This is an optimization exercise on Yosys and OpenROAD, whose aim is a short achievable clock period and few clock cycles, not a production implementation. Function was checked by simulation only, so behaviour that the tests miss may differ from the original. The series may have gaps, and a smaller design here may also do less where the tests do not look.

==> run_1/registers.png <==
The bar under the picture is 200 um long. Other sequential cells in the stronger gray, the rest of the logic in the fainter gray.
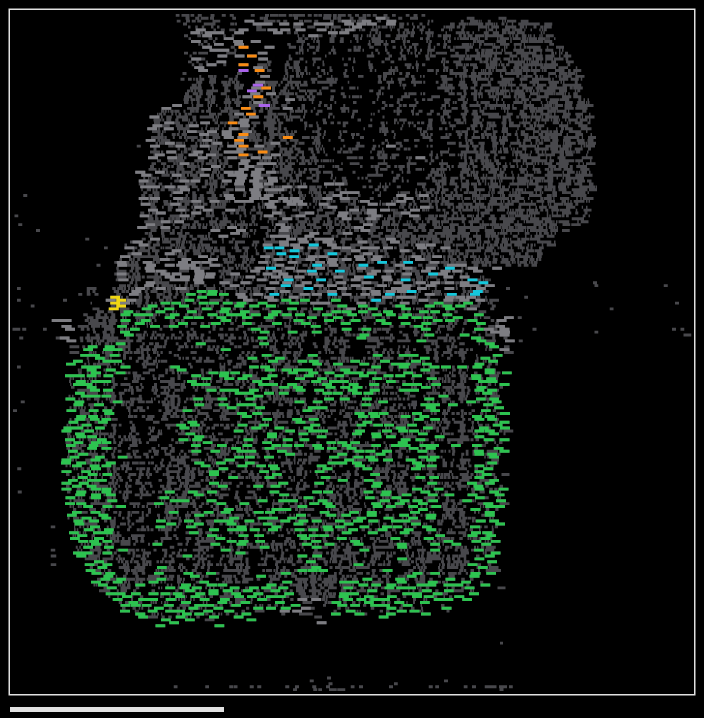
==> run_1/clock_map.png <==
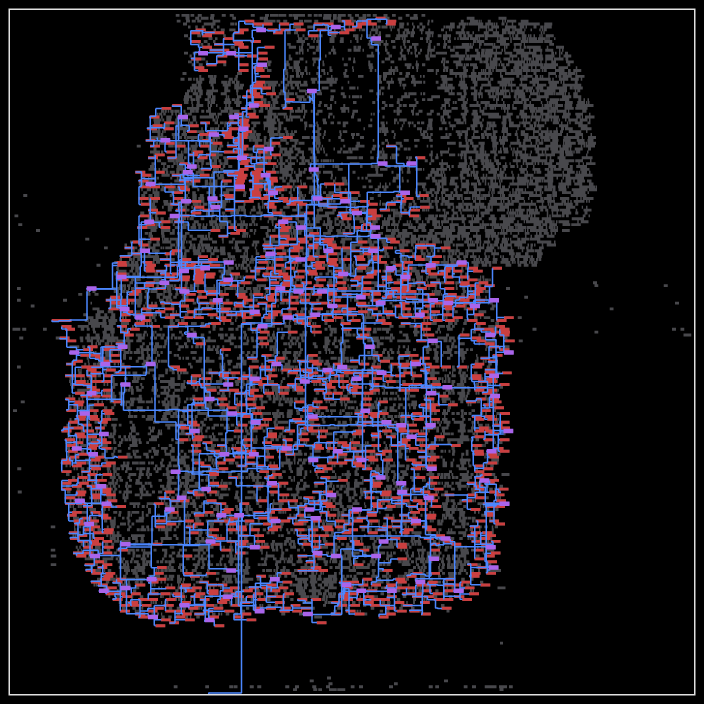
==> run_1/met1.png <==
The bar under the picture is 200 um long. Supply wires on this layer in gray.
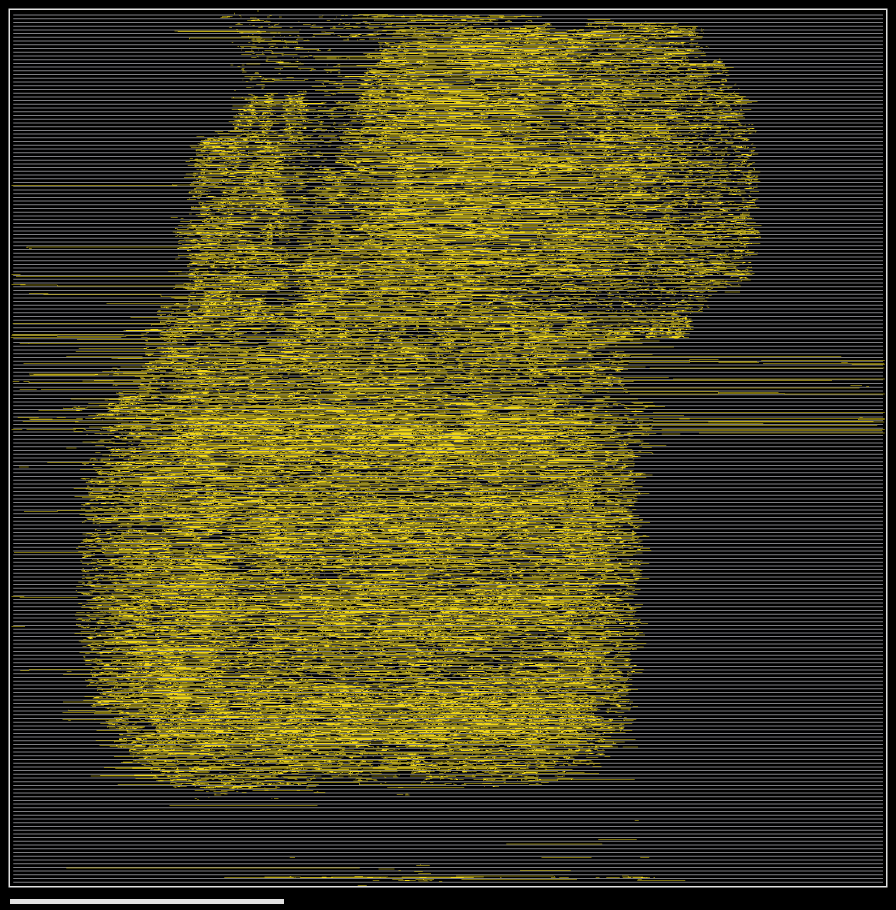
==> design/flow/design.v <==
`timescale 1ns / 1ps
module add1(
	input add1, add2,
	input c,
	output gg,	
	output pp,	
	output data_out
	);
	assign pp = add1 | add2;
	assign data_out = add1 ^ add2 ^ c;
	assign gg = add1 & add2;
endmodule
`timescale 1ns / 1ps
module cla4(
    input [3:0] gg, pp,
    input data_in,
    output ogg,
    output oper,
    output [4:1] data_out
);
    wire [4:0] carry;
    assign carry[0] = data_in;
    genvar i;
    generate
        for (i = 1; i <= 4; i = i + 1) begin : generate_carry
            assign carry[i] = gg[i-1] | (pp[i-1] & carry[i-1]);
        end
    endgenerate
    assign data_out = carry[4:1];
    assign ogg = carry[4];
    assign oper = &pp;
endmodule
`timescale 1ns / 1ps
module add4(
    input [3:0] add1, add2,
    input data_in,
    output ogg,
    output oper,
    output [3:0] s
);
    wire [3:0] gg;
    wire [3:0] pp;
    wire [4:1] c;
    genvar i;
    generate
        for (i = 0; i < 4; i = i + 1) begin : add_block
            if (i == 0) 
                add1 u_add(add1[i], add2[i], data_in, gg[i], pp[i], s[i]);
            else 
                add1 u_add(add1[i], add2[i], c[i], gg[i], pp[i], s[i]);
        end
    endgenerate
    cla4 u_cla4(gg, pp, data_in, ogg, oper, c);
endmodule
`timescale 1ns / 1ps
module add16(
    input [15:0] add1,
    input [15:0] add2,
    input data_in,
    output ogg,
    output oper,
    output [15:0] s
);
    wire [4:1] c;
    wire [3:0] gg, pp;
    genvar i;
    generate
        for (i = 0; i < 4; i = i + 1) begin : gen_add4
            if (i == 0) begin
                add4 add_1(add1[3:0], add2[3:0], data_in, gg[0], pp[0], s[3:0]);
            end else begin
                add4 add_i(add1[(i+1)*4-1:i*4], add2[(i+1)*4-1:i*4], c[i], gg[i], pp[i], s[(i+1)*4-1:i*4]);
            end
        end
    endgenerate
    cla4 cla4_inst(gg, pp, data_in, ogg, oper, c);
endmodule
`timescale 1ns / 1ps
module add32(
    input [31:0] add1,
    input [31:0] add2,
    input data_in,
    output [31:0] res,
    output data_out
);
    wire [1:0] gg;
	wire [1:0] pp;
	wire TEMP;
	assign TEMP = gg[0]|(pp[0]&data_in);
	assign data_out = gg[1]|(pp[1]&gg[0])|(pp[1]&pp[0]&data_in);
	add16 add_1_inst(
	    .add1(add1[15:0]), 
	    .add2(add2[15:0]), 
	    .data_in(data_in), 
	    .ogg(gg[0]), 
	    .oper(pp[0]), 
	    .s(res[15:0])
	);
	add16 add_2_inst(
	.add1(add1[31:16]), 
	.add2(add2[31:16]), 
	.data_in(TEMP), 
	.ogg(gg[1]), 
	.oper(pp[1]), 
	.s(res[31:16])
	);
endmodule
`timescale 1ns / 1ps
module neg32(
    input [31:0] data_in,
    input s,
    output [31:0] data_out
);
    genvar i;
    generate
        for (i = 0; i < 32; i = i + 1) begin : neg_logic
            assign data_out[i] = s ^ data_in[i];
        end
    endgenerate
endmodule
`timescale 1ns / 1ps
module add(
	input [31:0] add1,
	input [31:0] add2,
	input aluc,
	output [31:0] res
	);
	wire c_IN, c_OUT;
	wire [31:0] b_real;
	assign c_IN = aluc ? 1: 0;
	neg32 neg32_inst(
	    .data_in(add2), 
	    .s(aluc), 
	    .data_out(b_real)
	);
	add32 add32_inst(
	    .add1(add1), 
	    .add2(b_real), 
	    .data_in(c_IN), 
	    .res(res), 
	    .data_out(c_OUT)
	);
endmodule
`timescale 1ns / 1ps
module luislt(
    input [31:0] alu1,
    input [31:0] alu2,
    input [1:0] aluc,
    output reg [31:0] res
);
    reg [2:0] cmp;
    reg res_low;
    wire [31:0] res_lui = {alu2[15:0], 16'b0};
    wire [31:0] res_slt = {31'b0, res_low};
    wire [32:0] alur1 = {1'b0, alu1};
    wire [32:0] alur2 = {1'b0, alu2};
    always @(*) begin
        cmp = (alur1 > alur2) ? 3'b100 : 
              (alur1 == alur2) ? 3'b010 : 
              3'b001;
    end
    always @(*) begin
        casez ({aluc[0], alu1[31], alu2[31]})
            3'b0_??: res_low = cmp[0]; 
            3'b1_00, 3'b1_11: res_low = cmp[0]; 
            3'b1_01: res_low = 1'b0; 
            3'b1_10: res_low = 1'b1; 
            default: res_low = 1'b0;
        endcase
    end
    always @(*) begin
        res = aluc[1] ? res_slt : res_lui;
    end
endmodule
`timescale 1ns / 1ps
module alu(
    input [31:0] alu1,
    input [31:0] alu2,
    input [3:0] aluc,
    output reg [31:0] result
);
    wire [31:0] result0;
    wire [31:0] result1;
    add add_inst(
        .add1(alu1), 
        .add2(alu2), 
        .aluc(aluc[0]),
        .res(result0)
    );
    luislt luislt_inst(
        .alu1(alu1), 
        .alu2(alu2), 
        .aluc(aluc[1:0]),
        .res(result1)
    );
function [31:0] shift_operation(
        input [31:0] value,
        input [31:0] shift,
        input is_arithmetic,
        input is_left
    );
        reg [31:0] temp;
        integer i;
        begin
            temp = value;
            for (i = 0; i < 5; i = i + 1) begin
                if (shift[i]) begin
                    if (is_left)
                        temp = temp << (1 << i);
                    else if (is_arithmetic)
                        temp = $signed(temp) >>> (1 << i);
                    else
                        temp = temp >> (1 << i);
                end
            end
            shift_operation = temp;
        end
    endfunction
    always @(*) begin
        case (aluc[3:2])
            2'b00: result = result0;
            2'b10: result = result1;
            2'b01: begin
                case (aluc[1:0])
                    2'b00: result = alu1 & alu2;
                    2'b01: result = alu1 | alu2;
                    2'b10: result = alu1 ^ alu2;
                    default: result = ~(alu1 | alu2);
                endcase
            end
            2'b11: begin
                case (aluc[1:0])
                    2'b00: result = shift_operation(alu2, alu1, 1'b1, 1'b0);
                    2'b01: result = shift_operation(alu2, alu1, 1'b0, 1'b0);
                    default: result = shift_operation(alu2, alu1, 1'b0, 1'b1);
                endcase
            end
            default: result = 32'b0;
        endcase
    end
endmodule
`timescale 1ns / 1ps
module mux (
    input [4:0] rs,
    input [4:0] rt,
    input [31:0] rs_wire,
    input [31:0] rt_wire,
    input [31:0] npc_EX,
    input [31:0] mul_EX,
    input [31:0] alu_EX,
    input [4:0] w_addr_EX,
    input write_EX,
    input is_lw_EX,
    input is_jal_EX,
    input is_mul_EX,
    input [31:0] npc_MEM,
    input [31:0] mul_MEM,
    input [31:0] alu_MEM,
    input [4:0] w_addr_MEM,
    input write_MEM,
    input is_lw_MEM,
    input is_jal_MEM,
    input is_mul_MEM,
    output reg [31:0] rs_mux,
    output reg [31:0] rt_mux,
    output reg conflict_lw
);
    reg conflict_lw_rs;
    reg conflict_lw_rt;
    task handle_mux(
        input [4:0] reg_addr,
        input [31:0] wire_data,
        input [31:0] npc_stage,
        input [31:0] mul_stage,
        input [31:0] alu_stage,
        input [4:0] w_addr_stage,
        input write_stage,
        input is_lw_stage,
        input is_jal_stage,
        input is_mul_stage,
        output reg [31:0] mux_out,
        output reg conflict_lw_out
    );
    begin
        if (write_stage && w_addr_stage == reg_addr && reg_addr != 5'b0) begin
            if (is_jal_stage) begin
                conflict_lw_out = 1'b0;
                mux_out = npc_stage;
            end else if (is_mul_stage) begin
                conflict_lw_out = 1'b0;
                mux_out = mul_stage;
            end else if (is_lw_stage) begin
                conflict_lw_out = 1'b1;
                mux_out = 32'b0;
            end else begin
                conflict_lw_out = 1'b0;
                mux_out = alu_stage;
            end
        end else begin
            conflict_lw_out = 1'b0;
            mux_out = wire_data;
        end
    end
    endtask
    always @(*) begin
        conflict_lw = conflict_lw_rs || conflict_lw_rt;
    end
    always @(*) begin
        handle_mux(
            rs, rs_wire,
            npc_EX, mul_EX, alu_EX, w_addr_EX, write_EX, is_lw_EX, is_jal_EX, is_mul_EX,
            rs_mux, conflict_lw_rs
        );
        if (!conflict_lw_rs && !(write_EX && w_addr_EX == rs && rs != 5'b0)) begin  
            handle_mux(
                rs, rs_mux,
                npc_MEM, mul_MEM, alu_MEM, w_addr_MEM, write_MEM, is_lw_MEM, is_jal_MEM, is_mul_MEM,
                rs_mux, conflict_lw_rs
            );
        end
    end
    always @(*) begin
        handle_mux(
            rt, rt_wire,
            npc_EX, mul_EX, alu_EX, w_addr_EX, write_EX, is_lw_EX, is_jal_EX, is_mul_EX,
            rt_mux, conflict_lw_rt
        );
        if (!conflict_lw_rt && !(write_EX && w_addr_EX == rt && rt != 5'b0)) begin  
            handle_mux(
                rt, rt_mux,
                npc_MEM, mul_MEM, alu_MEM, w_addr_MEM, write_MEM, is_lw_MEM, is_jal_MEM, is_mul_MEM,
                rt_mux, conflict_lw_rt
            );
        end
    end
endmodule
`timescale 1ns / 1ps
module controller(
        input [5:0] operation,
        input [5:0] funct,
        input [31:0] rs_wire,
        input [31:0] rt_wire,
        output is_jump,
        output dm_w_signal_id,
        output write_id,
        output [3:0] aluc_id,
        output [1:0] mux_pc, 
        output mux_alu1_id,
        output [1:0] mux_alu2_id, 
        output [1:0] mux_waddr_id,
        output is_lw_id,
        output is_jal_id,
        output is_mul_id
        );
        wire r_type = (operation == 6'b000000);
        wire ADD = r_type & (funct == 6'b100000);
        wire ADDU = r_type & (funct == 6'b100001);
        wire SUB = r_type & (funct == 6'b100010);
        wire SUBU = r_type & (funct == 6'b100011);
        wire AND = r_type & (funct == 6'b100100);
        wire OR = r_type & (funct == 6'b100101);
        wire XOR = r_type & (funct == 6'b100110);
        wire NOR = r_type & (funct == 6'b100111);
        wire SLT = r_type & (funct == 6'b101010);
        wire SLTU = r_type & (funct == 6'b101011);
        wire SLL = r_type & (funct == 6'b000000);
        wire SRL = r_type & (funct == 6'b000010);
        wire SRA = r_type & (funct == 6'b000011);
        wire SLLV = r_type & (funct == 6'b000100);
        wire SRLV = r_type & (funct == 6'b000110);
        wire SRAV = r_type & (funct == 6'b000111);
        wire JR = r_type & (funct == 6'b001000);
        wire MUL = (operation == 6'b011100) & (funct == 6'b000010);
        wire ADDI = (operation == 6'b001000);
        wire ADDIU = (operation == 6'b001001);
        wire ANDI = (operation == 6'b001100);
        wire ORI = (operation == 6'b001101);
        wire XORI = (operation == 6'b001110);
        wire LUI = (operation == 6'b001111);
        wire LW = (operation == 6'b100011);
        wire SW = (operation == 6'b101011);
        wire BEQ = (operation == 6'b000100);
        wire BNE = (operation == 6'b000101);
        wire SLTI = (operation == 6'b001010);
        wire SLTIU = (operation == 6'b001011);
        wire J = (operation == 6'b000010);
        wire JAL = (operation == 6'b000011);
        assign is_jal_id = JAL;
        assign is_lw_id = LW;
        assign is_mul_id = MUL;
        assign dm_w_signal_id = SW;
        assign write_id = ~(JR | SW | BEQ | BNE | J);
        assign is_jump = JR | J | JAL | (BEQ & (rs_wire == rt_wire)) | (BNE & (rs_wire != rt_wire));
        assign aluc_id = { 
            LUI | SLL | SLLV | SLT | SLTI | SLTIU | SLTU | SRA | SRAV | SRL | SRLV,
            AND | ANDI | NOR | OR | ORI | SLL | SLLV | SRA | SRAV | SRL | SRLV | XOR | XORI,
            ADD | ADDI | BEQ | BNE | LW | NOR | SLL | SLLV | SLT | SLTI | SLTIU | SLTU | SUB | SW | XOR | XORI,
            BEQ | BNE | NOR | OR | ORI | SLT | SLTI | SRL | SRLV | SUB | SUBU
        };
        assign mux_pc = (J | JAL) ? 2'b00 :
                        (JR) ? 2'b01 :
                        (BNE | BEQ) ? 2'b11 : 2'bxx;
        assign mux_alu1_id = SLL | SRA | SRL;
        assign mux_alu2_id = {~(ADDI | ADDIU | LUI | LW | SLTI | SW | ANDI | ORI | SLTIU | XORI),
                              ANDI | ORI | SLTIU | XORI};
        assign mux_waddr_id = {JAL, ~(ADDI | ADDIU | ANDI | LUI | LW | ORI | SLTI | SLTIU | XORI | JAL)};
    endmodule
`timescale 1ns / 1ps
module conflict_judge(
    input [31:0] instr,
    input is_lw_ID,
    input is_lw_EX,
    input is_lw_MEM,
    input write_ID,
    input write_EX,
    input write_MEM,
    input [4:0] w_addr_ID,
    input [4:0] w_addr_EX,
    input [4:0] w_addr_MEM,
    output is_stall
    );
    wire [4:0] rs, rt;
    assign rt = instr[20:16];
    assign rs = instr[25:21];
    wire condition1 = (is_lw_ID && write_ID && w_addr_ID != 5'b0) && ((rs == w_addr_ID) || (rt == w_addr_ID));
    wire condition2 = (is_lw_MEM && write_MEM && w_addr_MEM != 5'b0) && ((rs == w_addr_MEM) || (rt == w_addr_MEM));
    wire condition3 = (is_lw_EX && write_EX && w_addr_EX != 5'b0) && ((rs == w_addr_EX) || (rt == w_addr_EX));
    assign is_stall = condition1 || condition2 || condition3;
endmodule
`timescale 1ns / 1ps
module regfiles (
    input clk,
    input rst,
    input write,
    input [4:0] rn1,
    input [4:0] rn2,
    input [4:0] w_addr,
    input [4:0] r_addr,
    input [31:0] data_in,
    output [31:0] data_out1,
    output [31:0] data_out2,
    output [31:0] data_out
);
    reg [31:0] regs[31:0];
    integer i;
    assign data_out = (r_addr)?regs[r_addr]:0;
    assign data_out1 = (rn1)?regs[rn1]:0;
    assign data_out2 = (rn2)?regs[rn2]:0;
    always@(negedge clk or posedge rst) begin
        if(rst==1) begin
            for(i=0;i<32;i=i+1) 
            begin
                regs[i]<=0; 
            end 
        end
        else if(w_addr != 0 && write) 
            regs[w_addr]<=data_in; 
    end
endmodule
`timescale 1ns / 1ps
module PC_reg(
    input clk,
    input rst,
    input [31:0] data_in,
    output reg [31:0] data_out
    );
    localparam RESET_VALUE = 32'h00400000;
    always@(posedge rst or posedge clk) begin
        if(rst==1)
            data_out <= RESET_VALUE;
        else
            data_out <= data_in;  
    end
endmodule
`timescale 1ns / 1ps
module regs_IF_ID(
    input clk,
    input rst,
    input [31:0] npc_if,
    input [31:0] instr_if,
    output reg [31:0] npc_id,
    output reg [31:0] instr_id
    );
    localparam RESET_VALUE = 32'b0;
    always @(posedge clk or posedge rst) begin
        if(rst==1) begin
            {npc_id, instr_id} <= {RESET_VALUE, RESET_VALUE}; 
        end 
        else  begin
            {npc_id, instr_id} <= {npc_if, instr_if}; 
        end
    end
endmodule
`timescale 1ns / 1ps
module regs_ID_EX(
    input clk,
    input rst,
    input dm_w_signal_ID,
    input write_ID, is_lw_ID, is_jal_ID, is_mul_ID, mux_alu1_ID,
    input [1:0] mux_alu2_ID,
    input [3:0] aluc_ID,
    input [31:0] npc_ID,
    input [4:0] w_addr_ID,
    input [31:0] shamt_ID, simmediate_ID, uimmediate_ID, rs_wire_ID, rt_wire_ID, dm_wdata_ID,
    output reg dm_w_signal_EX,
    output reg write_EX,
    output reg is_lw_EX,
    output reg is_jal_EX,
    output reg is_mul_EX,
    output reg mux_alu1_EX,
    output reg [1:0] mux_alu2_EX,
    output reg [3:0] aluc_EX,
    output reg [31:0] npc_EX,
    output reg [4:0] w_addr_EX,
    output reg [31:0] shamt_EX,
    output reg [31:0] simmediate_EX,
    output reg [31:0] uimmediate_EX,
    output reg [31:0] rs_wire_EX,
    output reg [31:0] rt_wire_EX,
    output reg [31:0] dm_wdata_EX
);
    task assign_or_reset;
        input reset;
        begin
            dm_w_signal_EX <= reset ? 1'b0 : dm_w_signal_ID;
            write_EX <= reset ? 1'b0 : write_ID;
            is_lw_EX <= reset ? 1'b0 : is_lw_ID;
            is_jal_EX <= reset ? 1'b0 : is_jal_ID;
            is_mul_EX <= reset ? 1'b0 : is_mul_ID;
            mux_alu1_EX <= reset ? 1'b0 : mux_alu1_ID;
            mux_alu2_EX <= reset ? 2'b0 : mux_alu2_ID;
            aluc_EX <= reset ? 4'b0 : aluc_ID;
            npc_EX <= reset ? 32'b0 : npc_ID;
            w_addr_EX <= reset ? 5'b0 : w_addr_ID;
            shamt_EX <= reset ? 32'b0 : shamt_ID;
            simmediate_EX <= reset ? 32'b0 : simmediate_ID;
            uimmediate_EX <= reset ? 32'b0 : uimmediate_ID;
            rs_wire_EX <= reset ? 32'b0 : rs_wire_ID;
            rt_wire_EX <= reset ? 32'b0 : rt_wire_ID;
            dm_wdata_EX <= reset ? 32'b0 : dm_wdata_ID;
        end
    endtask
    always @(posedge rst or posedge clk) begin
        if (rst) 
            assign_or_reset(1'b1);
        else 
            assign_or_reset(1'b0);
    end
endmodule
`timescale 1ns / 1ps
module regs_EX_MEM(
    input clk,
    input rst,
    input dm_w_signal_ex,
    input write_ex, is_lw_ex, is_jal_ex, is_mul_ex,
    input [4:0] w_addr_ex,
    input [31:0] alu_ex, mul_ex, npc_ex, dm_wdata_ex,
    output reg dm_w_signal_mem,
    output reg write_mem,
    output reg is_lw_mem,
    output reg is_jal_mem,
    output reg is_mul_mem,
    output reg [4:0] w_addr_mem,
    output reg [31:0] alu_mem,
    output reg [31:0] mul_mem,
    output reg [31:0] npc_mem,
    output reg [31:0] dm_wdata_mem
);
    task assign_or_reset;
        input reset;
        begin
            dm_w_signal_mem <= reset ? 1'b0 : dm_w_signal_ex;
            write_mem <= reset ? 1'b0 : write_ex;
            is_lw_mem <= reset ? 1'b0 : is_lw_ex;
            is_jal_mem <= reset ? 1'b0 : is_jal_ex;
            is_mul_mem <= reset ? 1'b0 : is_mul_ex;
            w_addr_mem <= reset ? 5'b0 : w_addr_ex;
            alu_mem <= reset ? 32'b0 : alu_ex;
            mul_mem <= reset ? 32'b0 : mul_ex;
            npc_mem <= reset ? 32'b0 : npc_ex;
            dm_wdata_mem <= reset ? 32'b0 : dm_wdata_ex;
        end
    endtask
    always @(posedge rst or posedge clk) begin
        if (rst) 
            assign_or_reset(1'b1);
        else 
            assign_or_reset(1'b0);
    end
endmodule
`timescale 1ns / 1ps
module regs_MEM_WB(
    input clk,
    input rst,
    input write_me, is_lw_me, is_jal_me, is_mul_me,
    input [4:0] w_addr_me,
    input [31:0] alu_me, mul_me, npc_me, dm_rdata_me,
    output reg write_w,
    output reg is_lw_w,
    output reg is_jal_w,
    output reg is_mul_w,
    output reg [4:0] w_addr_w,
    output reg [31:0] alu_w,
    output reg [31:0] mul_w,
    output reg [31:0] npc_w,
    output reg [31:0] dm_rdata_w
);
    task assign_or_reset;
        input reset;
        begin
            write_w <= reset ? 1'b0 : write_me;
            is_lw_w <= reset ? 1'b0 : is_lw_me;
            is_jal_w <= reset ? 1'b0 : is_jal_me;
            is_mul_w <= reset ? 1'b0 : is_mul_me;
            w_addr_w <= reset ? 5'b0 : w_addr_me;
            alu_w <= reset ? 32'b0 : alu_me;
            mul_w <= reset ? 32'b0 : mul_me;
            npc_w <= reset ? 32'b0 : npc_me;
            dm_rdata_w <= reset ? 32'b0 : dm_rdata_me;
        end
    endtask
    always @(posedge rst or posedge clk) begin
        if (rst)
            assign_or_reset(1'b1);
        else
            assign_or_reset(1'b0);
    end
endmodule
`timescale 1ns / 1ps
module cpu(
    input clk,
    input rst,
    input [31:0] instr,
    input [4:0] raddr,
    output [31:0] dm_addr,    
    output [31:0] dm_wdata,   
    output dm_we,             
    input [31:0] dm_rdata,    
    output [31:0] pc,
    output [31:0] odata
    );
    wire is_jump, is_stall;      
    wire [31:0] npc_if, pc_id, pc_if, instr_if;
    assign npc_if   = pc + 32'd4;
    assign instr_if  = (is_stall) ? 32'b0 : instr;
    reg jump_pend;
    reg [31:0] jump_pend_pc;
    always @(posedge clk or posedge rst) begin
        if (rst) begin
            jump_pend <= 1'b0;
            jump_pend_pc <= 32'b0;
        end else if (is_stall) begin
            if (is_jump) begin
                jump_pend <= 1'b1;
                jump_pend_pc <= pc_id;
            end
        end else begin
            jump_pend <= 1'b0;
        end
    end
    assign pc_if    = (is_stall) ? pc : (jump_pend) ? jump_pend_pc : (is_jump) ? pc_id : npc_if;
    PC_reg PC_inst(
        .clk(clk),
        .rst(rst),
        .data_in(pc_if),
        .data_out(pc)
    );
    wire [31:0] instr_id, npc_id;
    regs_IF_ID regs_IF_ID_inst(
        .clk(clk),
        .rst(rst), 
        .npc_if(npc_if), 
        .instr_if(instr_if), 
        .npc_id(npc_id), 
        .instr_id(instr_id)
        );
    wire [5:0] op,func;
    wire [4:0] rs,rt,rd,shamt;
    wire [15:0] immediate;
    wire [25:0] index;
    wire [31:0] shamt_id, uimmediate_id, simmediate_id, offset; 
    assign func     = instr_id[5:0];
    assign shamt       = instr_id[10:6];
    assign immediate    = instr_id[15:0];
    assign index    = instr_id[25:0];
    assign op       = instr_id[31:26];
    assign rs       = instr_id[25:21];
    assign rt       = instr_id[20:16];
    assign rd       = instr_id[15:11];
    assign shamt_id     = {27'b0, shamt};
    assign uimmediate_id   = {16'b0, immediate};
    assign simmediate_id   = {{16{immediate[15]}}, immediate};
    assign offset = {{14{immediate[15]}}, immediate, 2'b0};
    wire [1:0] mux_pc;
    wire [31:0] rs_wire, rt_wire;  
    wire [31:0]  pc_offset, pc_index, pc_rs; 
    assign pc_rs  = rs_mux;
    assign  pc_offset  = pc + offset;
    assign  pc_index  = {npc_if[31:28], index, 2'b0};
    assign pc_id = (mux_pc[1]) ?  pc_offset : (mux_pc[0]) ? pc_rs :  pc_index;
    wire write_ex, write_mem, conflict_lw; 
    wire is_lw_ex, is_jal_ex, is_mul_ex;
    wire is_lw_mem, is_jal_mem, is_mul_mem;
    wire [4:0] w_addr_ex, w_addr_mem;  
    wire [31:0] alu_ex, mul_ex, npc_ex;
    wire [31:0] alu_mem, mul_mem, npc_mem; 
    wire [31:0] rs_mux, rt_mux;
    mux mux_INST(rs, rt, rs_wire, rt_wire, npc_ex, mul_ex, alu_ex, w_addr_ex, write_ex, is_lw_ex, is_jal_ex, is_mul_ex,
            npc_mem, mul_mem, alu_mem, w_addr_mem, write_mem, is_lw_mem, is_jal_mem, is_mul_mem, rs_mux, rt_mux, conflict_lw);
    wire dm_w_signal_id, write_id;       
    wire is_lw_id, is_jal_id, is_mul_id;
    wire [3:0] aluc_id;    
    reg [4:0] w_addr_id;    
    wire mux_alu1_id;           
    wire [1:0] mux_alu2_id, mux_w_addr_id, mux_wdata_id;   
    always @(*) begin
        if (mux_w_addr_id[1])
            w_addr_id = 5'd31;
        else if (mux_w_addr_id[0])
            w_addr_id = rd;
        else
            w_addr_id = rt;
    end
    controller controller_INST(op, func, rs_mux, rt_mux, is_jump, dm_w_signal_id, 
                               write_id, aluc_id, mux_pc, mux_alu1_id, mux_alu2_id, 
                               mux_w_addr_id, is_lw_id, is_jal_id, is_mul_id);
    conflict_judge conflict_judge_INST(instr, is_lw_id, is_lw_ex, is_lw_mem, write_id, 
                                       write_ex, write_mem, w_addr_id, w_addr_ex, 
                                       w_addr_mem, is_stall);
    wire dm_w_signal_ex;
    wire mux_alu1_ex;
    wire dm_w_id_real;
    wire [1:0] mux_alu2_ex, mux_wdata_ex;
    wire [3:0] aluc_ex;
    wire [31:0] shamt_ex, simmediate_ex, uimmediate_ex;
    wire [31:0] rs_wire_ex, rt_wire_ex, dm_wdata_ex;
    wire judge;
    assign dm_w_id_real = judge;
    assign judge = dm_w_signal_id && (~conflict_lw);
    regs_ID_EX regs_ID_EX_INST(clk,rst, dm_w_id_real, write_id, is_lw_id, is_jal_id, is_mul_id, mux_alu1_id,
                            mux_alu2_id, aluc_id, npc_id, w_addr_id, shamt_id, simmediate_id, uimmediate_id,
                            rs_mux, rt_mux, rt_mux, dm_w_signal_ex, write_ex, is_lw_ex, is_jal_ex, 
                            is_mul_ex, mux_alu1_ex, mux_alu2_ex, aluc_ex, npc_ex, w_addr_ex,
                            shamt_ex, simmediate_ex, uimmediate_ex, rs_wire_ex, rt_wire_ex, dm_wdata_ex);
    reg [31:0] alu1, alu2;
    wire [63:0] mul_out;
    always @(*) begin
        if (mux_alu1_ex) alu1 = shamt_ex;
        else alu1 = rs_wire_ex;
        if (mux_alu2_ex[1])
            alu2 = rt_wire_ex;
        else if (mux_alu2_ex[0])
            alu2 = uimmediate_ex;
        else
            alu2 = simmediate_ex;
    end
    alu alu_inst(
        .alu1(alu1),
        .alu2(alu2),
        .aluc(aluc_ex),
        .result(alu_ex)
    );
    assign mul_out = alu1 * alu2;
    assign mul_ex = mul_out[31:0];
    wire DM_W_SIGNAL_MEM;
    wire [1:0] MUX_WDATA_MEM;
    wire [31:0] DM_WDATA_MEM;
    regs_EX_MEM regs_EX_MEM_INST(
        clk, 
        rst, 
        dm_w_signal_ex, 
        write_ex, 
        is_lw_ex, 
        is_jal_ex, 
        is_mul_ex, 
        w_addr_ex,
        npc_ex, 
        alu_ex, 
        mul_ex, 
        dm_wdata_ex, 
        DM_W_SIGNAL_MEM, 
        write_mem, 
        is_lw_mem, 
        is_jal_mem, 
        is_mul_mem, 
        w_addr_mem, 
        npc_mem, 
        alu_mem, 
        mul_mem, 
        DM_WDATA_MEM
    );
    wire [31:0] dm_addr_int, dm_rdata_int, dm_wdata_int;
    wire dm_w;
    assign dm_addr_int = alu_mem;
    assign dm_wdata_int = DM_WDATA_MEM;
    assign dm_w = DM_W_SIGNAL_MEM;
    assign dm_we = dm_w;
    assign dm_addr = dm_addr_int;
    assign dm_wdata = dm_wdata_int;
    assign dm_rdata_int = dm_rdata;
    wire [1:0] mux_wdata_wb;
    wire [4:0] w_addr_wb;
    wire write_wb, is_lw_wb, is_jal_wb, is_mul_wb;
    wire [31:0] alu_wb, mul_wb, npc_wb, dm_rdata_wb;
    wire [31:0] wb_signals[3:0];
    assign alu_wb = wb_signals[0];
    assign mul_wb = wb_signals[1];
    assign npc_wb = wb_signals[2];
    assign dm_rdata_wb = wb_signals[3];
    regs_MEM_WB regs_MEM_WB_INST(
        clk, 
        rst, 
        write_mem, 
        is_lw_mem, 
        is_jal_mem, 
        is_mul_mem, 
        w_addr_mem, 
        alu_mem,
        mul_mem, 
        npc_mem, 
        dm_rdata_int, 
        write_wb, 
        is_lw_wb, 
        is_jal_wb, 
        is_mul_wb,
        w_addr_wb, 
        wb_signals[0], 
        wb_signals[1], 
        wb_signals[2], 
        wb_signals[3]
    );
    reg [31:0] wdata_wb;
    always @(*) begin
        if (is_lw_wb)
            wdata_wb = dm_rdata_wb;
        else if (is_jal_wb)
            wdata_wb = npc_wb;
        else if (is_mul_wb)
            wdata_wb = mul_wb;
        else
            wdata_wb = alu_wb;
    end
    regfiles regfiles_INST(
        .clk(clk),
        .rst(rst),
        .write(write_wb),
        .rn1(rs),
        .rn2(rt),
        .w_addr(w_addr_wb),
        .r_addr(raddr),
        .data_in(wdata_wb),
        .data_out1(rs_wire),
        .data_out2(rt_wire),
        .data_out(odata)
    );
endmodule
==> design/flow/run.sh <==
#!/bin/bash
# synth_recipe.tcl (not shown) runs the flow's synth.tcl, then flattens the netlist and writes it again
# the make line also repeats each setting of config.mk as NAME=value (left out here)
make -C /OpenROAD-flow-scripts/flow DESIGN_CONFIG=/design/flow/config.mk WORK_HOME=/design/flow/orfs CLKGATE_MAP_FILE= SYNTH_SCRIPT=/design/flow/synth_recipe.tcl finish
==> design/flow/config.mk <==
export PLATFORM = sky130hd
export DESIGN_NAME = cpu
export DESIGN_NICKNAME = cpu
export VERILOG_FILES = /design/flow/design.v
export SDC_FILE = /design/flow/constraint.sdc
export NUM_CORES = 8
export LEC_CHECK = 0
export CAP_MARGIN = 40
export CORE_MARGIN = 2
export CORE_UTILIZATION = 25
export SETUP_SLACK_MARGIN = 0.5
export SLEW_MARGIN = 40
==> design/flow/constraint.sdc <==
create_clock -name core_clock -period 18.0 [get_ports {clk}]
set_input_delay 3.6000 -clock core_clock [delete_from_list [all_inputs] [get_ports {clk}]]
set_output_delay 3.6000 -clock core_clock [all_outputs]
set_load 0.01 [all_outputs]
==> flow_summary_export.csv, run 1 <==
group,metric,value,unit
status,status,"complete, no violations",
cells_and_area,largest_reg_flops,992,
logic_synthesis,yosys_warnings,11,
logic_synthesis,synthDistinctLibCells,109,
floorplan,die_h,640,um
logic_synthesis,synth.most_common_cell,"nand2_1",
floorplan,die_x,640,um
job,maxCapViolations,0,
timing,max_freq,58.2,MHz
cells_and_area,final_cells,17100,
timing,rsz0062_at_grt,"no",
logic_synthesis,ys.flop_type,"dfrtn_1",
global_route,overflow,0,
global_route,antenna_found_initial,79,
placed_design,portBuffers,199,
logic_synthesis,seq_area_frac_synth,37.7,%
routing,drc,0,
setup_path,critPathMaxFanout,7,
cells_and_area,drive_gt1_share,10.5,%
clock_tree,clk_pin_slew,0.06,ns
setup_path,rrSetupSlack,0.82,ns
setup_path,worstSetupPathType,"register to register",
cells_and_area,final_nets,12300,
routing,ant_nets,0,
placed_design,gp_congestion,1.07,
timing,layout_setup_ws,0.823,ns
setup_path,startpoint_type,"register",
clock_tree,root_buffer,"clkbuf_16",
cells_and_area,layout_common_cells,"nand2_1, nor2_1, a22oi_1, dfrtn_1, a21oi_1",
logic_synthesis,synth_top_cell_by_area,"dfrtn_1",
logic_synthesis,synth-async-reset-ratio,100,%
global_route,globalRouteTotalUtil,29.5,%
timing,slew_headroom,28.4,%
cells_and_area,layout_commonest_cell,"nand2_1",
cells_and_area,fillCellCount,42600,
timing,finalSetupViolCount,0,
cells_and_area,top_register,"regfiles_INST.regs",
floorplan,core,0.403,mm^2
logic_synthesis,yosysTopAreaCellShare,24.5,%
global_route,grt_pass1_vias,98300,
logic_synthesis,yosys-top-cells-area,"dfrtn_1, dfrtp_1, fa_1",
clock_tree,clock_latency,0.92,ns
setup_path,worstSetupEndpoint,"jump_pend_pc[24]",
setup_path,cp.required,18.70,ns
timing,final.setup.tns,0,ns
logic_synthesis,ys_top_cells_by_count,"nand2_1, nor2_1, a22oi_1",
routing,via_per_inst,6.29,
clock_tree,clockBufferDepth,4,
global_route,grt_max_degree,151,
setup_path,critPathCaptureType,"register",
clock_tree,h-tree-depth,4,
floorplan,rows,233,
hold_path,min_path_type,"register to register",
timing,hold_violations,0,
setup_path,cp.arrival,17.88,ns
routing,first_pass_iters,21,
logic_synthesis,synth_area,0.101,mm^2
routing,routed_wirelength,629,mm
floorplan,fp.dieArea,0.410,mm^2
setup_path,cpPeakStageDelay,0.49,ns
floorplan,io_pins,200,
placed_design,place_worst_setup_slack,-1.72,ns
logic_synthesis,synth.avg_cell_area,8.77,um^2
setup_path,worst_r2r_endpoint,"jump_pend_pc[24]",
timing,tightest_slew,1.07,ns
clock_tree,cts_inserted_buffers,171,
routing,num_vias,107000,
global_route,grt_pass1_wl,846,mm
routing,routedWlPerCell,36.9,um
timing,finalCriticalPeriod,17.18,ns
cells_and_area,syn2layout_area_growth,17.2,%
cells_and_area,fin_util,29.4,%
placed_design,dpl-instance-area,0.112,mm^2
logic_synthesis,synth_edf_count,0,
setup_path,cpMaxStageDelayCell,"or4_4",
setup_path,worstSetupStartpoint,"regs_ID_EX_INST.mux_alu2_EX[1]",
timing,slew_viol_final,0,
setup_path,cpMostUsedCell,"fa_2",
clock_tree,cts.sinks,1525,
logic_synthesis,synth-seq-cells,1525,
setup_path,timing.rr.start,"regs_ID_EX_INST.mux_alu2_EX[1]",
floorplan,start_util,25.1,%
setup_path,rr_worst_depth,58,
routing,drt_iter0_drc,20900,
clock_tree,cts_tree,"built",
timing,clock_skew,0.125,ns
logic_synthesis,postSynthCellCount,11500,
placed_design,dpl.hpwl,412,mm
timing,fin_crit_sh,95.4,%
placed_design,dp.cells,16700,
cells_and_area,postLayoutCellArea,0.119,mm^2
timing,hold_slack,0.335,ns
Testbench counts for the RTL of run 1, summed over its fixed seeds: cycles 204,167.
Back to the opening pictures, registers.png:
color	netlist name	placed flops
purple	regs_ID_EX_INST.aluc_EX	4
cyan	regs_MEM_WB_INST.mul_w	32
yellow	regs_MEM_WB_INST.w_addr_w	5
green	regfiles_INST.regs	992
orange	regs_ID_EX_INST.simmediate_EX	15
not colored	477

Back to the opening pictures, clock_map.png:
[blue] clock wires | length: 22.4 mm
[red] flip-flops | count: 1,525
[purple] cells driving clock nets | count: 171
routed clock nets	172

Back to the opening pictures, met1.png:
share of all routed wire	36%
longest straight run	214 um

[run 1: worst max-delay path: cells and delay by family, from the launching register on]
family,cells,cell delay (ns)
flops,1,0.42
fa+ha+maj,30,11.32
compound gates,12,2.38
simple gates,4,1.00
buf+inv,5,0.58
xor+xnor,5,0.66
mux,2,0.64
[run 1: logic make-up (layout without fill, tap and decap cells)]
group           after synthesis  in the layout  share of synthesized area [%]
xor+xnor                    242            242                           2.10
fa+ha+maj                   717            717                           12.1
other cells                   0             59                              0
mux                         179            179                           2.00
simple gates               3641           3641                           16.1
flops                      1525           1525                           37.7
compound gates             3569           3569                           23.6
buf+inv                    1663           1715                           6.37
[run 1: layout make-up]
class                           instances  area, um^2  share of cell area [%]
Clock inverter                         62         798                   0.674
Antenna cell                           59         148                   0.125
Clock buffer                          236        4950                    4.18
Timing Repair Buffer                  703        6580                    5.55
Multi-Input combinational cell       8348       58400                    49.3
Inverter                              714        2690                    2.27
Tap cell                             5405        6760                    5.71
Sequential cell                      1525       38200                    32.2
[run 1: how the worst min path moves through the flow]
stage	start	end	depth (start not counted)
6_report	regs_IF_ID_inst.npc_id[29]	regs_ID_EX_INST.npc_EX[29]	0
5_1_grt	regs_IF_ID_inst.npc_id[5]	regs_ID_EX_INST.npc_EX[5]	0
2_1_floorplan	regs_ID_EX_INST.dm_w_signal_EX	regs_EX_MEM_INST.dm_w_signal_mem	0
4_1_cts	regs_IF_ID_inst.npc_id[29]	regs_ID_EX_INST.npc_EX[29]	0
3_5_place_dp	regs_IF_ID_inst.npc_id[12]	regs_ID_EX_INST.npc_EX[12]	0
3_3_place_gp	regs_IF_ID_inst.npc_id[31]	regs_ID_EX_INST.npc_EX[31]	0
[run 1: repair_timing]
action	4_1_cts	5_1_grt
gates resized for setup	43	30
hold buffers	0	0
buffers inserted	10	7
gates cloned	1	0
setup endpoints to repair	67	65
pin swaps	22	40
[run 1: per-layer routing]
layer  vias up  global-route usage (%)  share of wire (%)
met3      3313                    13.4                 15
met1     52600                    36.3                 36
met5         -                    1.32              0.099
li1      41000                       -                  -
met2     10300                    39.6                 38
met4        53                    22.6                 10
==> run_1/cts_layout.png <==
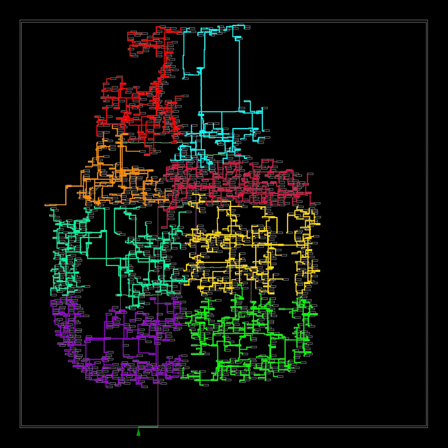

## Run 2: files that changed since run 1, shown whole
==> design/flow/design.v <==
`timescale 1ns / 1ps
module cpu(
    input clk,
    input rst,
    input [31:0] instr,
    input [4:0] raddr,
    output [31:0] dm_addr,    
    output [31:0] dm_wdata,   
    output dm_we,             
    input [31:0] dm_rdata,    
    output [31:0] pc,
    output [31:0] odata
    );
    reg [31:0] pc_r;
    reg [31:0] ex_a, ex_b, ex_sd, ex_tgt;
    reg [4:0]  ex_samt, ex_wd;
    reg        ex_wen, ex_sw, ex_lw;
    reg        ex_beq, ex_bne, ex_jmp;
    reg        ex_add, ex_sub, ex_and, ex_or, ex_xor, ex_nor;
    reg        ex_slt, ex_sltu, ex_sll, ex_srl, ex_sra, ex_mul, ex_passb;
    wire [5:0]  op  = instr[31:26];
    wire [4:0]  rs  = instr[25:21];
    wire [4:0]  rt  = instr[20:16];
    wire [4:0]  rd  = instr[15:11];
    wire [4:0]  sh  = instr[10:6];
    wire [5:0]  fn  = instr[5:0];
    wire [15:0] imm = instr[15:0];
    wire r_type = (op == 6'h00);
    wire f_add  = r_type & ((fn == 6'h20) | (fn == 6'h21));
    wire f_sub  = r_type & ((fn == 6'h22) | (fn == 6'h23));
    wire f_and  = r_type & (fn == 6'h24);
    wire f_or   = r_type & (fn == 6'h25);
    wire f_xor  = r_type & (fn == 6'h26);
    wire f_nor  = r_type & (fn == 6'h27);
    wire f_slt  = r_type & (fn == 6'h2a);
    wire f_sltu = r_type & (fn == 6'h2b);
    wire f_sll  = r_type & (fn == 6'h00);
    wire f_srl  = r_type & (fn == 6'h02);
    wire f_sra  = r_type & (fn == 6'h03);
    wire f_sllv = r_type & (fn == 6'h04);
    wire f_srlv = r_type & (fn == 6'h06);
    wire f_srav = r_type & (fn == 6'h07);
    wire f_jr   = r_type & (fn == 6'h08);
    wire i_mul  = (op == 6'h1c);
    wire i_addi = (op == 6'h08) | (op == 6'h09);
    wire i_andi = (op == 6'h0c);
    wire i_ori  = (op == 6'h0d);
    wire i_xori = (op == 6'h0e);
    wire i_slti = (op == 6'h0a);
    wire i_sltiu= (op == 6'h0b);
    wire i_lui  = (op == 6'h0f);
    wire i_lw   = (op == 6'h23);
    wire i_sw   = (op == 6'h2b);
    wire i_beq  = (op == 6'h04);
    wire i_bne  = (op == 6'h05);
    wire i_j    = (op == 6'h02);
    wire i_jal  = (op == 6'h03);
    wire use_simm = i_addi | i_slti | i_lw | i_sw;
    wire use_zimm = i_andi | i_ori | i_xori | i_sltiu;
    wire wr_rt    = i_addi | i_andi | i_ori | i_xori | i_slti | i_sltiu | i_lui | i_lw;
    wire wr_rd    = r_type & ~f_jr | i_mul;
    wire [4:0] wd = i_jal ? 5'd31 : wr_rt ? rt : rd;
    wire wen      = (wr_rt | wr_rd | i_jal) & (wd != 5'd0);
    wire [31:0] ex_res;
    wire [31:0] rfv [0:31];
    assign rfv[0] = 32'd0;
    genvar g;
    generate
        for (g = 1; g < 32; g = g + 1) begin : RF
            reg [31:0] q;
            always @(posedge clk or posedge rst) begin
                if (rst)
                    q <= 32'd0;
                else if (ex_wen && ex_wd == g)
                    q <= ex_res;
            end
            assign rfv[g] = q;
        end
    endgenerate
    assign odata = rfv[raddr];
    wire [31:0] rs_rf = rfv[rs];
    wire [31:0] rt_rf = rfv[rt];
    wire fw_rs = ex_wen & (ex_wd == rs);
    wire fw_rt = ex_wen & (ex_wd == rt);
    wire [31:0] rs_v = fw_rs ? ex_res : rs_rf;
    wire [31:0] rt_v = fw_rt ? ex_res : rt_rf;
    wire [31:0] pc4   = pc_r + 32'd4;
    wire [31:0] simm  = {{16{imm[15]}}, imm};
    wire [31:0] btgt  = pc4 + {simm[29:0], 2'b00};
    wire [31:0] jtgt  = {pc4[31:28], instr[25:0], 2'b00};
    wire [31:0] b_in = use_simm ? simm :
                       use_zimm ? {16'd0, imm} :
                       i_lui    ? {imm, 16'd0} :
                       i_jal    ? pc4 : rt_v;
    wire shv = f_sllv | f_srlv | f_srav;
    always @(posedge clk or posedge rst) begin
        if (rst) begin
            ex_a <= 32'd0; ex_b <= 32'd0; ex_sd <= 32'd0; ex_tgt <= 32'd0;
            ex_samt <= 5'd0; ex_wd <= 5'd0;
            ex_wen <= 1'b0; ex_sw <= 1'b0; ex_lw <= 1'b0;
            ex_beq <= 1'b0; ex_bne <= 1'b0; ex_jmp <= 1'b0;
            ex_add <= 1'b0; ex_sub <= 1'b0; ex_and <= 1'b0; ex_or <= 1'b0;
            ex_xor <= 1'b0; ex_nor <= 1'b0; ex_slt <= 1'b0; ex_sltu <= 1'b0;
            ex_sll <= 1'b0; ex_srl <= 1'b0; ex_sra <= 1'b0; ex_mul <= 1'b0;
            ex_passb <= 1'b0;
        end else begin
            ex_a    <= rs_v;
            ex_b    <= b_in;
            ex_sd   <= rt_v;
            ex_tgt  <= f_jr ? rs_v : (i_j | i_jal) ? jtgt : btgt;
            ex_samt <= shv ? rs_v[4:0] : sh;
            ex_wd   <= wd;
            ex_wen  <= wen;
            ex_sw   <= i_sw;
            ex_lw   <= i_lw;
            ex_beq  <= i_beq;
            ex_bne  <= i_bne;
            ex_jmp  <= f_jr | i_j | i_jal;
            ex_add  <= f_add | i_addi;
            ex_sub  <= f_sub;
            ex_and  <= f_and | i_andi;
            ex_or   <= f_or | i_ori;
            ex_xor  <= f_xor | i_xori;
            ex_nor  <= f_nor;
            ex_slt  <= f_slt | i_slti;
            ex_sltu <= f_sltu | i_sltiu;
            ex_sll  <= f_sll | f_sllv;
            ex_srl  <= f_srl | f_srlv;
            ex_sra  <= f_sra | f_srav;
            ex_mul  <= i_mul;
            ex_passb <= i_lui | i_jal;
        end
    end
    wire [31:0] sum  = ex_a + ex_b;
    wire [31:0] diff = ex_a - ex_b;
    wire        lts  = $signed(ex_a) < $signed(ex_b);
    wire        ltu  = ex_a < ex_b;
    wire [31:0] prod = ex_a * ex_b;
    wire [31:0] shl  = ex_b << ex_samt;
    wire [31:0] shr  = ex_b >> ex_samt;
    wire [31:0] sha  = $signed(ex_b) >>> ex_samt;
    assign ex_res = ex_lw   ? dm_rdata :
                    ({32{ex_add}}  & sum)  |
                    ({32{ex_sub}}  & diff) |
                    ({32{ex_and}}  & (ex_a & ex_b)) |
                    ({32{ex_or}}   & (ex_a | ex_b)) |
                    ({32{ex_xor}}  & (ex_a ^ ex_b)) |
                    ({32{ex_nor}}  & ~(ex_a | ex_b)) |
                    ({32{ex_slt}}  & {31'd0, lts}) |
                    ({32{ex_sltu}} & {31'd0, ltu}) |
                    ({32{ex_sll}}  & shl) |
                    ({32{ex_srl}}  & shr) |
                    ({32{ex_sra}}  & sha) |
                    ({32{ex_mul}}  & prod) |
                    ({32{ex_passb}} & ex_b);
    assign dm_addr  = sum;
    assign dm_wdata = ex_sd;
    assign dm_we    = ex_sw;
    wire eq    = (ex_a == ex_sd);
    wire taken = ex_jmp | (ex_beq & eq) | (ex_bne & ~eq);
    always @(posedge clk or posedge rst) begin
        if (rst)
            pc_r <= 32'h00400000;
        else
            pc_r <= taken ? ex_tgt : pc4;
    end
    assign pc = pc_r;
endmodule
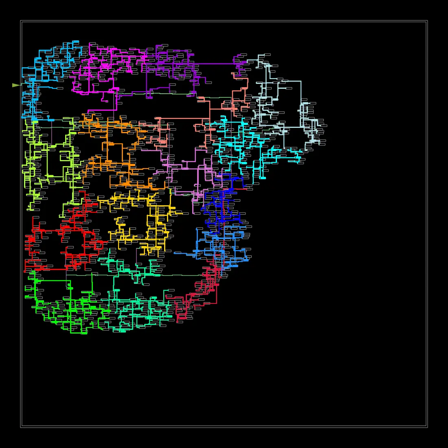
(run_2/cts_layout.png)
CTS sink count: 1,181
number of sequential cells: 1,181
H-tree depth: 4
CTS Root Cell: clkbuf_16
Num CTS Buffers: 139

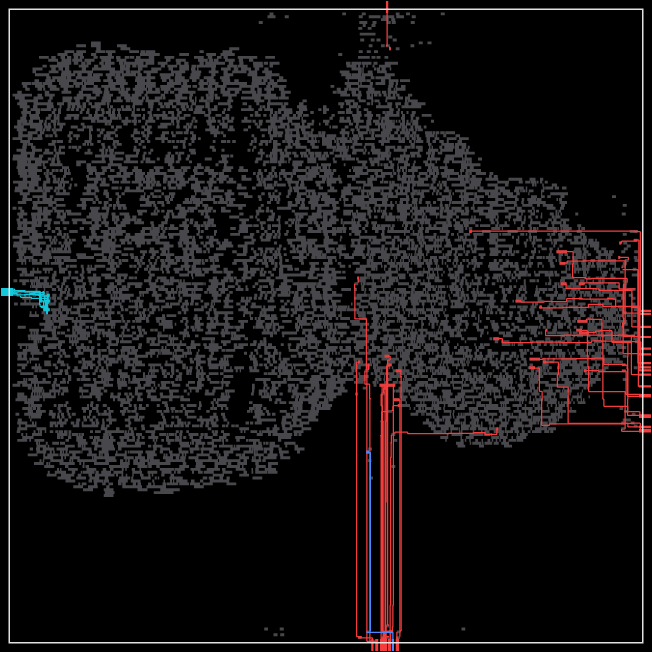
(run_2/port_nets.png)
color	port	bits	direction	end cells	buffers	wire
blue	rst	1	input	1	1	204 um
red	dm_rdata	32	input	32	32	6,150 um
cyan	raddr	5	input	13	5	277 um

==> run 2 against run 1 <==
Sequential cell count decreased by 344; synthesized cell count down 22%; routed wire length down 15%; non-clock buffer count decreased by 161; core utilization shrank 0.32 points; highest routed layer unchanged; still clean on timing, DRC and antenna; largest cell class unchanged.
==> flow_summary_export.csv, run 2 <==
group,metric,value,unit
status,status,"complete, no violations",
timing,slew_viol_final,0,
placed_design,dpl-instance-area,0.0955,mm^2
logic_synthesis,synth.most_common_cell,"dfrtp_1",
logic_synthesis,yosys_warnings,1,
clock_tree,cts_hold_buf,0,
clock_tree,clock_latency,0.85,ns
floorplan,core,0.345,mm^2
cells_and_area,multi_input_area,0.0534,mm^2
logic_synthesis,synth.avg_cell_area,9.64,um^2
floorplan,rows,216,
cells_and_area,largest_reg_flops,992,
cells_and_area,layout_common_cells,"dfrtp_1, nand2_1, a22oi_1, mux2_2, o21ai_0",
setup_path,critPathCaptureType,"output pin",
setup_path,startpoint_type,"primary input",
clock_tree,cts.repair.resized,0,
floorplan,die_h,593,um
setup_path,critPathMaxFanout,21,
global_route,grt_pass1_vias,83300,
setup_path,cpMaxStageDelayCell,"nor2_4",
routing,via_per_inst,6.53,
setup_path,cp.arrival,7.59,ns
cells_and_area,drive_gt1_share,16.5,%
logic_synthesis,synthDistinctLibCells,104,
timing,fin_crit_sh,62.2,%
placed_design,dpl.hpwl,340,mm
cells_and_area,syn2layout_area_growth,16.1,%
timing,hold_violations,0,
timing,hold_slack,0.455,ns
timing,slew_headroom,27.1,%
routing,first_pass_iters,13,
setup_path,cpMostUsedCell,"clkdlybuf4s50_1",
routing,routedWlPerCell,39.3,um
routing,ant_nets,0,
logic_synthesis,seq_area_frac_synth,34.1,%
timing,tightest_slew,1.09,ns
floorplan,io_pins,200,
routing,num_vias,88800,
logic_synthesis,synth_edf_count,0,
logic_synthesis,synth_area,0.0866,mm^2
cells_and_area,fin_util,29.1,%
cells_and_area,fillCellCount,36200,
hold_path,min_path_type,"register to register",
logic_synthesis,yosys-top-cells-area,"dfrtp_1, fa_1, mux2_2",
setup_path,worstSetupPathType,"primary input to output pin",
logic_synthesis,synth-async-reset-ratio,100,%
floorplan,die_x,593,um
global_route,globalRouteTotalUtil,29.5,%
timing,max_freq,89.3,MHz
placed_design,gp_congestion,1.02,
global_route,grt_pass1_wl,719,mm
global_route,antenna_found_initial,71,
timing,finalSetupViolCount,0,
job,maxCapViolations,0,
timing,final.setup.tns,0,ns
logic_synthesis,postSynthCellCount,8983,
clock_tree,cts_tree,"built",
timing,clock_skew,0.0633,ns
placed_design,portBuffers,199,
cells_and_area,seqCellArea,0.0296,mm^2
clock_tree,cts_setup_buffers,0,
cells_and_area,layout_commonest_cell,"dfrtp_1",
Testbench counts for the RTL of run 2, summed over its fixed seeds: cycles 170,631.
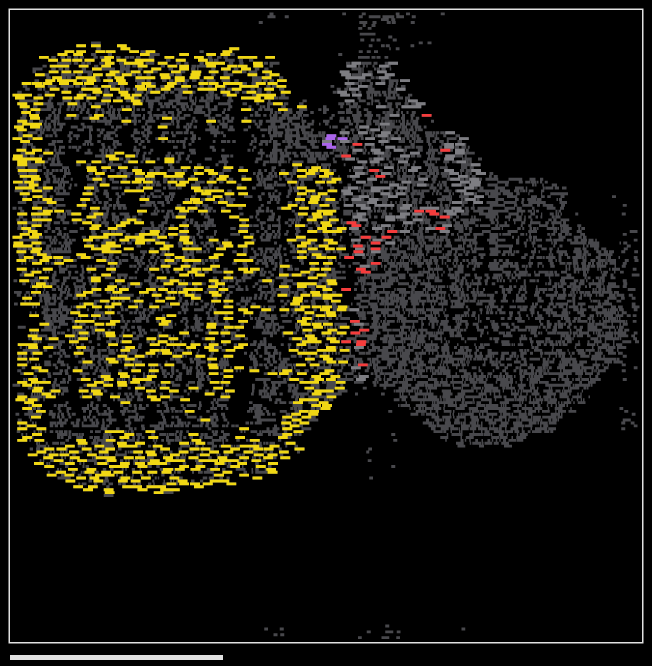
(run_2/registers.png)
The bar under the picture is 200 um long. Other sequential cells in the stronger gray, the rest of the logic in the fainter gray.
color	netlist name	placed flops
yellow	RF.q	992
red	ex_a	32
purple	ex_wd	5

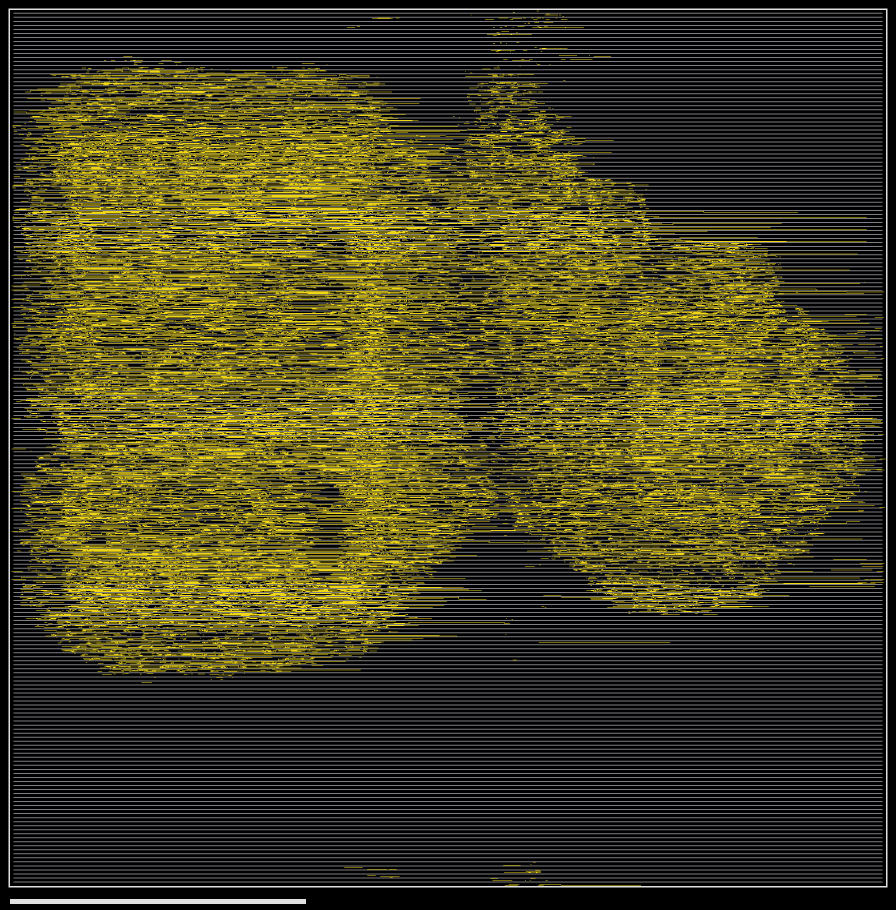
(run_2/met1.png)
The bar under the picture is 200 um long. Supply wires on this layer in gray.
longest straight run	145 um
main direction	horizontal
share of all routed wire	35%

==> run 2: cell types whose count changed after synthesis, moves of 207 or more <==
cell     previous run  this run
mux2_2             28       599
dfrtn_1           992         0
a22oi_1          1051       673
nor2_1           1222       631
a21oi_1           922       179
a22o_1            145       352
dfrtp_1           532      1180
nand2_1          1308       834
==> run 2: critical path, delay by kind of cell <==
family / cells / cell delay [ns]
and+or+nand+nor: 4 / 1.80
buffers and inverters: 3 / 1.86
AOI/OAI and AO/OA: 2 / 0.29
==> run 2: per-layer routing <==
layer,up-vias,GRT usage (%),routed length (um)
li1,33100,-,-
met2,8776,40.5,208000
met5,-,2.33,1340
met4,71,20.7,52000
met1,43700,34.7,187000
met3,3204,15.5,86500
==> run 2: metrics by stage <==
step,instances,setup WS [ns]
finish,13600,6.81
global route,13600,6.88
CTS,13600,6.95
detailed placement,13300,6.96
global placement,13300,6.92
floorplan,8983,-1.91
==> run 2: cell families (layout without fill, tap and decap cells) <==
family,after synthesis,count (layout),synth area share (%)
multiplexers,735,735,10.6
AND/OR/NAND/NOR,2186,2186,11.2
buffers and inverters,1310,1316,5.97
flip-flops,1181,1181,34.1
XOR/XNOR,217,217,2.21
AO/OA/AOI/OAI,2694,2694,22.8
other,0,37,0
adder cells (fa/ha/maj),660,660,13.1
==> run 2: final timing paths <==
check	startpoint	endpoint	slack, ns	depth (start not counted)
min	ex_tgt[31]	pc_r[31]	0.46	2
max reg2reg	ex_b[4]	ex_tgt[31]	8.49	25
min reg2reg	ex_tgt[31]	pc_r[31]	0.46	2
max	raddr[3]	odata[5]	6.81	9
min in group asynchronous	rst	RF[1].q[17]	3.46	2
max in group asynchronous	rst	RF[6].q[3]	11.82	7
==> run 2: final cells by class <==
class	count	area share (%)
Clock inverter	57	0.646
Tap cell	4578	5.70
Inverter	526	1.97
Antenna cell	37	0.0921
Timing Repair Buffer	542	5.03
Multi-Input combinational cell	6492	53.1
Clock buffer	191	4.00
Sequential cell	1181	29.4
==> run_2/clock_map.png <==
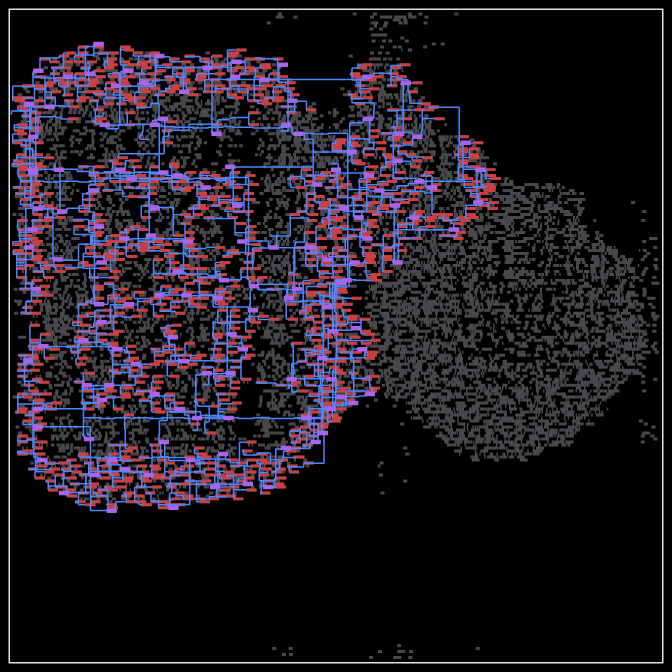

==> run 3: too many edits to list; what changed since run 2 <==
design/flow/design.v: 168 -> 1362 lines; modules unchanged: 0
  mul32: new, 856 lines
  add3: new, 8 lines
  add2: new, 7 lines
  brcond: new, 12 lines
  xalu: new, 38 lines
  mux32x32: new, 7 lines
  dec: new, 104 lines
  icrd: new, 11 lines
  cpu: edited, 167 -> 311 lines
==> module dec as of run 3 <==
module dec(
    input  [31:0] ins,
    output [4:0]  rs,
    output [4:0]  rt,
    output        rd_rs,      
    output        rd_rt,      
    output [4:0]  wd,         
    output        wen,        
    output        alu,        
    output        ld,
    output        st,
    output        mul,
    output        beq,
    output        bne,
    output        jabs,       
    output        jal,
    output        jr,
    output        ctrl,       
    output        use_simm,
    output        use_zimm,
    output        lui,
    output        shv,        
    output        o_add,
    output        o_sub,
    output        o_and,
    output        o_or,
    output        o_xor,
    output        o_nor,
    output        o_slt,
    output        o_sltu,
    output        o_sll,
    output        o_srl,
    output        o_sra,
    output        o_passb
    );
    wire [5:0] op = ins[31:26];
    wire [5:0] fn = ins[5:0];
    assign rs = ins[25:21];
    assign rt = ins[20:16];
    wire [4:0] rd = ins[15:11];
    wire r_type = (op == 6'h00);
    wire f_add  = r_type & ((fn == 6'h20) | (fn == 6'h21));
    wire f_sub  = r_type & ((fn == 6'h22) | (fn == 6'h23));
    wire f_and  = r_type & (fn == 6'h24);
    wire f_or   = r_type & (fn == 6'h25);
    wire f_xor  = r_type & (fn == 6'h26);
    wire f_nor  = r_type & (fn == 6'h27);
    wire f_slt  = r_type & (fn == 6'h2a);
    wire f_sltu = r_type & (fn == 6'h2b);
    wire f_sll  = r_type & (fn == 6'h00);
    wire f_srl  = r_type & (fn == 6'h02);
    wire f_sra  = r_type & (fn == 6'h03);
    wire f_sllv = r_type & (fn == 6'h04);
    wire f_srlv = r_type & (fn == 6'h06);
    wire f_srav = r_type & (fn == 6'h07);
    wire f_jr   = r_type & (fn == 6'h08);
    wire i_mul  = (op == 6'h1c);
    wire i_addi = (op == 6'h08) | (op == 6'h09);
    wire i_andi = (op == 6'h0c);
    wire i_ori  = (op == 6'h0d);
    wire i_xori = (op == 6'h0e);
    wire i_slti = (op == 6'h0a);
    wire i_sltiu= (op == 6'h0b);
    wire i_lui  = (op == 6'h0f);
    wire i_lw   = (op == 6'h23);
    wire i_sw   = (op == 6'h2b);
    wire i_beq  = (op == 6'h04);
    wire i_bne  = (op == 6'h05);
    wire i_j    = (op == 6'h02);
    wire i_jal  = (op == 6'h03);
    assign use_simm = i_addi | i_slti | i_lw | i_sw;
    assign use_zimm = i_andi | i_ori | i_xori | i_sltiu;
    assign lui      = i_lui;
    wire wr_rt      = i_addi | i_andi | i_ori | i_xori | i_slti | i_sltiu | i_lui | i_lw;
    wire wr_rd      = r_type & ~f_jr | i_mul;
    assign wd       = i_jal ? 5'd31 : wr_rt ? rt : rd;
    assign wen      = (wr_rt | wr_rd | i_jal) & (wd != 5'd0);
    assign rd_rs    = ~(i_j | i_jal | i_lui);
    assign rd_rt    = r_type | i_mul | i_sw | i_beq | i_bne;
    assign ld   = i_lw;
    assign st   = i_sw;
    assign mul  = i_mul;
    assign beq  = i_beq;
    assign bne  = i_bne;
    assign jabs = i_j | i_jal;
    assign jal  = i_jal;
    assign jr   = f_jr;
    assign ctrl = i_beq | i_bne | i_j | i_jal | f_jr;
    assign shv  = f_sllv | f_srlv | f_srav;
    assign o_add  = f_add | i_addi | i_lui;    
    assign o_sub  = f_sub;
    assign o_and  = f_and | i_andi;
    assign o_or   = f_or | i_ori;
    assign o_xor  = f_xor | i_xori;
    assign o_nor  = f_nor;
    assign o_slt  = f_slt | i_slti;
    assign o_sltu = f_sltu | i_sltiu;
    assign o_sll  = f_sll | f_sllv;
    assign o_srl  = f_srl | f_srlv;
    assign o_sra  = f_sra | f_srav;
    assign o_passb = i_jal;
    assign alu = o_add | o_sub | o_and | o_or | o_xor | o_nor | o_slt | o_sltu |
                 o_sll | o_srl | o_sra;
endmodule
==> module add3 as of run 3 <==
module add3(
    input  [31:0] a,
    input  [31:0] b,
    input  [31:0] c,
    output [31:0] y
    );
    assign y = a + b + c;
endmodule
==> module mux32x32 as of run 3 <==
module mux32x32(
    input  [1023:0] d,        
    input  [4:0]    s,
    output [31:0]   y
    );
    assign y = d[s*32 +: 32];
endmodule
==> module xalu as of run 3 <==
module xalu(
    input  [31:0] a,
    input  [31:0] b,
    input  [4:0]  samt,
    input         o_add,
    input         o_sub,
    input         o_and,
    input         o_or,
    input         o_xor,
    input         o_nor,
    input         o_slt,
    input         o_sltu,
    input         o_sll,
    input         o_srl,
    input         o_sra,
    input         o_passb,
    output [31:0] y
    );
    wire [31:0] sum  = a + b;
    wire [31:0] diff = a - b;
    wire        lts  = $signed(a) < $signed(b);
    wire        ltu  = a < b;
    wire [31:0] shl  = b << samt;
    wire [31:0] shr  = b >> samt;
    wire [31:0] sha  = $signed(b) >>> samt;
    assign y = ({32{o_add}}  & sum)  |
               ({32{o_sub}}  & diff) |
               ({32{o_and}}  & (a & b)) |
               ({32{o_or}}   & (a | b)) |
               ({32{o_xor}}  & (a ^ b)) |
               ({32{o_nor}}  & ~(a | b)) |
               ({32{o_slt}}  & {31'd0, lts}) |
               ({32{o_sltu}} & {31'd0, ltu}) |
               ({32{o_sll}}  & shl) |
               ({32{o_srl}}  & shr) |
               ({32{o_sra}}  & sha) |
               ({32{o_passb}} & b);
endmodule
==> module brcond as of run 3 <==
module brcond(
    input  [31:0] a,
    input  [31:0] b,
    input         bj,
    input         unc,
    input         beq,
    input         bne,
    output        taken
    );
    wire eqv = (a == b);
    assign taken = bj & (unc | (beq & eqv) | (bne & ~eqv));
endmodule
==> module icrd as of run 3 <==
module icrd(
    input  [64*37-1:0] e,     
    input  [63:0]      v,
    input  [31:0]      a,
    output             hit,
    output [31:0]      w
    );
    wire [36:0] x = e[a[7:2]*37 +: 37];
    assign hit = v[a[7:2]] & (x[36:32] == a[12:8]) & (a[31:13] == 19'h00200);
    assign w   = x[31:0];
endmodule
==> module add2 as of run 3 <==
module add2(
    input  [31:0] a,
    input  [31:0] b,
    output [31:0] y
    );
    assign y = a + b;
endmodule
==> design/flow/flow/run.sh (new file) <==
#!/bin/bash
set -euo pipefail
bash standard.sh SETUP_SLACK_MARGIN=9 finish > standard.log 2>&1
==> design/flow/standard.sh (new file) <==
#!/bin/bash
# synth_recipe.tcl (not shown) runs the flow's synth.tcl, then flattens the netlist and writes it again
# the make line also repeats each setting of config.mk as NAME=value (left out here)
make -C /OpenROAD-flow-scripts/flow DESIGN_CONFIG=/design/flow/config.mk WORK_HOME=/design/flow/orfs CLKGATE_MAP_FILE= SYNTH_SCRIPT=/design/flow/synth_recipe.tcl "${@:-finish}"
--- a/design/flow/config.mk
+++ b/design/flow/config.mk
@@ -8,5 +8,6 @@
 export CAP_MARGIN = 40
 export CORE_MARGIN = 2
-export CORE_UTILIZATION = 25
+export CORE_UTILIZATION = 30
 export SETUP_SLACK_MARGIN = 0.5
 export SLEW_MARGIN = 40
+export SYNTH_HIERARCHICAL = 1
removed: design/flow/run.sh
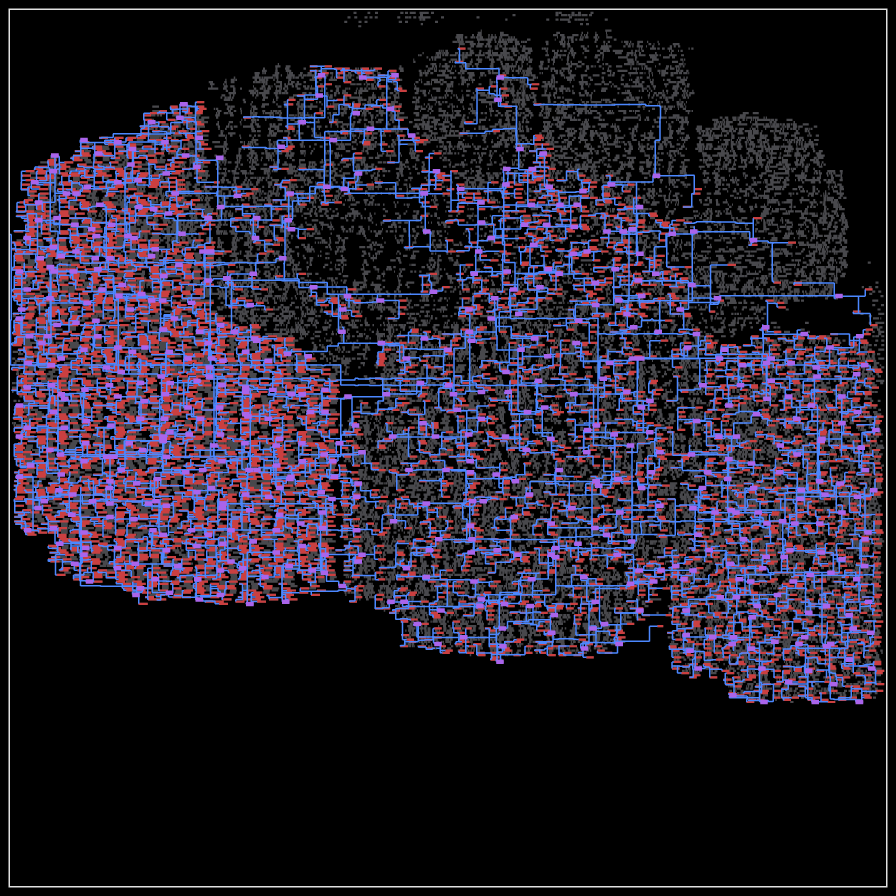
(run_3/clock_map.png)
[red] flip-flops | count: 5,160
[purple] cells driving clock nets | count: 579
[blue] clock wires | length: 75.7 mm
routed clock nets	580

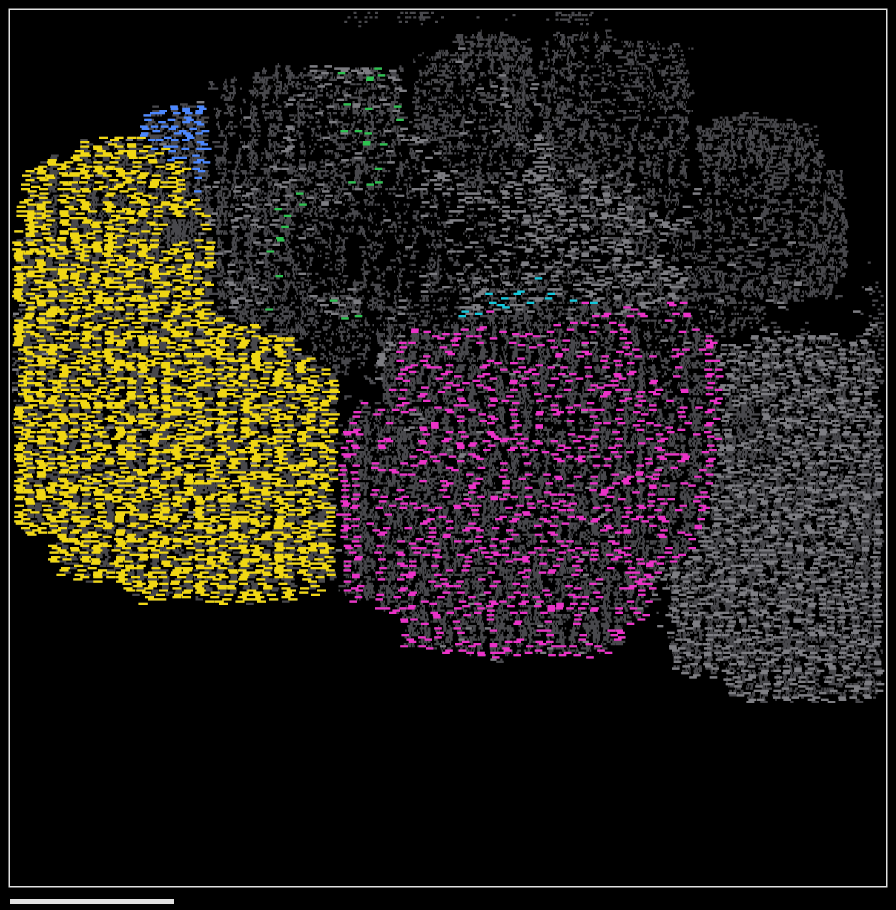
(run_3/registers.png)
The bar under the picture is 200 um long. Other sequential cells in the stronger gray, the rest of the logic in the fainter gray.
color	netlist name	placed flops
green	lt_tgt	32
cyan	ex_moff	16
yellow	IC.q	2,368
magenta	RF.q	992
blue	ic_v	64
not colored	1,688

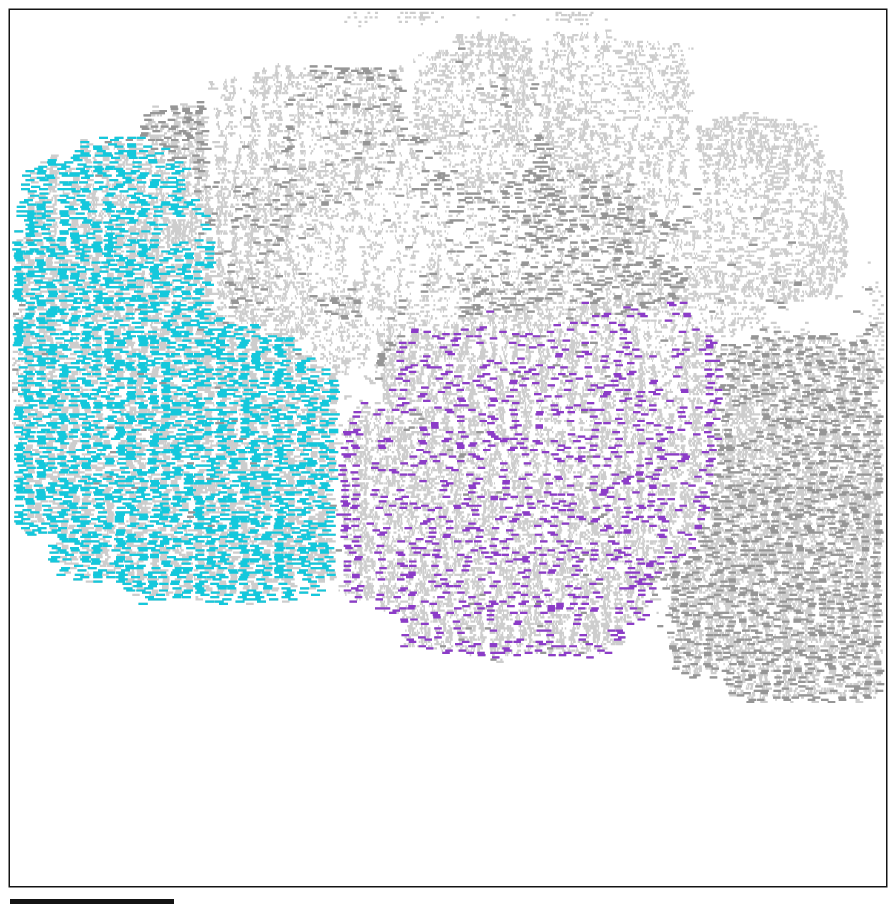
(run_3/hierarchy.png)
The bar under the picture is 200 um long. Other sequential cells in the stronger gray, the rest of the logic in the fainter gray.
color	scope	placed flops
cyan	IC	2,368
purple	RF	992

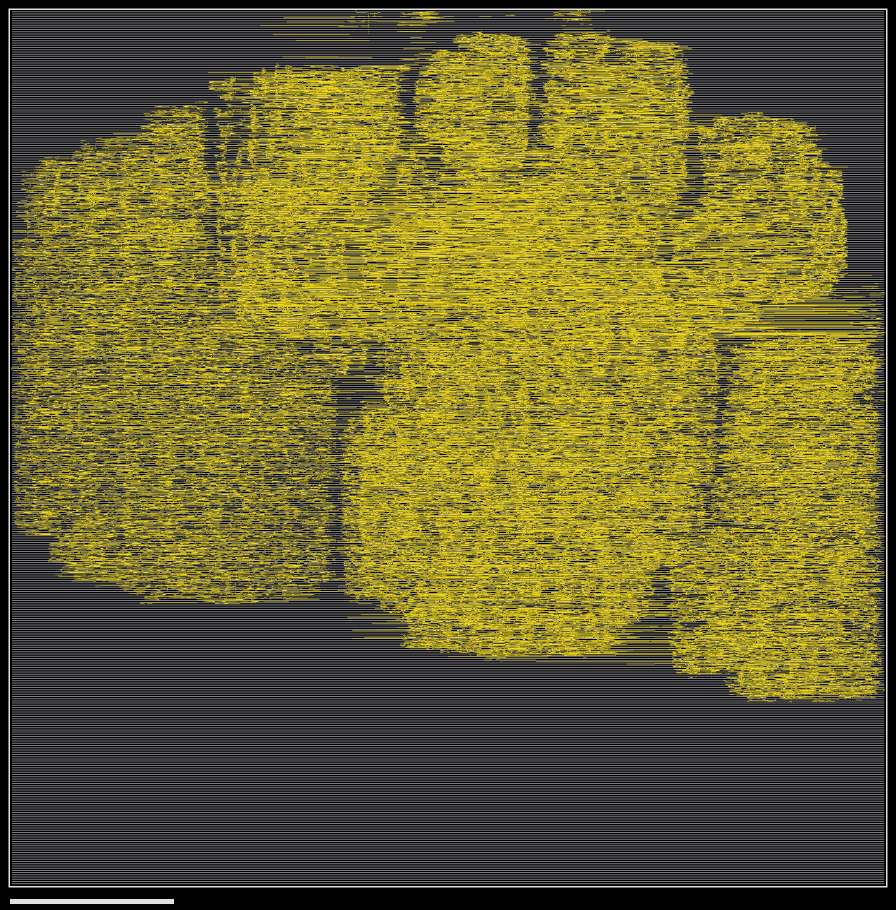
(run_3/met1.png)
The bar under the picture is 200 um long. Supply wires on this layer in gray.
share of all routed wire	37%
nets with wire on the layer	30,839
wire length on this layer	621 mm
longest straight run	234 um

==> run 3 against run 2 <==
Cell count rose to 3.5 times the previous value; synthesized cell count rose to 3.6 times the previous value; die area rose to 3.3 times the previous value; area after synthesis rose to 3.9 times the previous value; critical endpoint is now dm_addr[13]; highest routed layer unchanged.
==> flow_summary_export.csv, run 3 <==
group,metric,value,unit
status,status,"complete, no violations",
logic_synthesis,postSynthCellCount,32700,
setup_path,worstSetupPathType,"register to output pin",
cells_and_area,layout_commonest_cell,"mux2i_1",
setup_path,rr_worst_depth,31,
floorplan,die_x,1.07,mm
timing,tightest_slew,1.05,ns
clock_tree,clockBufferDepth,5,
floorplan,core,1.13,mm^2
placed_design,gp_congestion,1.03,
setup_path,cpMaxStageDelayCell,"clkdlybuf4s50_1",
timing,rsz0062_at_grt,"yes",
placed_design,dpl.hpwl,1090,mm
routing,ant_nets,0,
cells_and_area,top_register,"IC.q",
floorplan,io_pins,200,
setup_path,cp.required,14.40,ns
global_route,globalRouteTotalUtil,28.4,%
setup_path,timing.rr.start,"ex_b0[11]",
setup_path,startpoint_type,"register",
cells_and_area,largest_reg_flops,2368,
floorplan,start_util,30.0,%
hold_path,worstHoldStart,"icw_data[6]",
timing,slew_viol_final,0,
cells_and_area,drive_gt1_share,15.3,%
routing,first_pass_iters,9,
cells_and_area,layout_common_cells,"mux2i_1, a21oi_1, nor2_1, nand2_1, dfrtp_1",
timing,fin_crit_sh,51.3,%
routing,num_vias,296000,
setup_path,critPathCaptureType,"output pin",
timing,hold_violations,0,
global_route,overflow,0,
floorplan,rows,391,
setup_path,cp.arrival,5.63,ns
routing,routedWlPerCell,35.6,um
floorplan,fp.dieArea,1.14,mm^2
placed_design,portBuffers,199,
routing,routed_wirelength,1700,mm
cells_and_area,final_nets,32700,
timing,finalSetupViolCount,0,
clock_tree,cts.sinks,5160,
cells_and_area,syn2layout_area_growth,13.3,%
timing,clock_skew,0.122,ns
floorplan,die_h,1.07,mm
clock_tree,cts_tree,"built",
clock_tree,clk_pin_slew,0.06,ns
clock_tree,h-tree-depth,6,
hold_path,min_path_type,"register to register",
routing,drt_iter0_drc,47500,
setup_path,worstSetupStartpoint,"ex_my[12]",
global_route,antenna_found_initial,181,
clock_tree,cts_hold_buf,0,
timing,final.setup.tns,0,ns
job,maxCapViolations,0,
setup_path,rrSetupSlack,8.89,ns
routing,drc,0,
setup_path,worstSetupEndpoint,"dm_addr[13]",
setup_path,worst_r2r_endpoint,"ex_b1[8]",
logic_synthesis,synth.avg_cell_area,10.4,um^2
routing,via_per_inst,6.23,
global_route,grt_pass1_wl,2300,mm
clock_tree,cts_inserted_buffers,579,
setup_path,cpPeakStageDelay,0.91,ns
logic_synthesis,synth_area,0.340,mm^2
timing,max_freq,108,MHz
setup_path,critPathMaxFanout,6,
clock_tree,root_buffer,"clkbuf_16",
Testbench counts for the RTL of run 3, summed over its fixed seeds: cycles 93,274.
run 3: critical path: cells and delay by family, from the launching register on:
family,cells,cell delay (ns)
AOI/OAI and AO/OA,2,1.38
adders and majority gates,2,1.06
buffers and inverters,1,0.91
xor gates and xnor gates,1,0.77
DFF,1,0.44
run 3: worst min-delay path by stage:
stage | endpoint | slack, ns | depth (start not counted)
global route | IC[62].q[6] | 0.48 | 0
CTS | IC[62].q[6] | 0.48 | 0
detailed placement | IC[62].q[6] | 0.43 | 0
floorplan | dw_a0[0] | 0.35 | 0
global placement | IC[62].q[6] | 0.41 | 0
finish | IC[62].q[6] | 0.47 | 0
run 3: metrics by stage:
stage	setup WS (ns)	hold WS (ns)	util (%)	area, um^2	instances
2_1_floorplan	-22.80	0.345	-	341000	32900
3_3_place_gp	6.55	0.412	31.6	358000	46200
3_5_place_dp	6.78	0.434	31.8	360000	46300
4_1_cts	8.90	0.476	33.8	383000	47400
5_1_grt	8.96	0.480	34.0	385000	47500
6_report	8.77	0.467	34.0	385000	47600
run 3: repair_timing:
| item | CTS | global route |
|---|---|---|
| gates cloned | 54 | 11 |
| pin swaps | 54 | 38 |
| resized for setup | 472 | 216 |
| setup buffers | 57 | 47 |
| setup endpoints to repair | 555 | 343 |
run 3: layout make-up:
class,instances,area [um^2]
Fill cell,112000,746000
Tap cell,15100,18900
Inverter,715,2800
Clock buffer,805,16200
Timing Repair Buffer,1484,16100
Antenna cell,94,235
Multi-Input combinational cell,24000,188000
Timing Repair inverter,2,13.8
Clock inverter,229,2340
Sequential cell,5160,141000
run 3: per-layer routing:
layer | up-vias | share of wire, % | global-route usage [%]
li1 | 120000 | - | -
met2 | 22600 | 41 | 40.8
met3 | 5794 | 14 | 9.99
met4 | 116 | 8.4 | 19.1
met5 | - | 0.048 | 0.0207
met1 | 148000 | 37 | 35.8
==> run_3/cts_layout.png <==
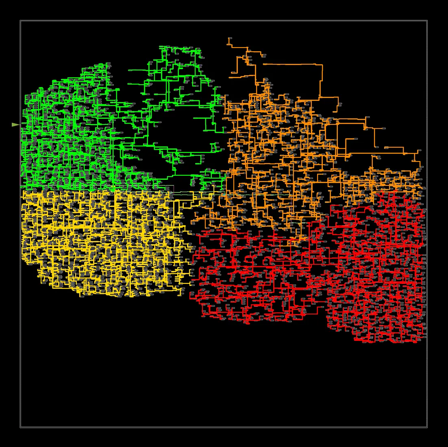

==> run 4, diff against run 3 <==
==> design/flow/flow/run.sh (replaced) <==
#!/bin/bash
# The standard layout (standard.sh: the standard synthesis and the ORFS
# steps, unchanged), with two make variables added:
#  - the port buffers that ORFS puts on every input and output are plain
#    buffers instead of the delay cells it picks by default.
set -euo pipefail
bash standard.sh "BUFFER_PORTS_ARGS=-buffer_cell sky130_fd_sc_hd__buf_4" \
    SETUP_SLACK_MARGIN=9.5 finish > standard.log 2>&1
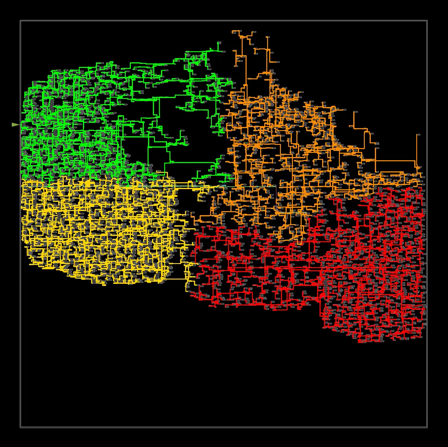
(run_4/cts_layout.png)
H-tree depth: 6
Num CTS Buffers: 582

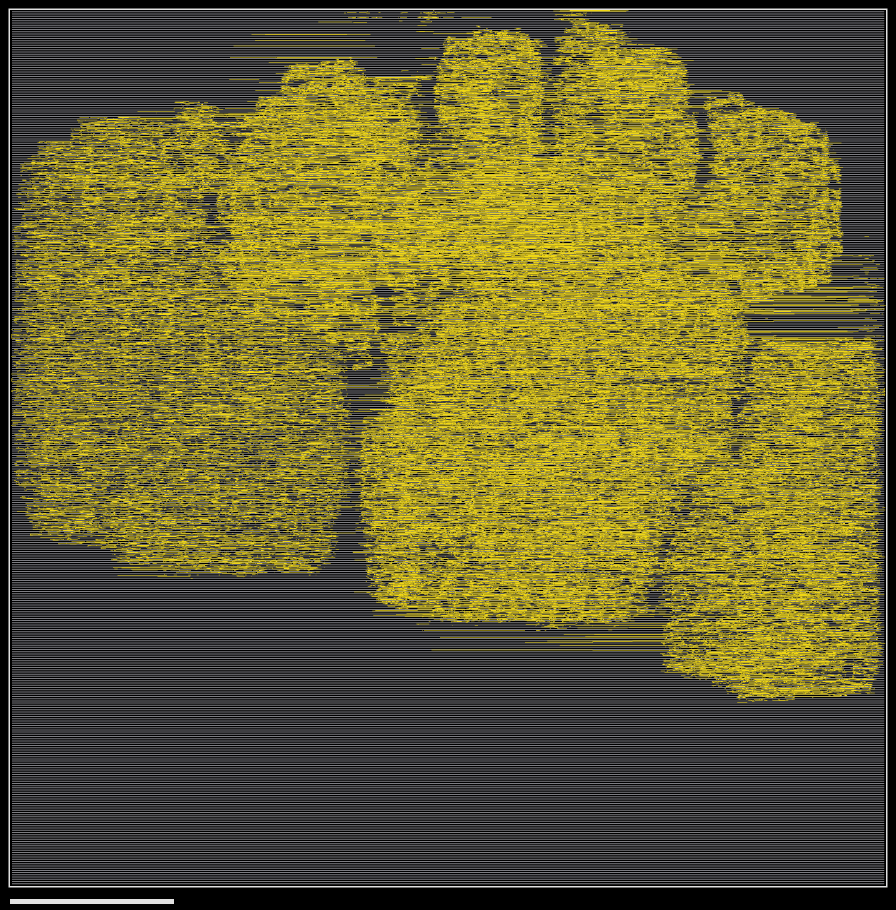
(run_4/met1.png)
The bar under the picture is 200 um long. Supply wires on this layer in gray.
nets with wire on the layer	30,993
share of all routed wire	36%
wire length on this layer	601 mm
longest straight run	277 um
main direction	horizontal

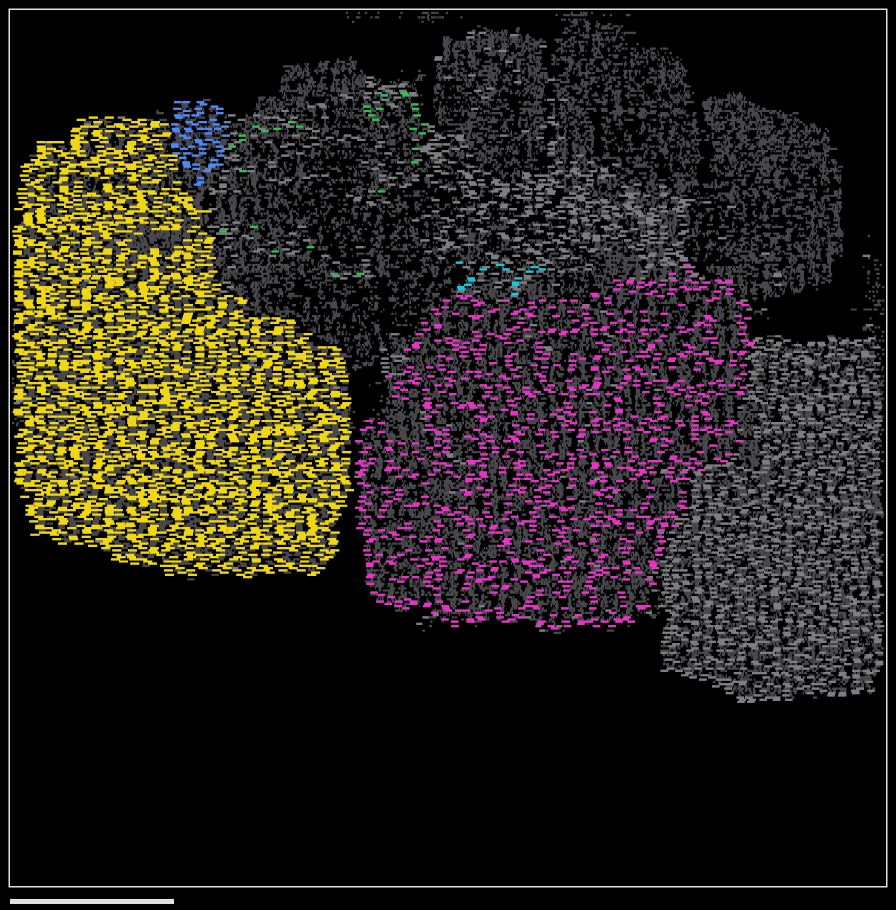
(run_4/registers.png)
The bar under the picture is 200 um long. Other sequential cells in the stronger gray, the rest of the logic in the fainter gray.
color	netlist name	placed flops
magenta	RF.q	992
yellow	IC.q	2,368
cyan	ex_moff	16
green	lt_tgt	32
blue	ic_v	64

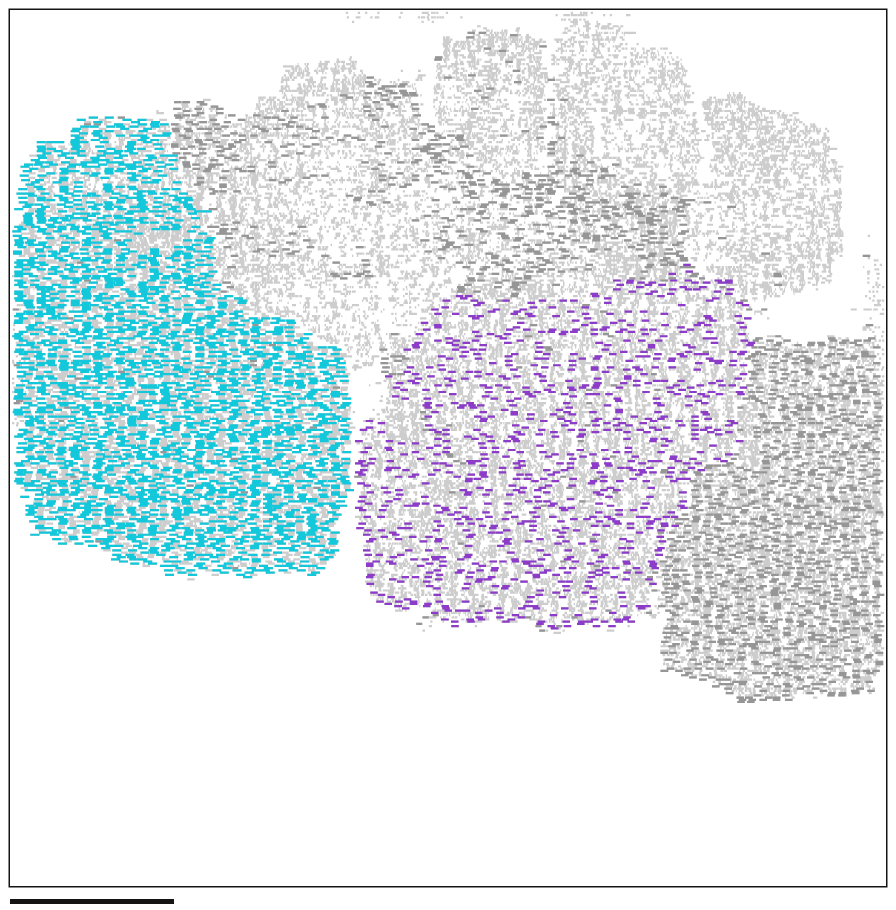
(run_4/hierarchy.png)
The bar under the picture is 200 um long. Other sequential cells in the stronger gray, the rest of the logic in the fainter gray.
color	scope	placed flops
cyan	IC	2,368
purple	RF	992

==> run 4 against run 3 <==
Non-clock buffer count rose by 65; register-to-register slack improved by 0.16 ns; worst setup slack improved by 0.20 ns; clock skew fell by 0.0053 ns; cell area rose by 0.70%; cell count rose by 0.22%; clock-buffer cell count fell by 5; routed wire length fell by 0.64%; maximum frequency rose by 2.2%; critical path type is now primary input to output pin.
==> flow_summary_export.csv, run 4 <==
group,metric,value,unit
floorplan,rows,391,
timing,slew_viol_final,0,
placed_design,gp_congestion,1.06,
cells_and_area,drive_gt1_share,16.4,%
floorplan,start_util,30.0,%
cells_and_area,layout_commonest_cell,"mux2i_1",
cells_and_area,top_register,"IC.q",
floorplan,core,1.13,mm^2
timing,fin_crit_sh,50.2,%
timing,final.setup.tns,0,ns
setup_path,critPathMaxFanout,6,
setup_path,startpoint_type,"primary input",
clock_tree,cts_tree,"built",
global_route,use_met1,34.7,%
global_route,grt_max_degree,156,
routing,drt_iter0_drc,49100,
cells_and_area,syn2layout_area_growth,14.1,%
cells_and_area,fillCellCount,112000,
routing,num_vias,299000,
timing,finalCriticalPeriod,9.04,ns
job,maxCapViolations,0,
hold_path,min_path_type,"register to register",
floorplan,io_pins,200,
global_route,top_usage_layer,"met2",
floorplan,fp.dieArea,1.14,mm^2
timing,slew_headroom,27.4,%
cells_and_area,final_nets,32800,
global_route,use_met3,11.3,%
logic_synthesis,synth_area,0.340,mm^2
timing,rsz0062_at_grt,"yes",
placed_design,dpl.hpwl,1070,mm
routing,routedWlPerCell,35.3,um
setup_path,cp.required,14.40,ns
clock_tree,root_buffer,"clkbuf_16",
status,status,"complete, no violations",
clock_tree,clk_pin_slew,0.06,ns
routing,routed_wirelength,1680,mm
clock_tree,cts.sinks,5160,
global_route,antenna_found_initial,182,
cells_and_area,largest_reg_flops,2368,
routing,ant_nets,0,
timing,max_freq,111,MHz
global_route,overflow,0,
routing,first_pass_iters,10,
setup_path,worstSetupStartpoint,"raddr[1]",
logic_synthesis,yosys_warnings,7,
clock_tree,cts_hold_buf,0,
[run 4: routing by layer]
layer / part of all wire, % / up-vias
met5: 0.092 / -
met4: 8.8 / 120
met3: 15 / 6223
met2: 41 / 24100
met1: 36 / 149000
li1: - / 120000
[run 4: cell type report]
| cell class | instances | area, um^2 | area share [%] |
|---|---|---|---|
| flip-flops and latches | 5160 | 141000 | 36.3 |
| inverters | 715 | 2860 | 0.738 |
| clock buffers | 800 | 16400 | 4.22 |
| multi-input cells | 24000 | 189000 | 48.7 |
| well taps | 15100 | 18900 | 4.88 |
| clock inverters | 231 | 2420 | 0.625 |
| repair inverters | 3 | 21.3 | 0.00548 |
| diodes | 133 | 333 | 0.0858 |
| repair buffers | 1549 | 17400 | 4.49 |
[run 4: worst paths after layout]
check | end | slack (ns) | depth (start not counted)
setup reg to reg | ex_tgt[30] | 9.05 | 26
hold / removal | ic_v[13] | 0.49 | 1
min in group asynchronous | ex_msd[2] | 2.48 | 2
setup / recovery | odata[6] | 8.96 | 10
max in group asynchronous | DB[4].q[3] | 12.13 | 9
hold reg to reg | ic_v[13] | 0.49 | 1
[run 4: per-stage QoR]
stage	area (um^2)	util [%]	cells	setup slack (ns)
floorplan	341000	-	32900	-22.80
global placement	357000	31.5	46100	6.84
detailed placement	360000	31.8	46200	6.80
CTS	384000	33.9	47400	9.08
global route	388000	34.3	47600	9.00
finish	388000	34.3	47700	8.96
[run 4: repair_timing]
| action | 4_1_cts | 5_1_grt |
|---|---|---|
| endpoints found under the setup margin | 690 | 473 |
| setup buffers | 122 | 99 |
| gates cloned | 69 | 19 |
| gates resized for setup | 561 | 364 |
| pin swaps | 94 | 76 |
[run 4: critical path, stage by stage]
cell and delay [ns]:
buf_16 0.15, buf_4 0.17, clkbuf_16 0.18, buf_16 0.17, mux2i_1 0.17, a22o_1 0.17, nor3_1 0.05, a31oi_1 0.31
nand3_2 0.24, buf_6 0.19
==> run_4/clock_map.png <==
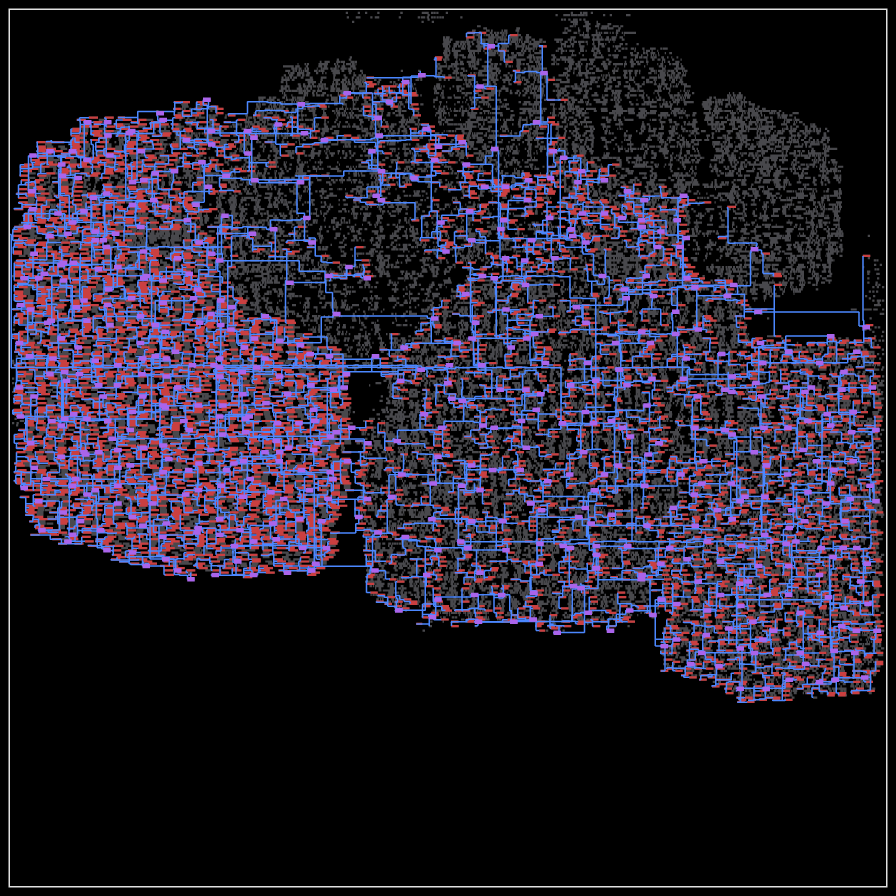

==> run 5, diff against run 4 <==
--- a/design/flow/flow/run.sh
+++ b/design/flow/flow/run.sh
@@ -6,3 +6,3 @@
 set -euo pipefail
 bash standard.sh "BUFFER_PORTS_ARGS=-buffer_cell sky130_fd_sc_hd__buf_4" \
-    SETUP_SLACK_MARGIN=9.5 finish > standard.log 2>&1
+    SETUP_SLACK_MARGIN=10 finish > standard.log 2>&1
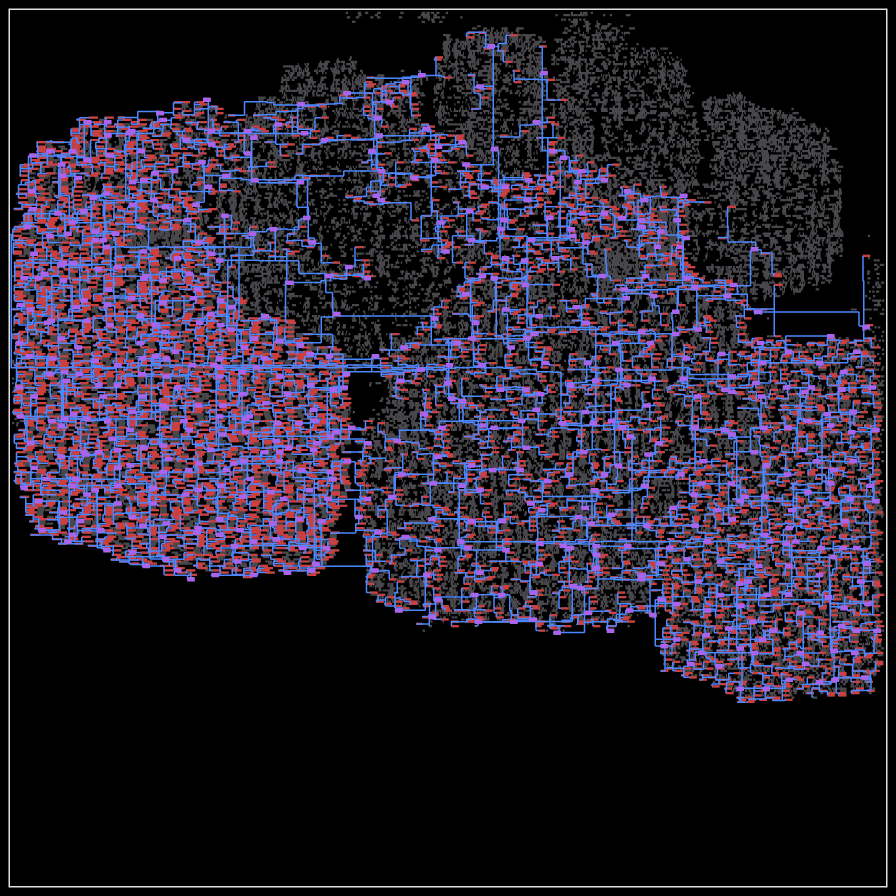
(run_5/clock_map.png)
[purple] cells driving clock nets | count: 582
[red] flip-flops | count: 5,160
[blue] clock wires | length: 74.7 mm
routed clock nets	583

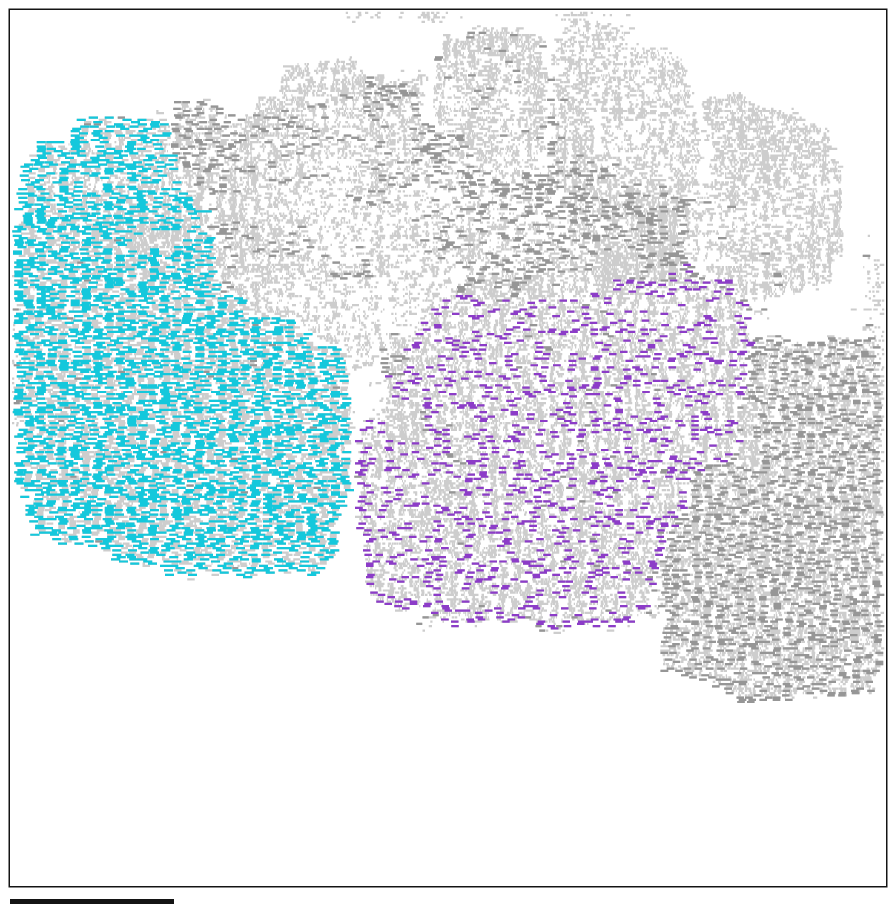
(run_5/hierarchy.png)
The bar under the picture is 200 um long. Other sequential cells in the stronger gray, the rest of the logic in the fainter gray.
color	scope	placed flops
purple	RF	992
cyan	IC	2,368
not colored	1,800

==> run 5 against run 4 <==
Still clean on timing, DRC and antenna; sequential share of layout area is 0.68 points lower; register-to-register slack better by 0.40 ns; area after synthesis did not move.
==> flow_summary_export.csv, run 5 <==
group,metric,value,unit
status,status,"complete, no violations",
global_route,grt_pass1_wl,2300,mm
cells_and_area,multi_input_area,0.192,mm^2
cells_and_area,largest_reg_flops,2368,
timing,slew_headroom,26.7,%
cells_and_area,final_nets,33100,
cells_and_area,postLayoutCellArea,0.395,mm^2
setup_path,cp.arrival,5.46,ns
floorplan,start_util,30.0,%
timing,finalCriticalPeriod,9.06,ns
placed_design,dpl-instance-area,0.360,mm^2
clock_tree,cts_inserted_buffers,582,
logic_synthesis,postSynthCellCount,32700,
floorplan,core,1.13,mm^2
clock_tree,h-tree-depth,6,
setup_path,worstSetupEndpoint,"odata[6]",
floorplan,die_x,1.07,mm
setup_path,startpoint_type,"primary input",
setup_path,worstSetupPathType,"primary input to output pin",
placed_design,gp_congestion,1.06,
logic_synthesis,synth.avg_cell_area,10.4,um^2
logic_synthesis,yosys_warnings,7,
cells_and_area,top_register,"IC.q",
setup_path,rrSetupSlack,9.45,ns
routing,drc,0,
setup_path,worstSetupStartpoint,"raddr[1]",
clock_tree,clock_latency,1.14,ns
cells_and_area,layout_commonest_cell,"mux2i_1",
cells_and_area,syn2layout_area_growth,16.3,%
routing,routed_wirelength,1710,mm
cells_and_area,final_cells,48000,
clock_tree,root_buffer,"clkbuf_16",
setup_path,worst_r2r_endpoint,"ex_b1[25]",
cells_and_area,drive_gt1_share,18.5,%
timing,rsz0062_at_grt,"yes",
global_route,grt_max_degree,156,
timing,fin_crit_sh,50.3,%
global_route,overflow,0,
timing,tightest_slew,1.09,ns
setup_path,rr_worst_depth,28,
setup_path,critPathMaxFanout,6,
clock_tree,clk_pin_slew,0.06,ns
routing,ant_nets,0,
routing,via_per_inst,6.29,
cells_and_area,fin_util,34.9,%
global_route,antenna_found_initial,176,
floorplan,fp.dieArea,1.14,mm^2
logic_synthesis,synth_area,0.340,mm^2
cells_and_area,seqCellArea,0.141,mm^2
global_route,globalRouteTotalUtil,28.3,%
floorplan,die_h,1.07,mm
timing,hold_violations,0,
routing,num_vias,302000,
routing,drt_iter0_drc,49300,
job,maxCapViolations,0,
placed_design,portBuffers,199,
setup_path,critPathCaptureType,"output pin",
clock_tree,cts_hold_buf,0,
global_route,grt_pass1_vias,282000,
timing,finalSetupViolCount,0,
clock_tree,cts_tree,"built",
timing,clock_skew,0.111,ns
setup_path,timing.rr.start,"ex_brb[16]",
placed_design,dpl.hpwl,1070,mm
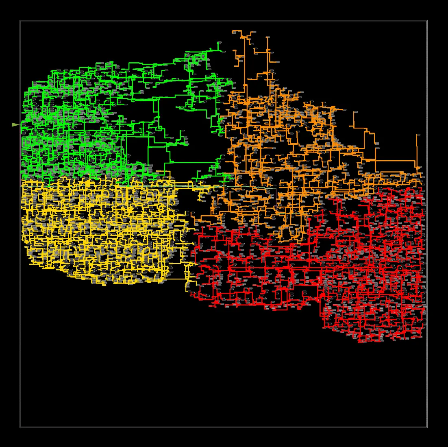
(run_5/cts_layout.png)
number of sequential cells: 5,160
CTS sink count: 5,160

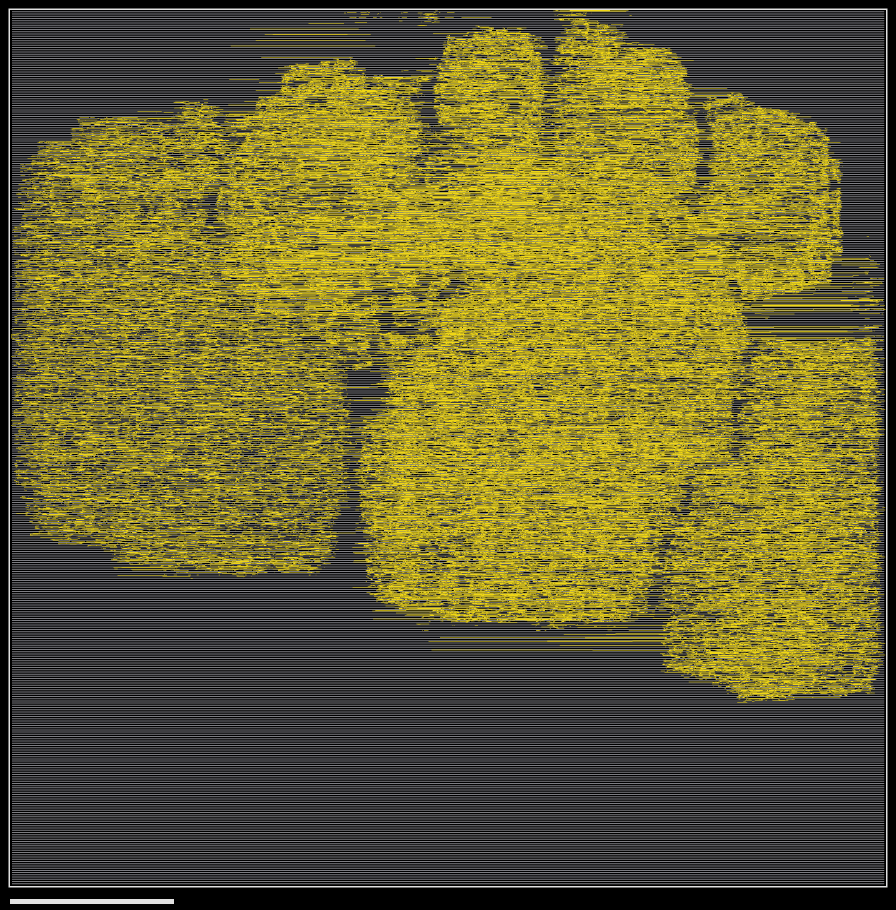
(run_5/met1.png)
The bar under the picture is 200 um long. Supply wires on this layer in gray.
nets with wire on the layer	31,322
wire length on this layer	604 mm
share of all routed wire	35%
longest straight run	292 um
main direction	horizontal

-- run 5: final cells by class --
class / count / area share [%]
Multi-Input combinational cell: 24000 / 48.5
Sequential cell: 5160 / 35.6
Timing Repair Buffer: 1887 / 5.57
Tap cell: 15100 / 4.79
Clock buffer: 800 / 4.14
Inverter: 715 / 0.742
Clock inverter: 231 / 0.613
Antenna cell: 111 / 0.0703
Timing Repair inverter: 5 / 0.00981
-- run 5: per-stage QoR --
step	setup slack [ns]	hold slack, ns
2_1_floorplan	-22.80	0.345
3_3_place_gp	6.84	0.467
3_5_place_dp	6.80	0.475
4_1_cts	9.08	0.495
5_1_grt	9.00	0.512
6_report	8.94	0.493
-- run 5: worst max-delay path, stage by stage --
cell,delay (ns)
buf_16,0.15
buf_4,0.17
clkbuf_16,0.19
buf_16,0.17
mux2i_1,0.17
a22o_1,0.17
nor3_1,0.05
a31oi_1,0.33
nand3_2,0.24
buf_6,0.19
-- run 5: per-layer routing --
| metal | vias up | global-route usage, % | wire [um] |
|---|---|---|---|
| li1 | 121000 | - | - |
| met1 | 150000 | 34.8 | 604000 |
| met2 | 24400 | 40.0 | 694000 |
| met3 | 6605 | 11.7 | 258000 |
| met4 | 116 | 20.2 | 155000 |
| met5 | - | 0.393 | 1250 |
-- run 5: worst min path at each step --
stage | end | depth (start not counted) | startpoint | slack, ns
after CTS | ic_v[32] | 1 | ic_v[32] | 0.50
after detailed placement | ic_v[42] | 1 | ic_v[42] | 0.48
after floorplan | dw_a0[0] | 0 | ex_wd0[0] | 0.35
after global routing | ic_v[43] | 1 | ic_v[43] | 0.51
final | ic_v[13] | 1 | ic_v[13] | 0.49
after global placement | ic_v[46] | 1 | ic_v[46] | 0.47
-- run 5: repair_timing --
action / CTS / global route
resized for setup: 1113 / 709
pin swaps: 153 / 245
cloned: 88 / 54
buffers inserted: 246 / 263
endpoints found under the setup margin: 1346 / 519

port drivers added, routing unchanged:
The results above use ideal ports. As a check the final layouts listed here were re-extracted and re-timed, cells and wires unchanged. Step 1, drivers: a clkbuf_16 drives clk and a buf_2 each remaining input, both assumed. Step 2, shift: input delay + t, output delay - t, t = (earliest + latest rising clock arrival at the registers) / 2. This alone moves slack from input paths to output paths. a / b / c = ideal ports / drivers / drivers and shift; a / b = the first two.
run	t, ns	slack for setup (ns)	latest minus earliest clock arrival (ns)	pins driven straight from the clock port
run 2	0.917	6.805 / 6.773 / 6.773	0.064 / 0.064	1
run 3	1.218	8.766 / 8.607 / 7.647	0.145 / 0.144	1
run 4	1.218	8.963 / 8.680 / 8.552	0.127 / 0.128	1
run 5	1.221	8.944 / 8.644 / 8.644	0.122 / 0.122	1
After both steps every run listed still meets setup and hold. For run 3, which loses most, drivers alone change the setup slack by -0.159 ns; drivers and shift together by -1.119 ns.
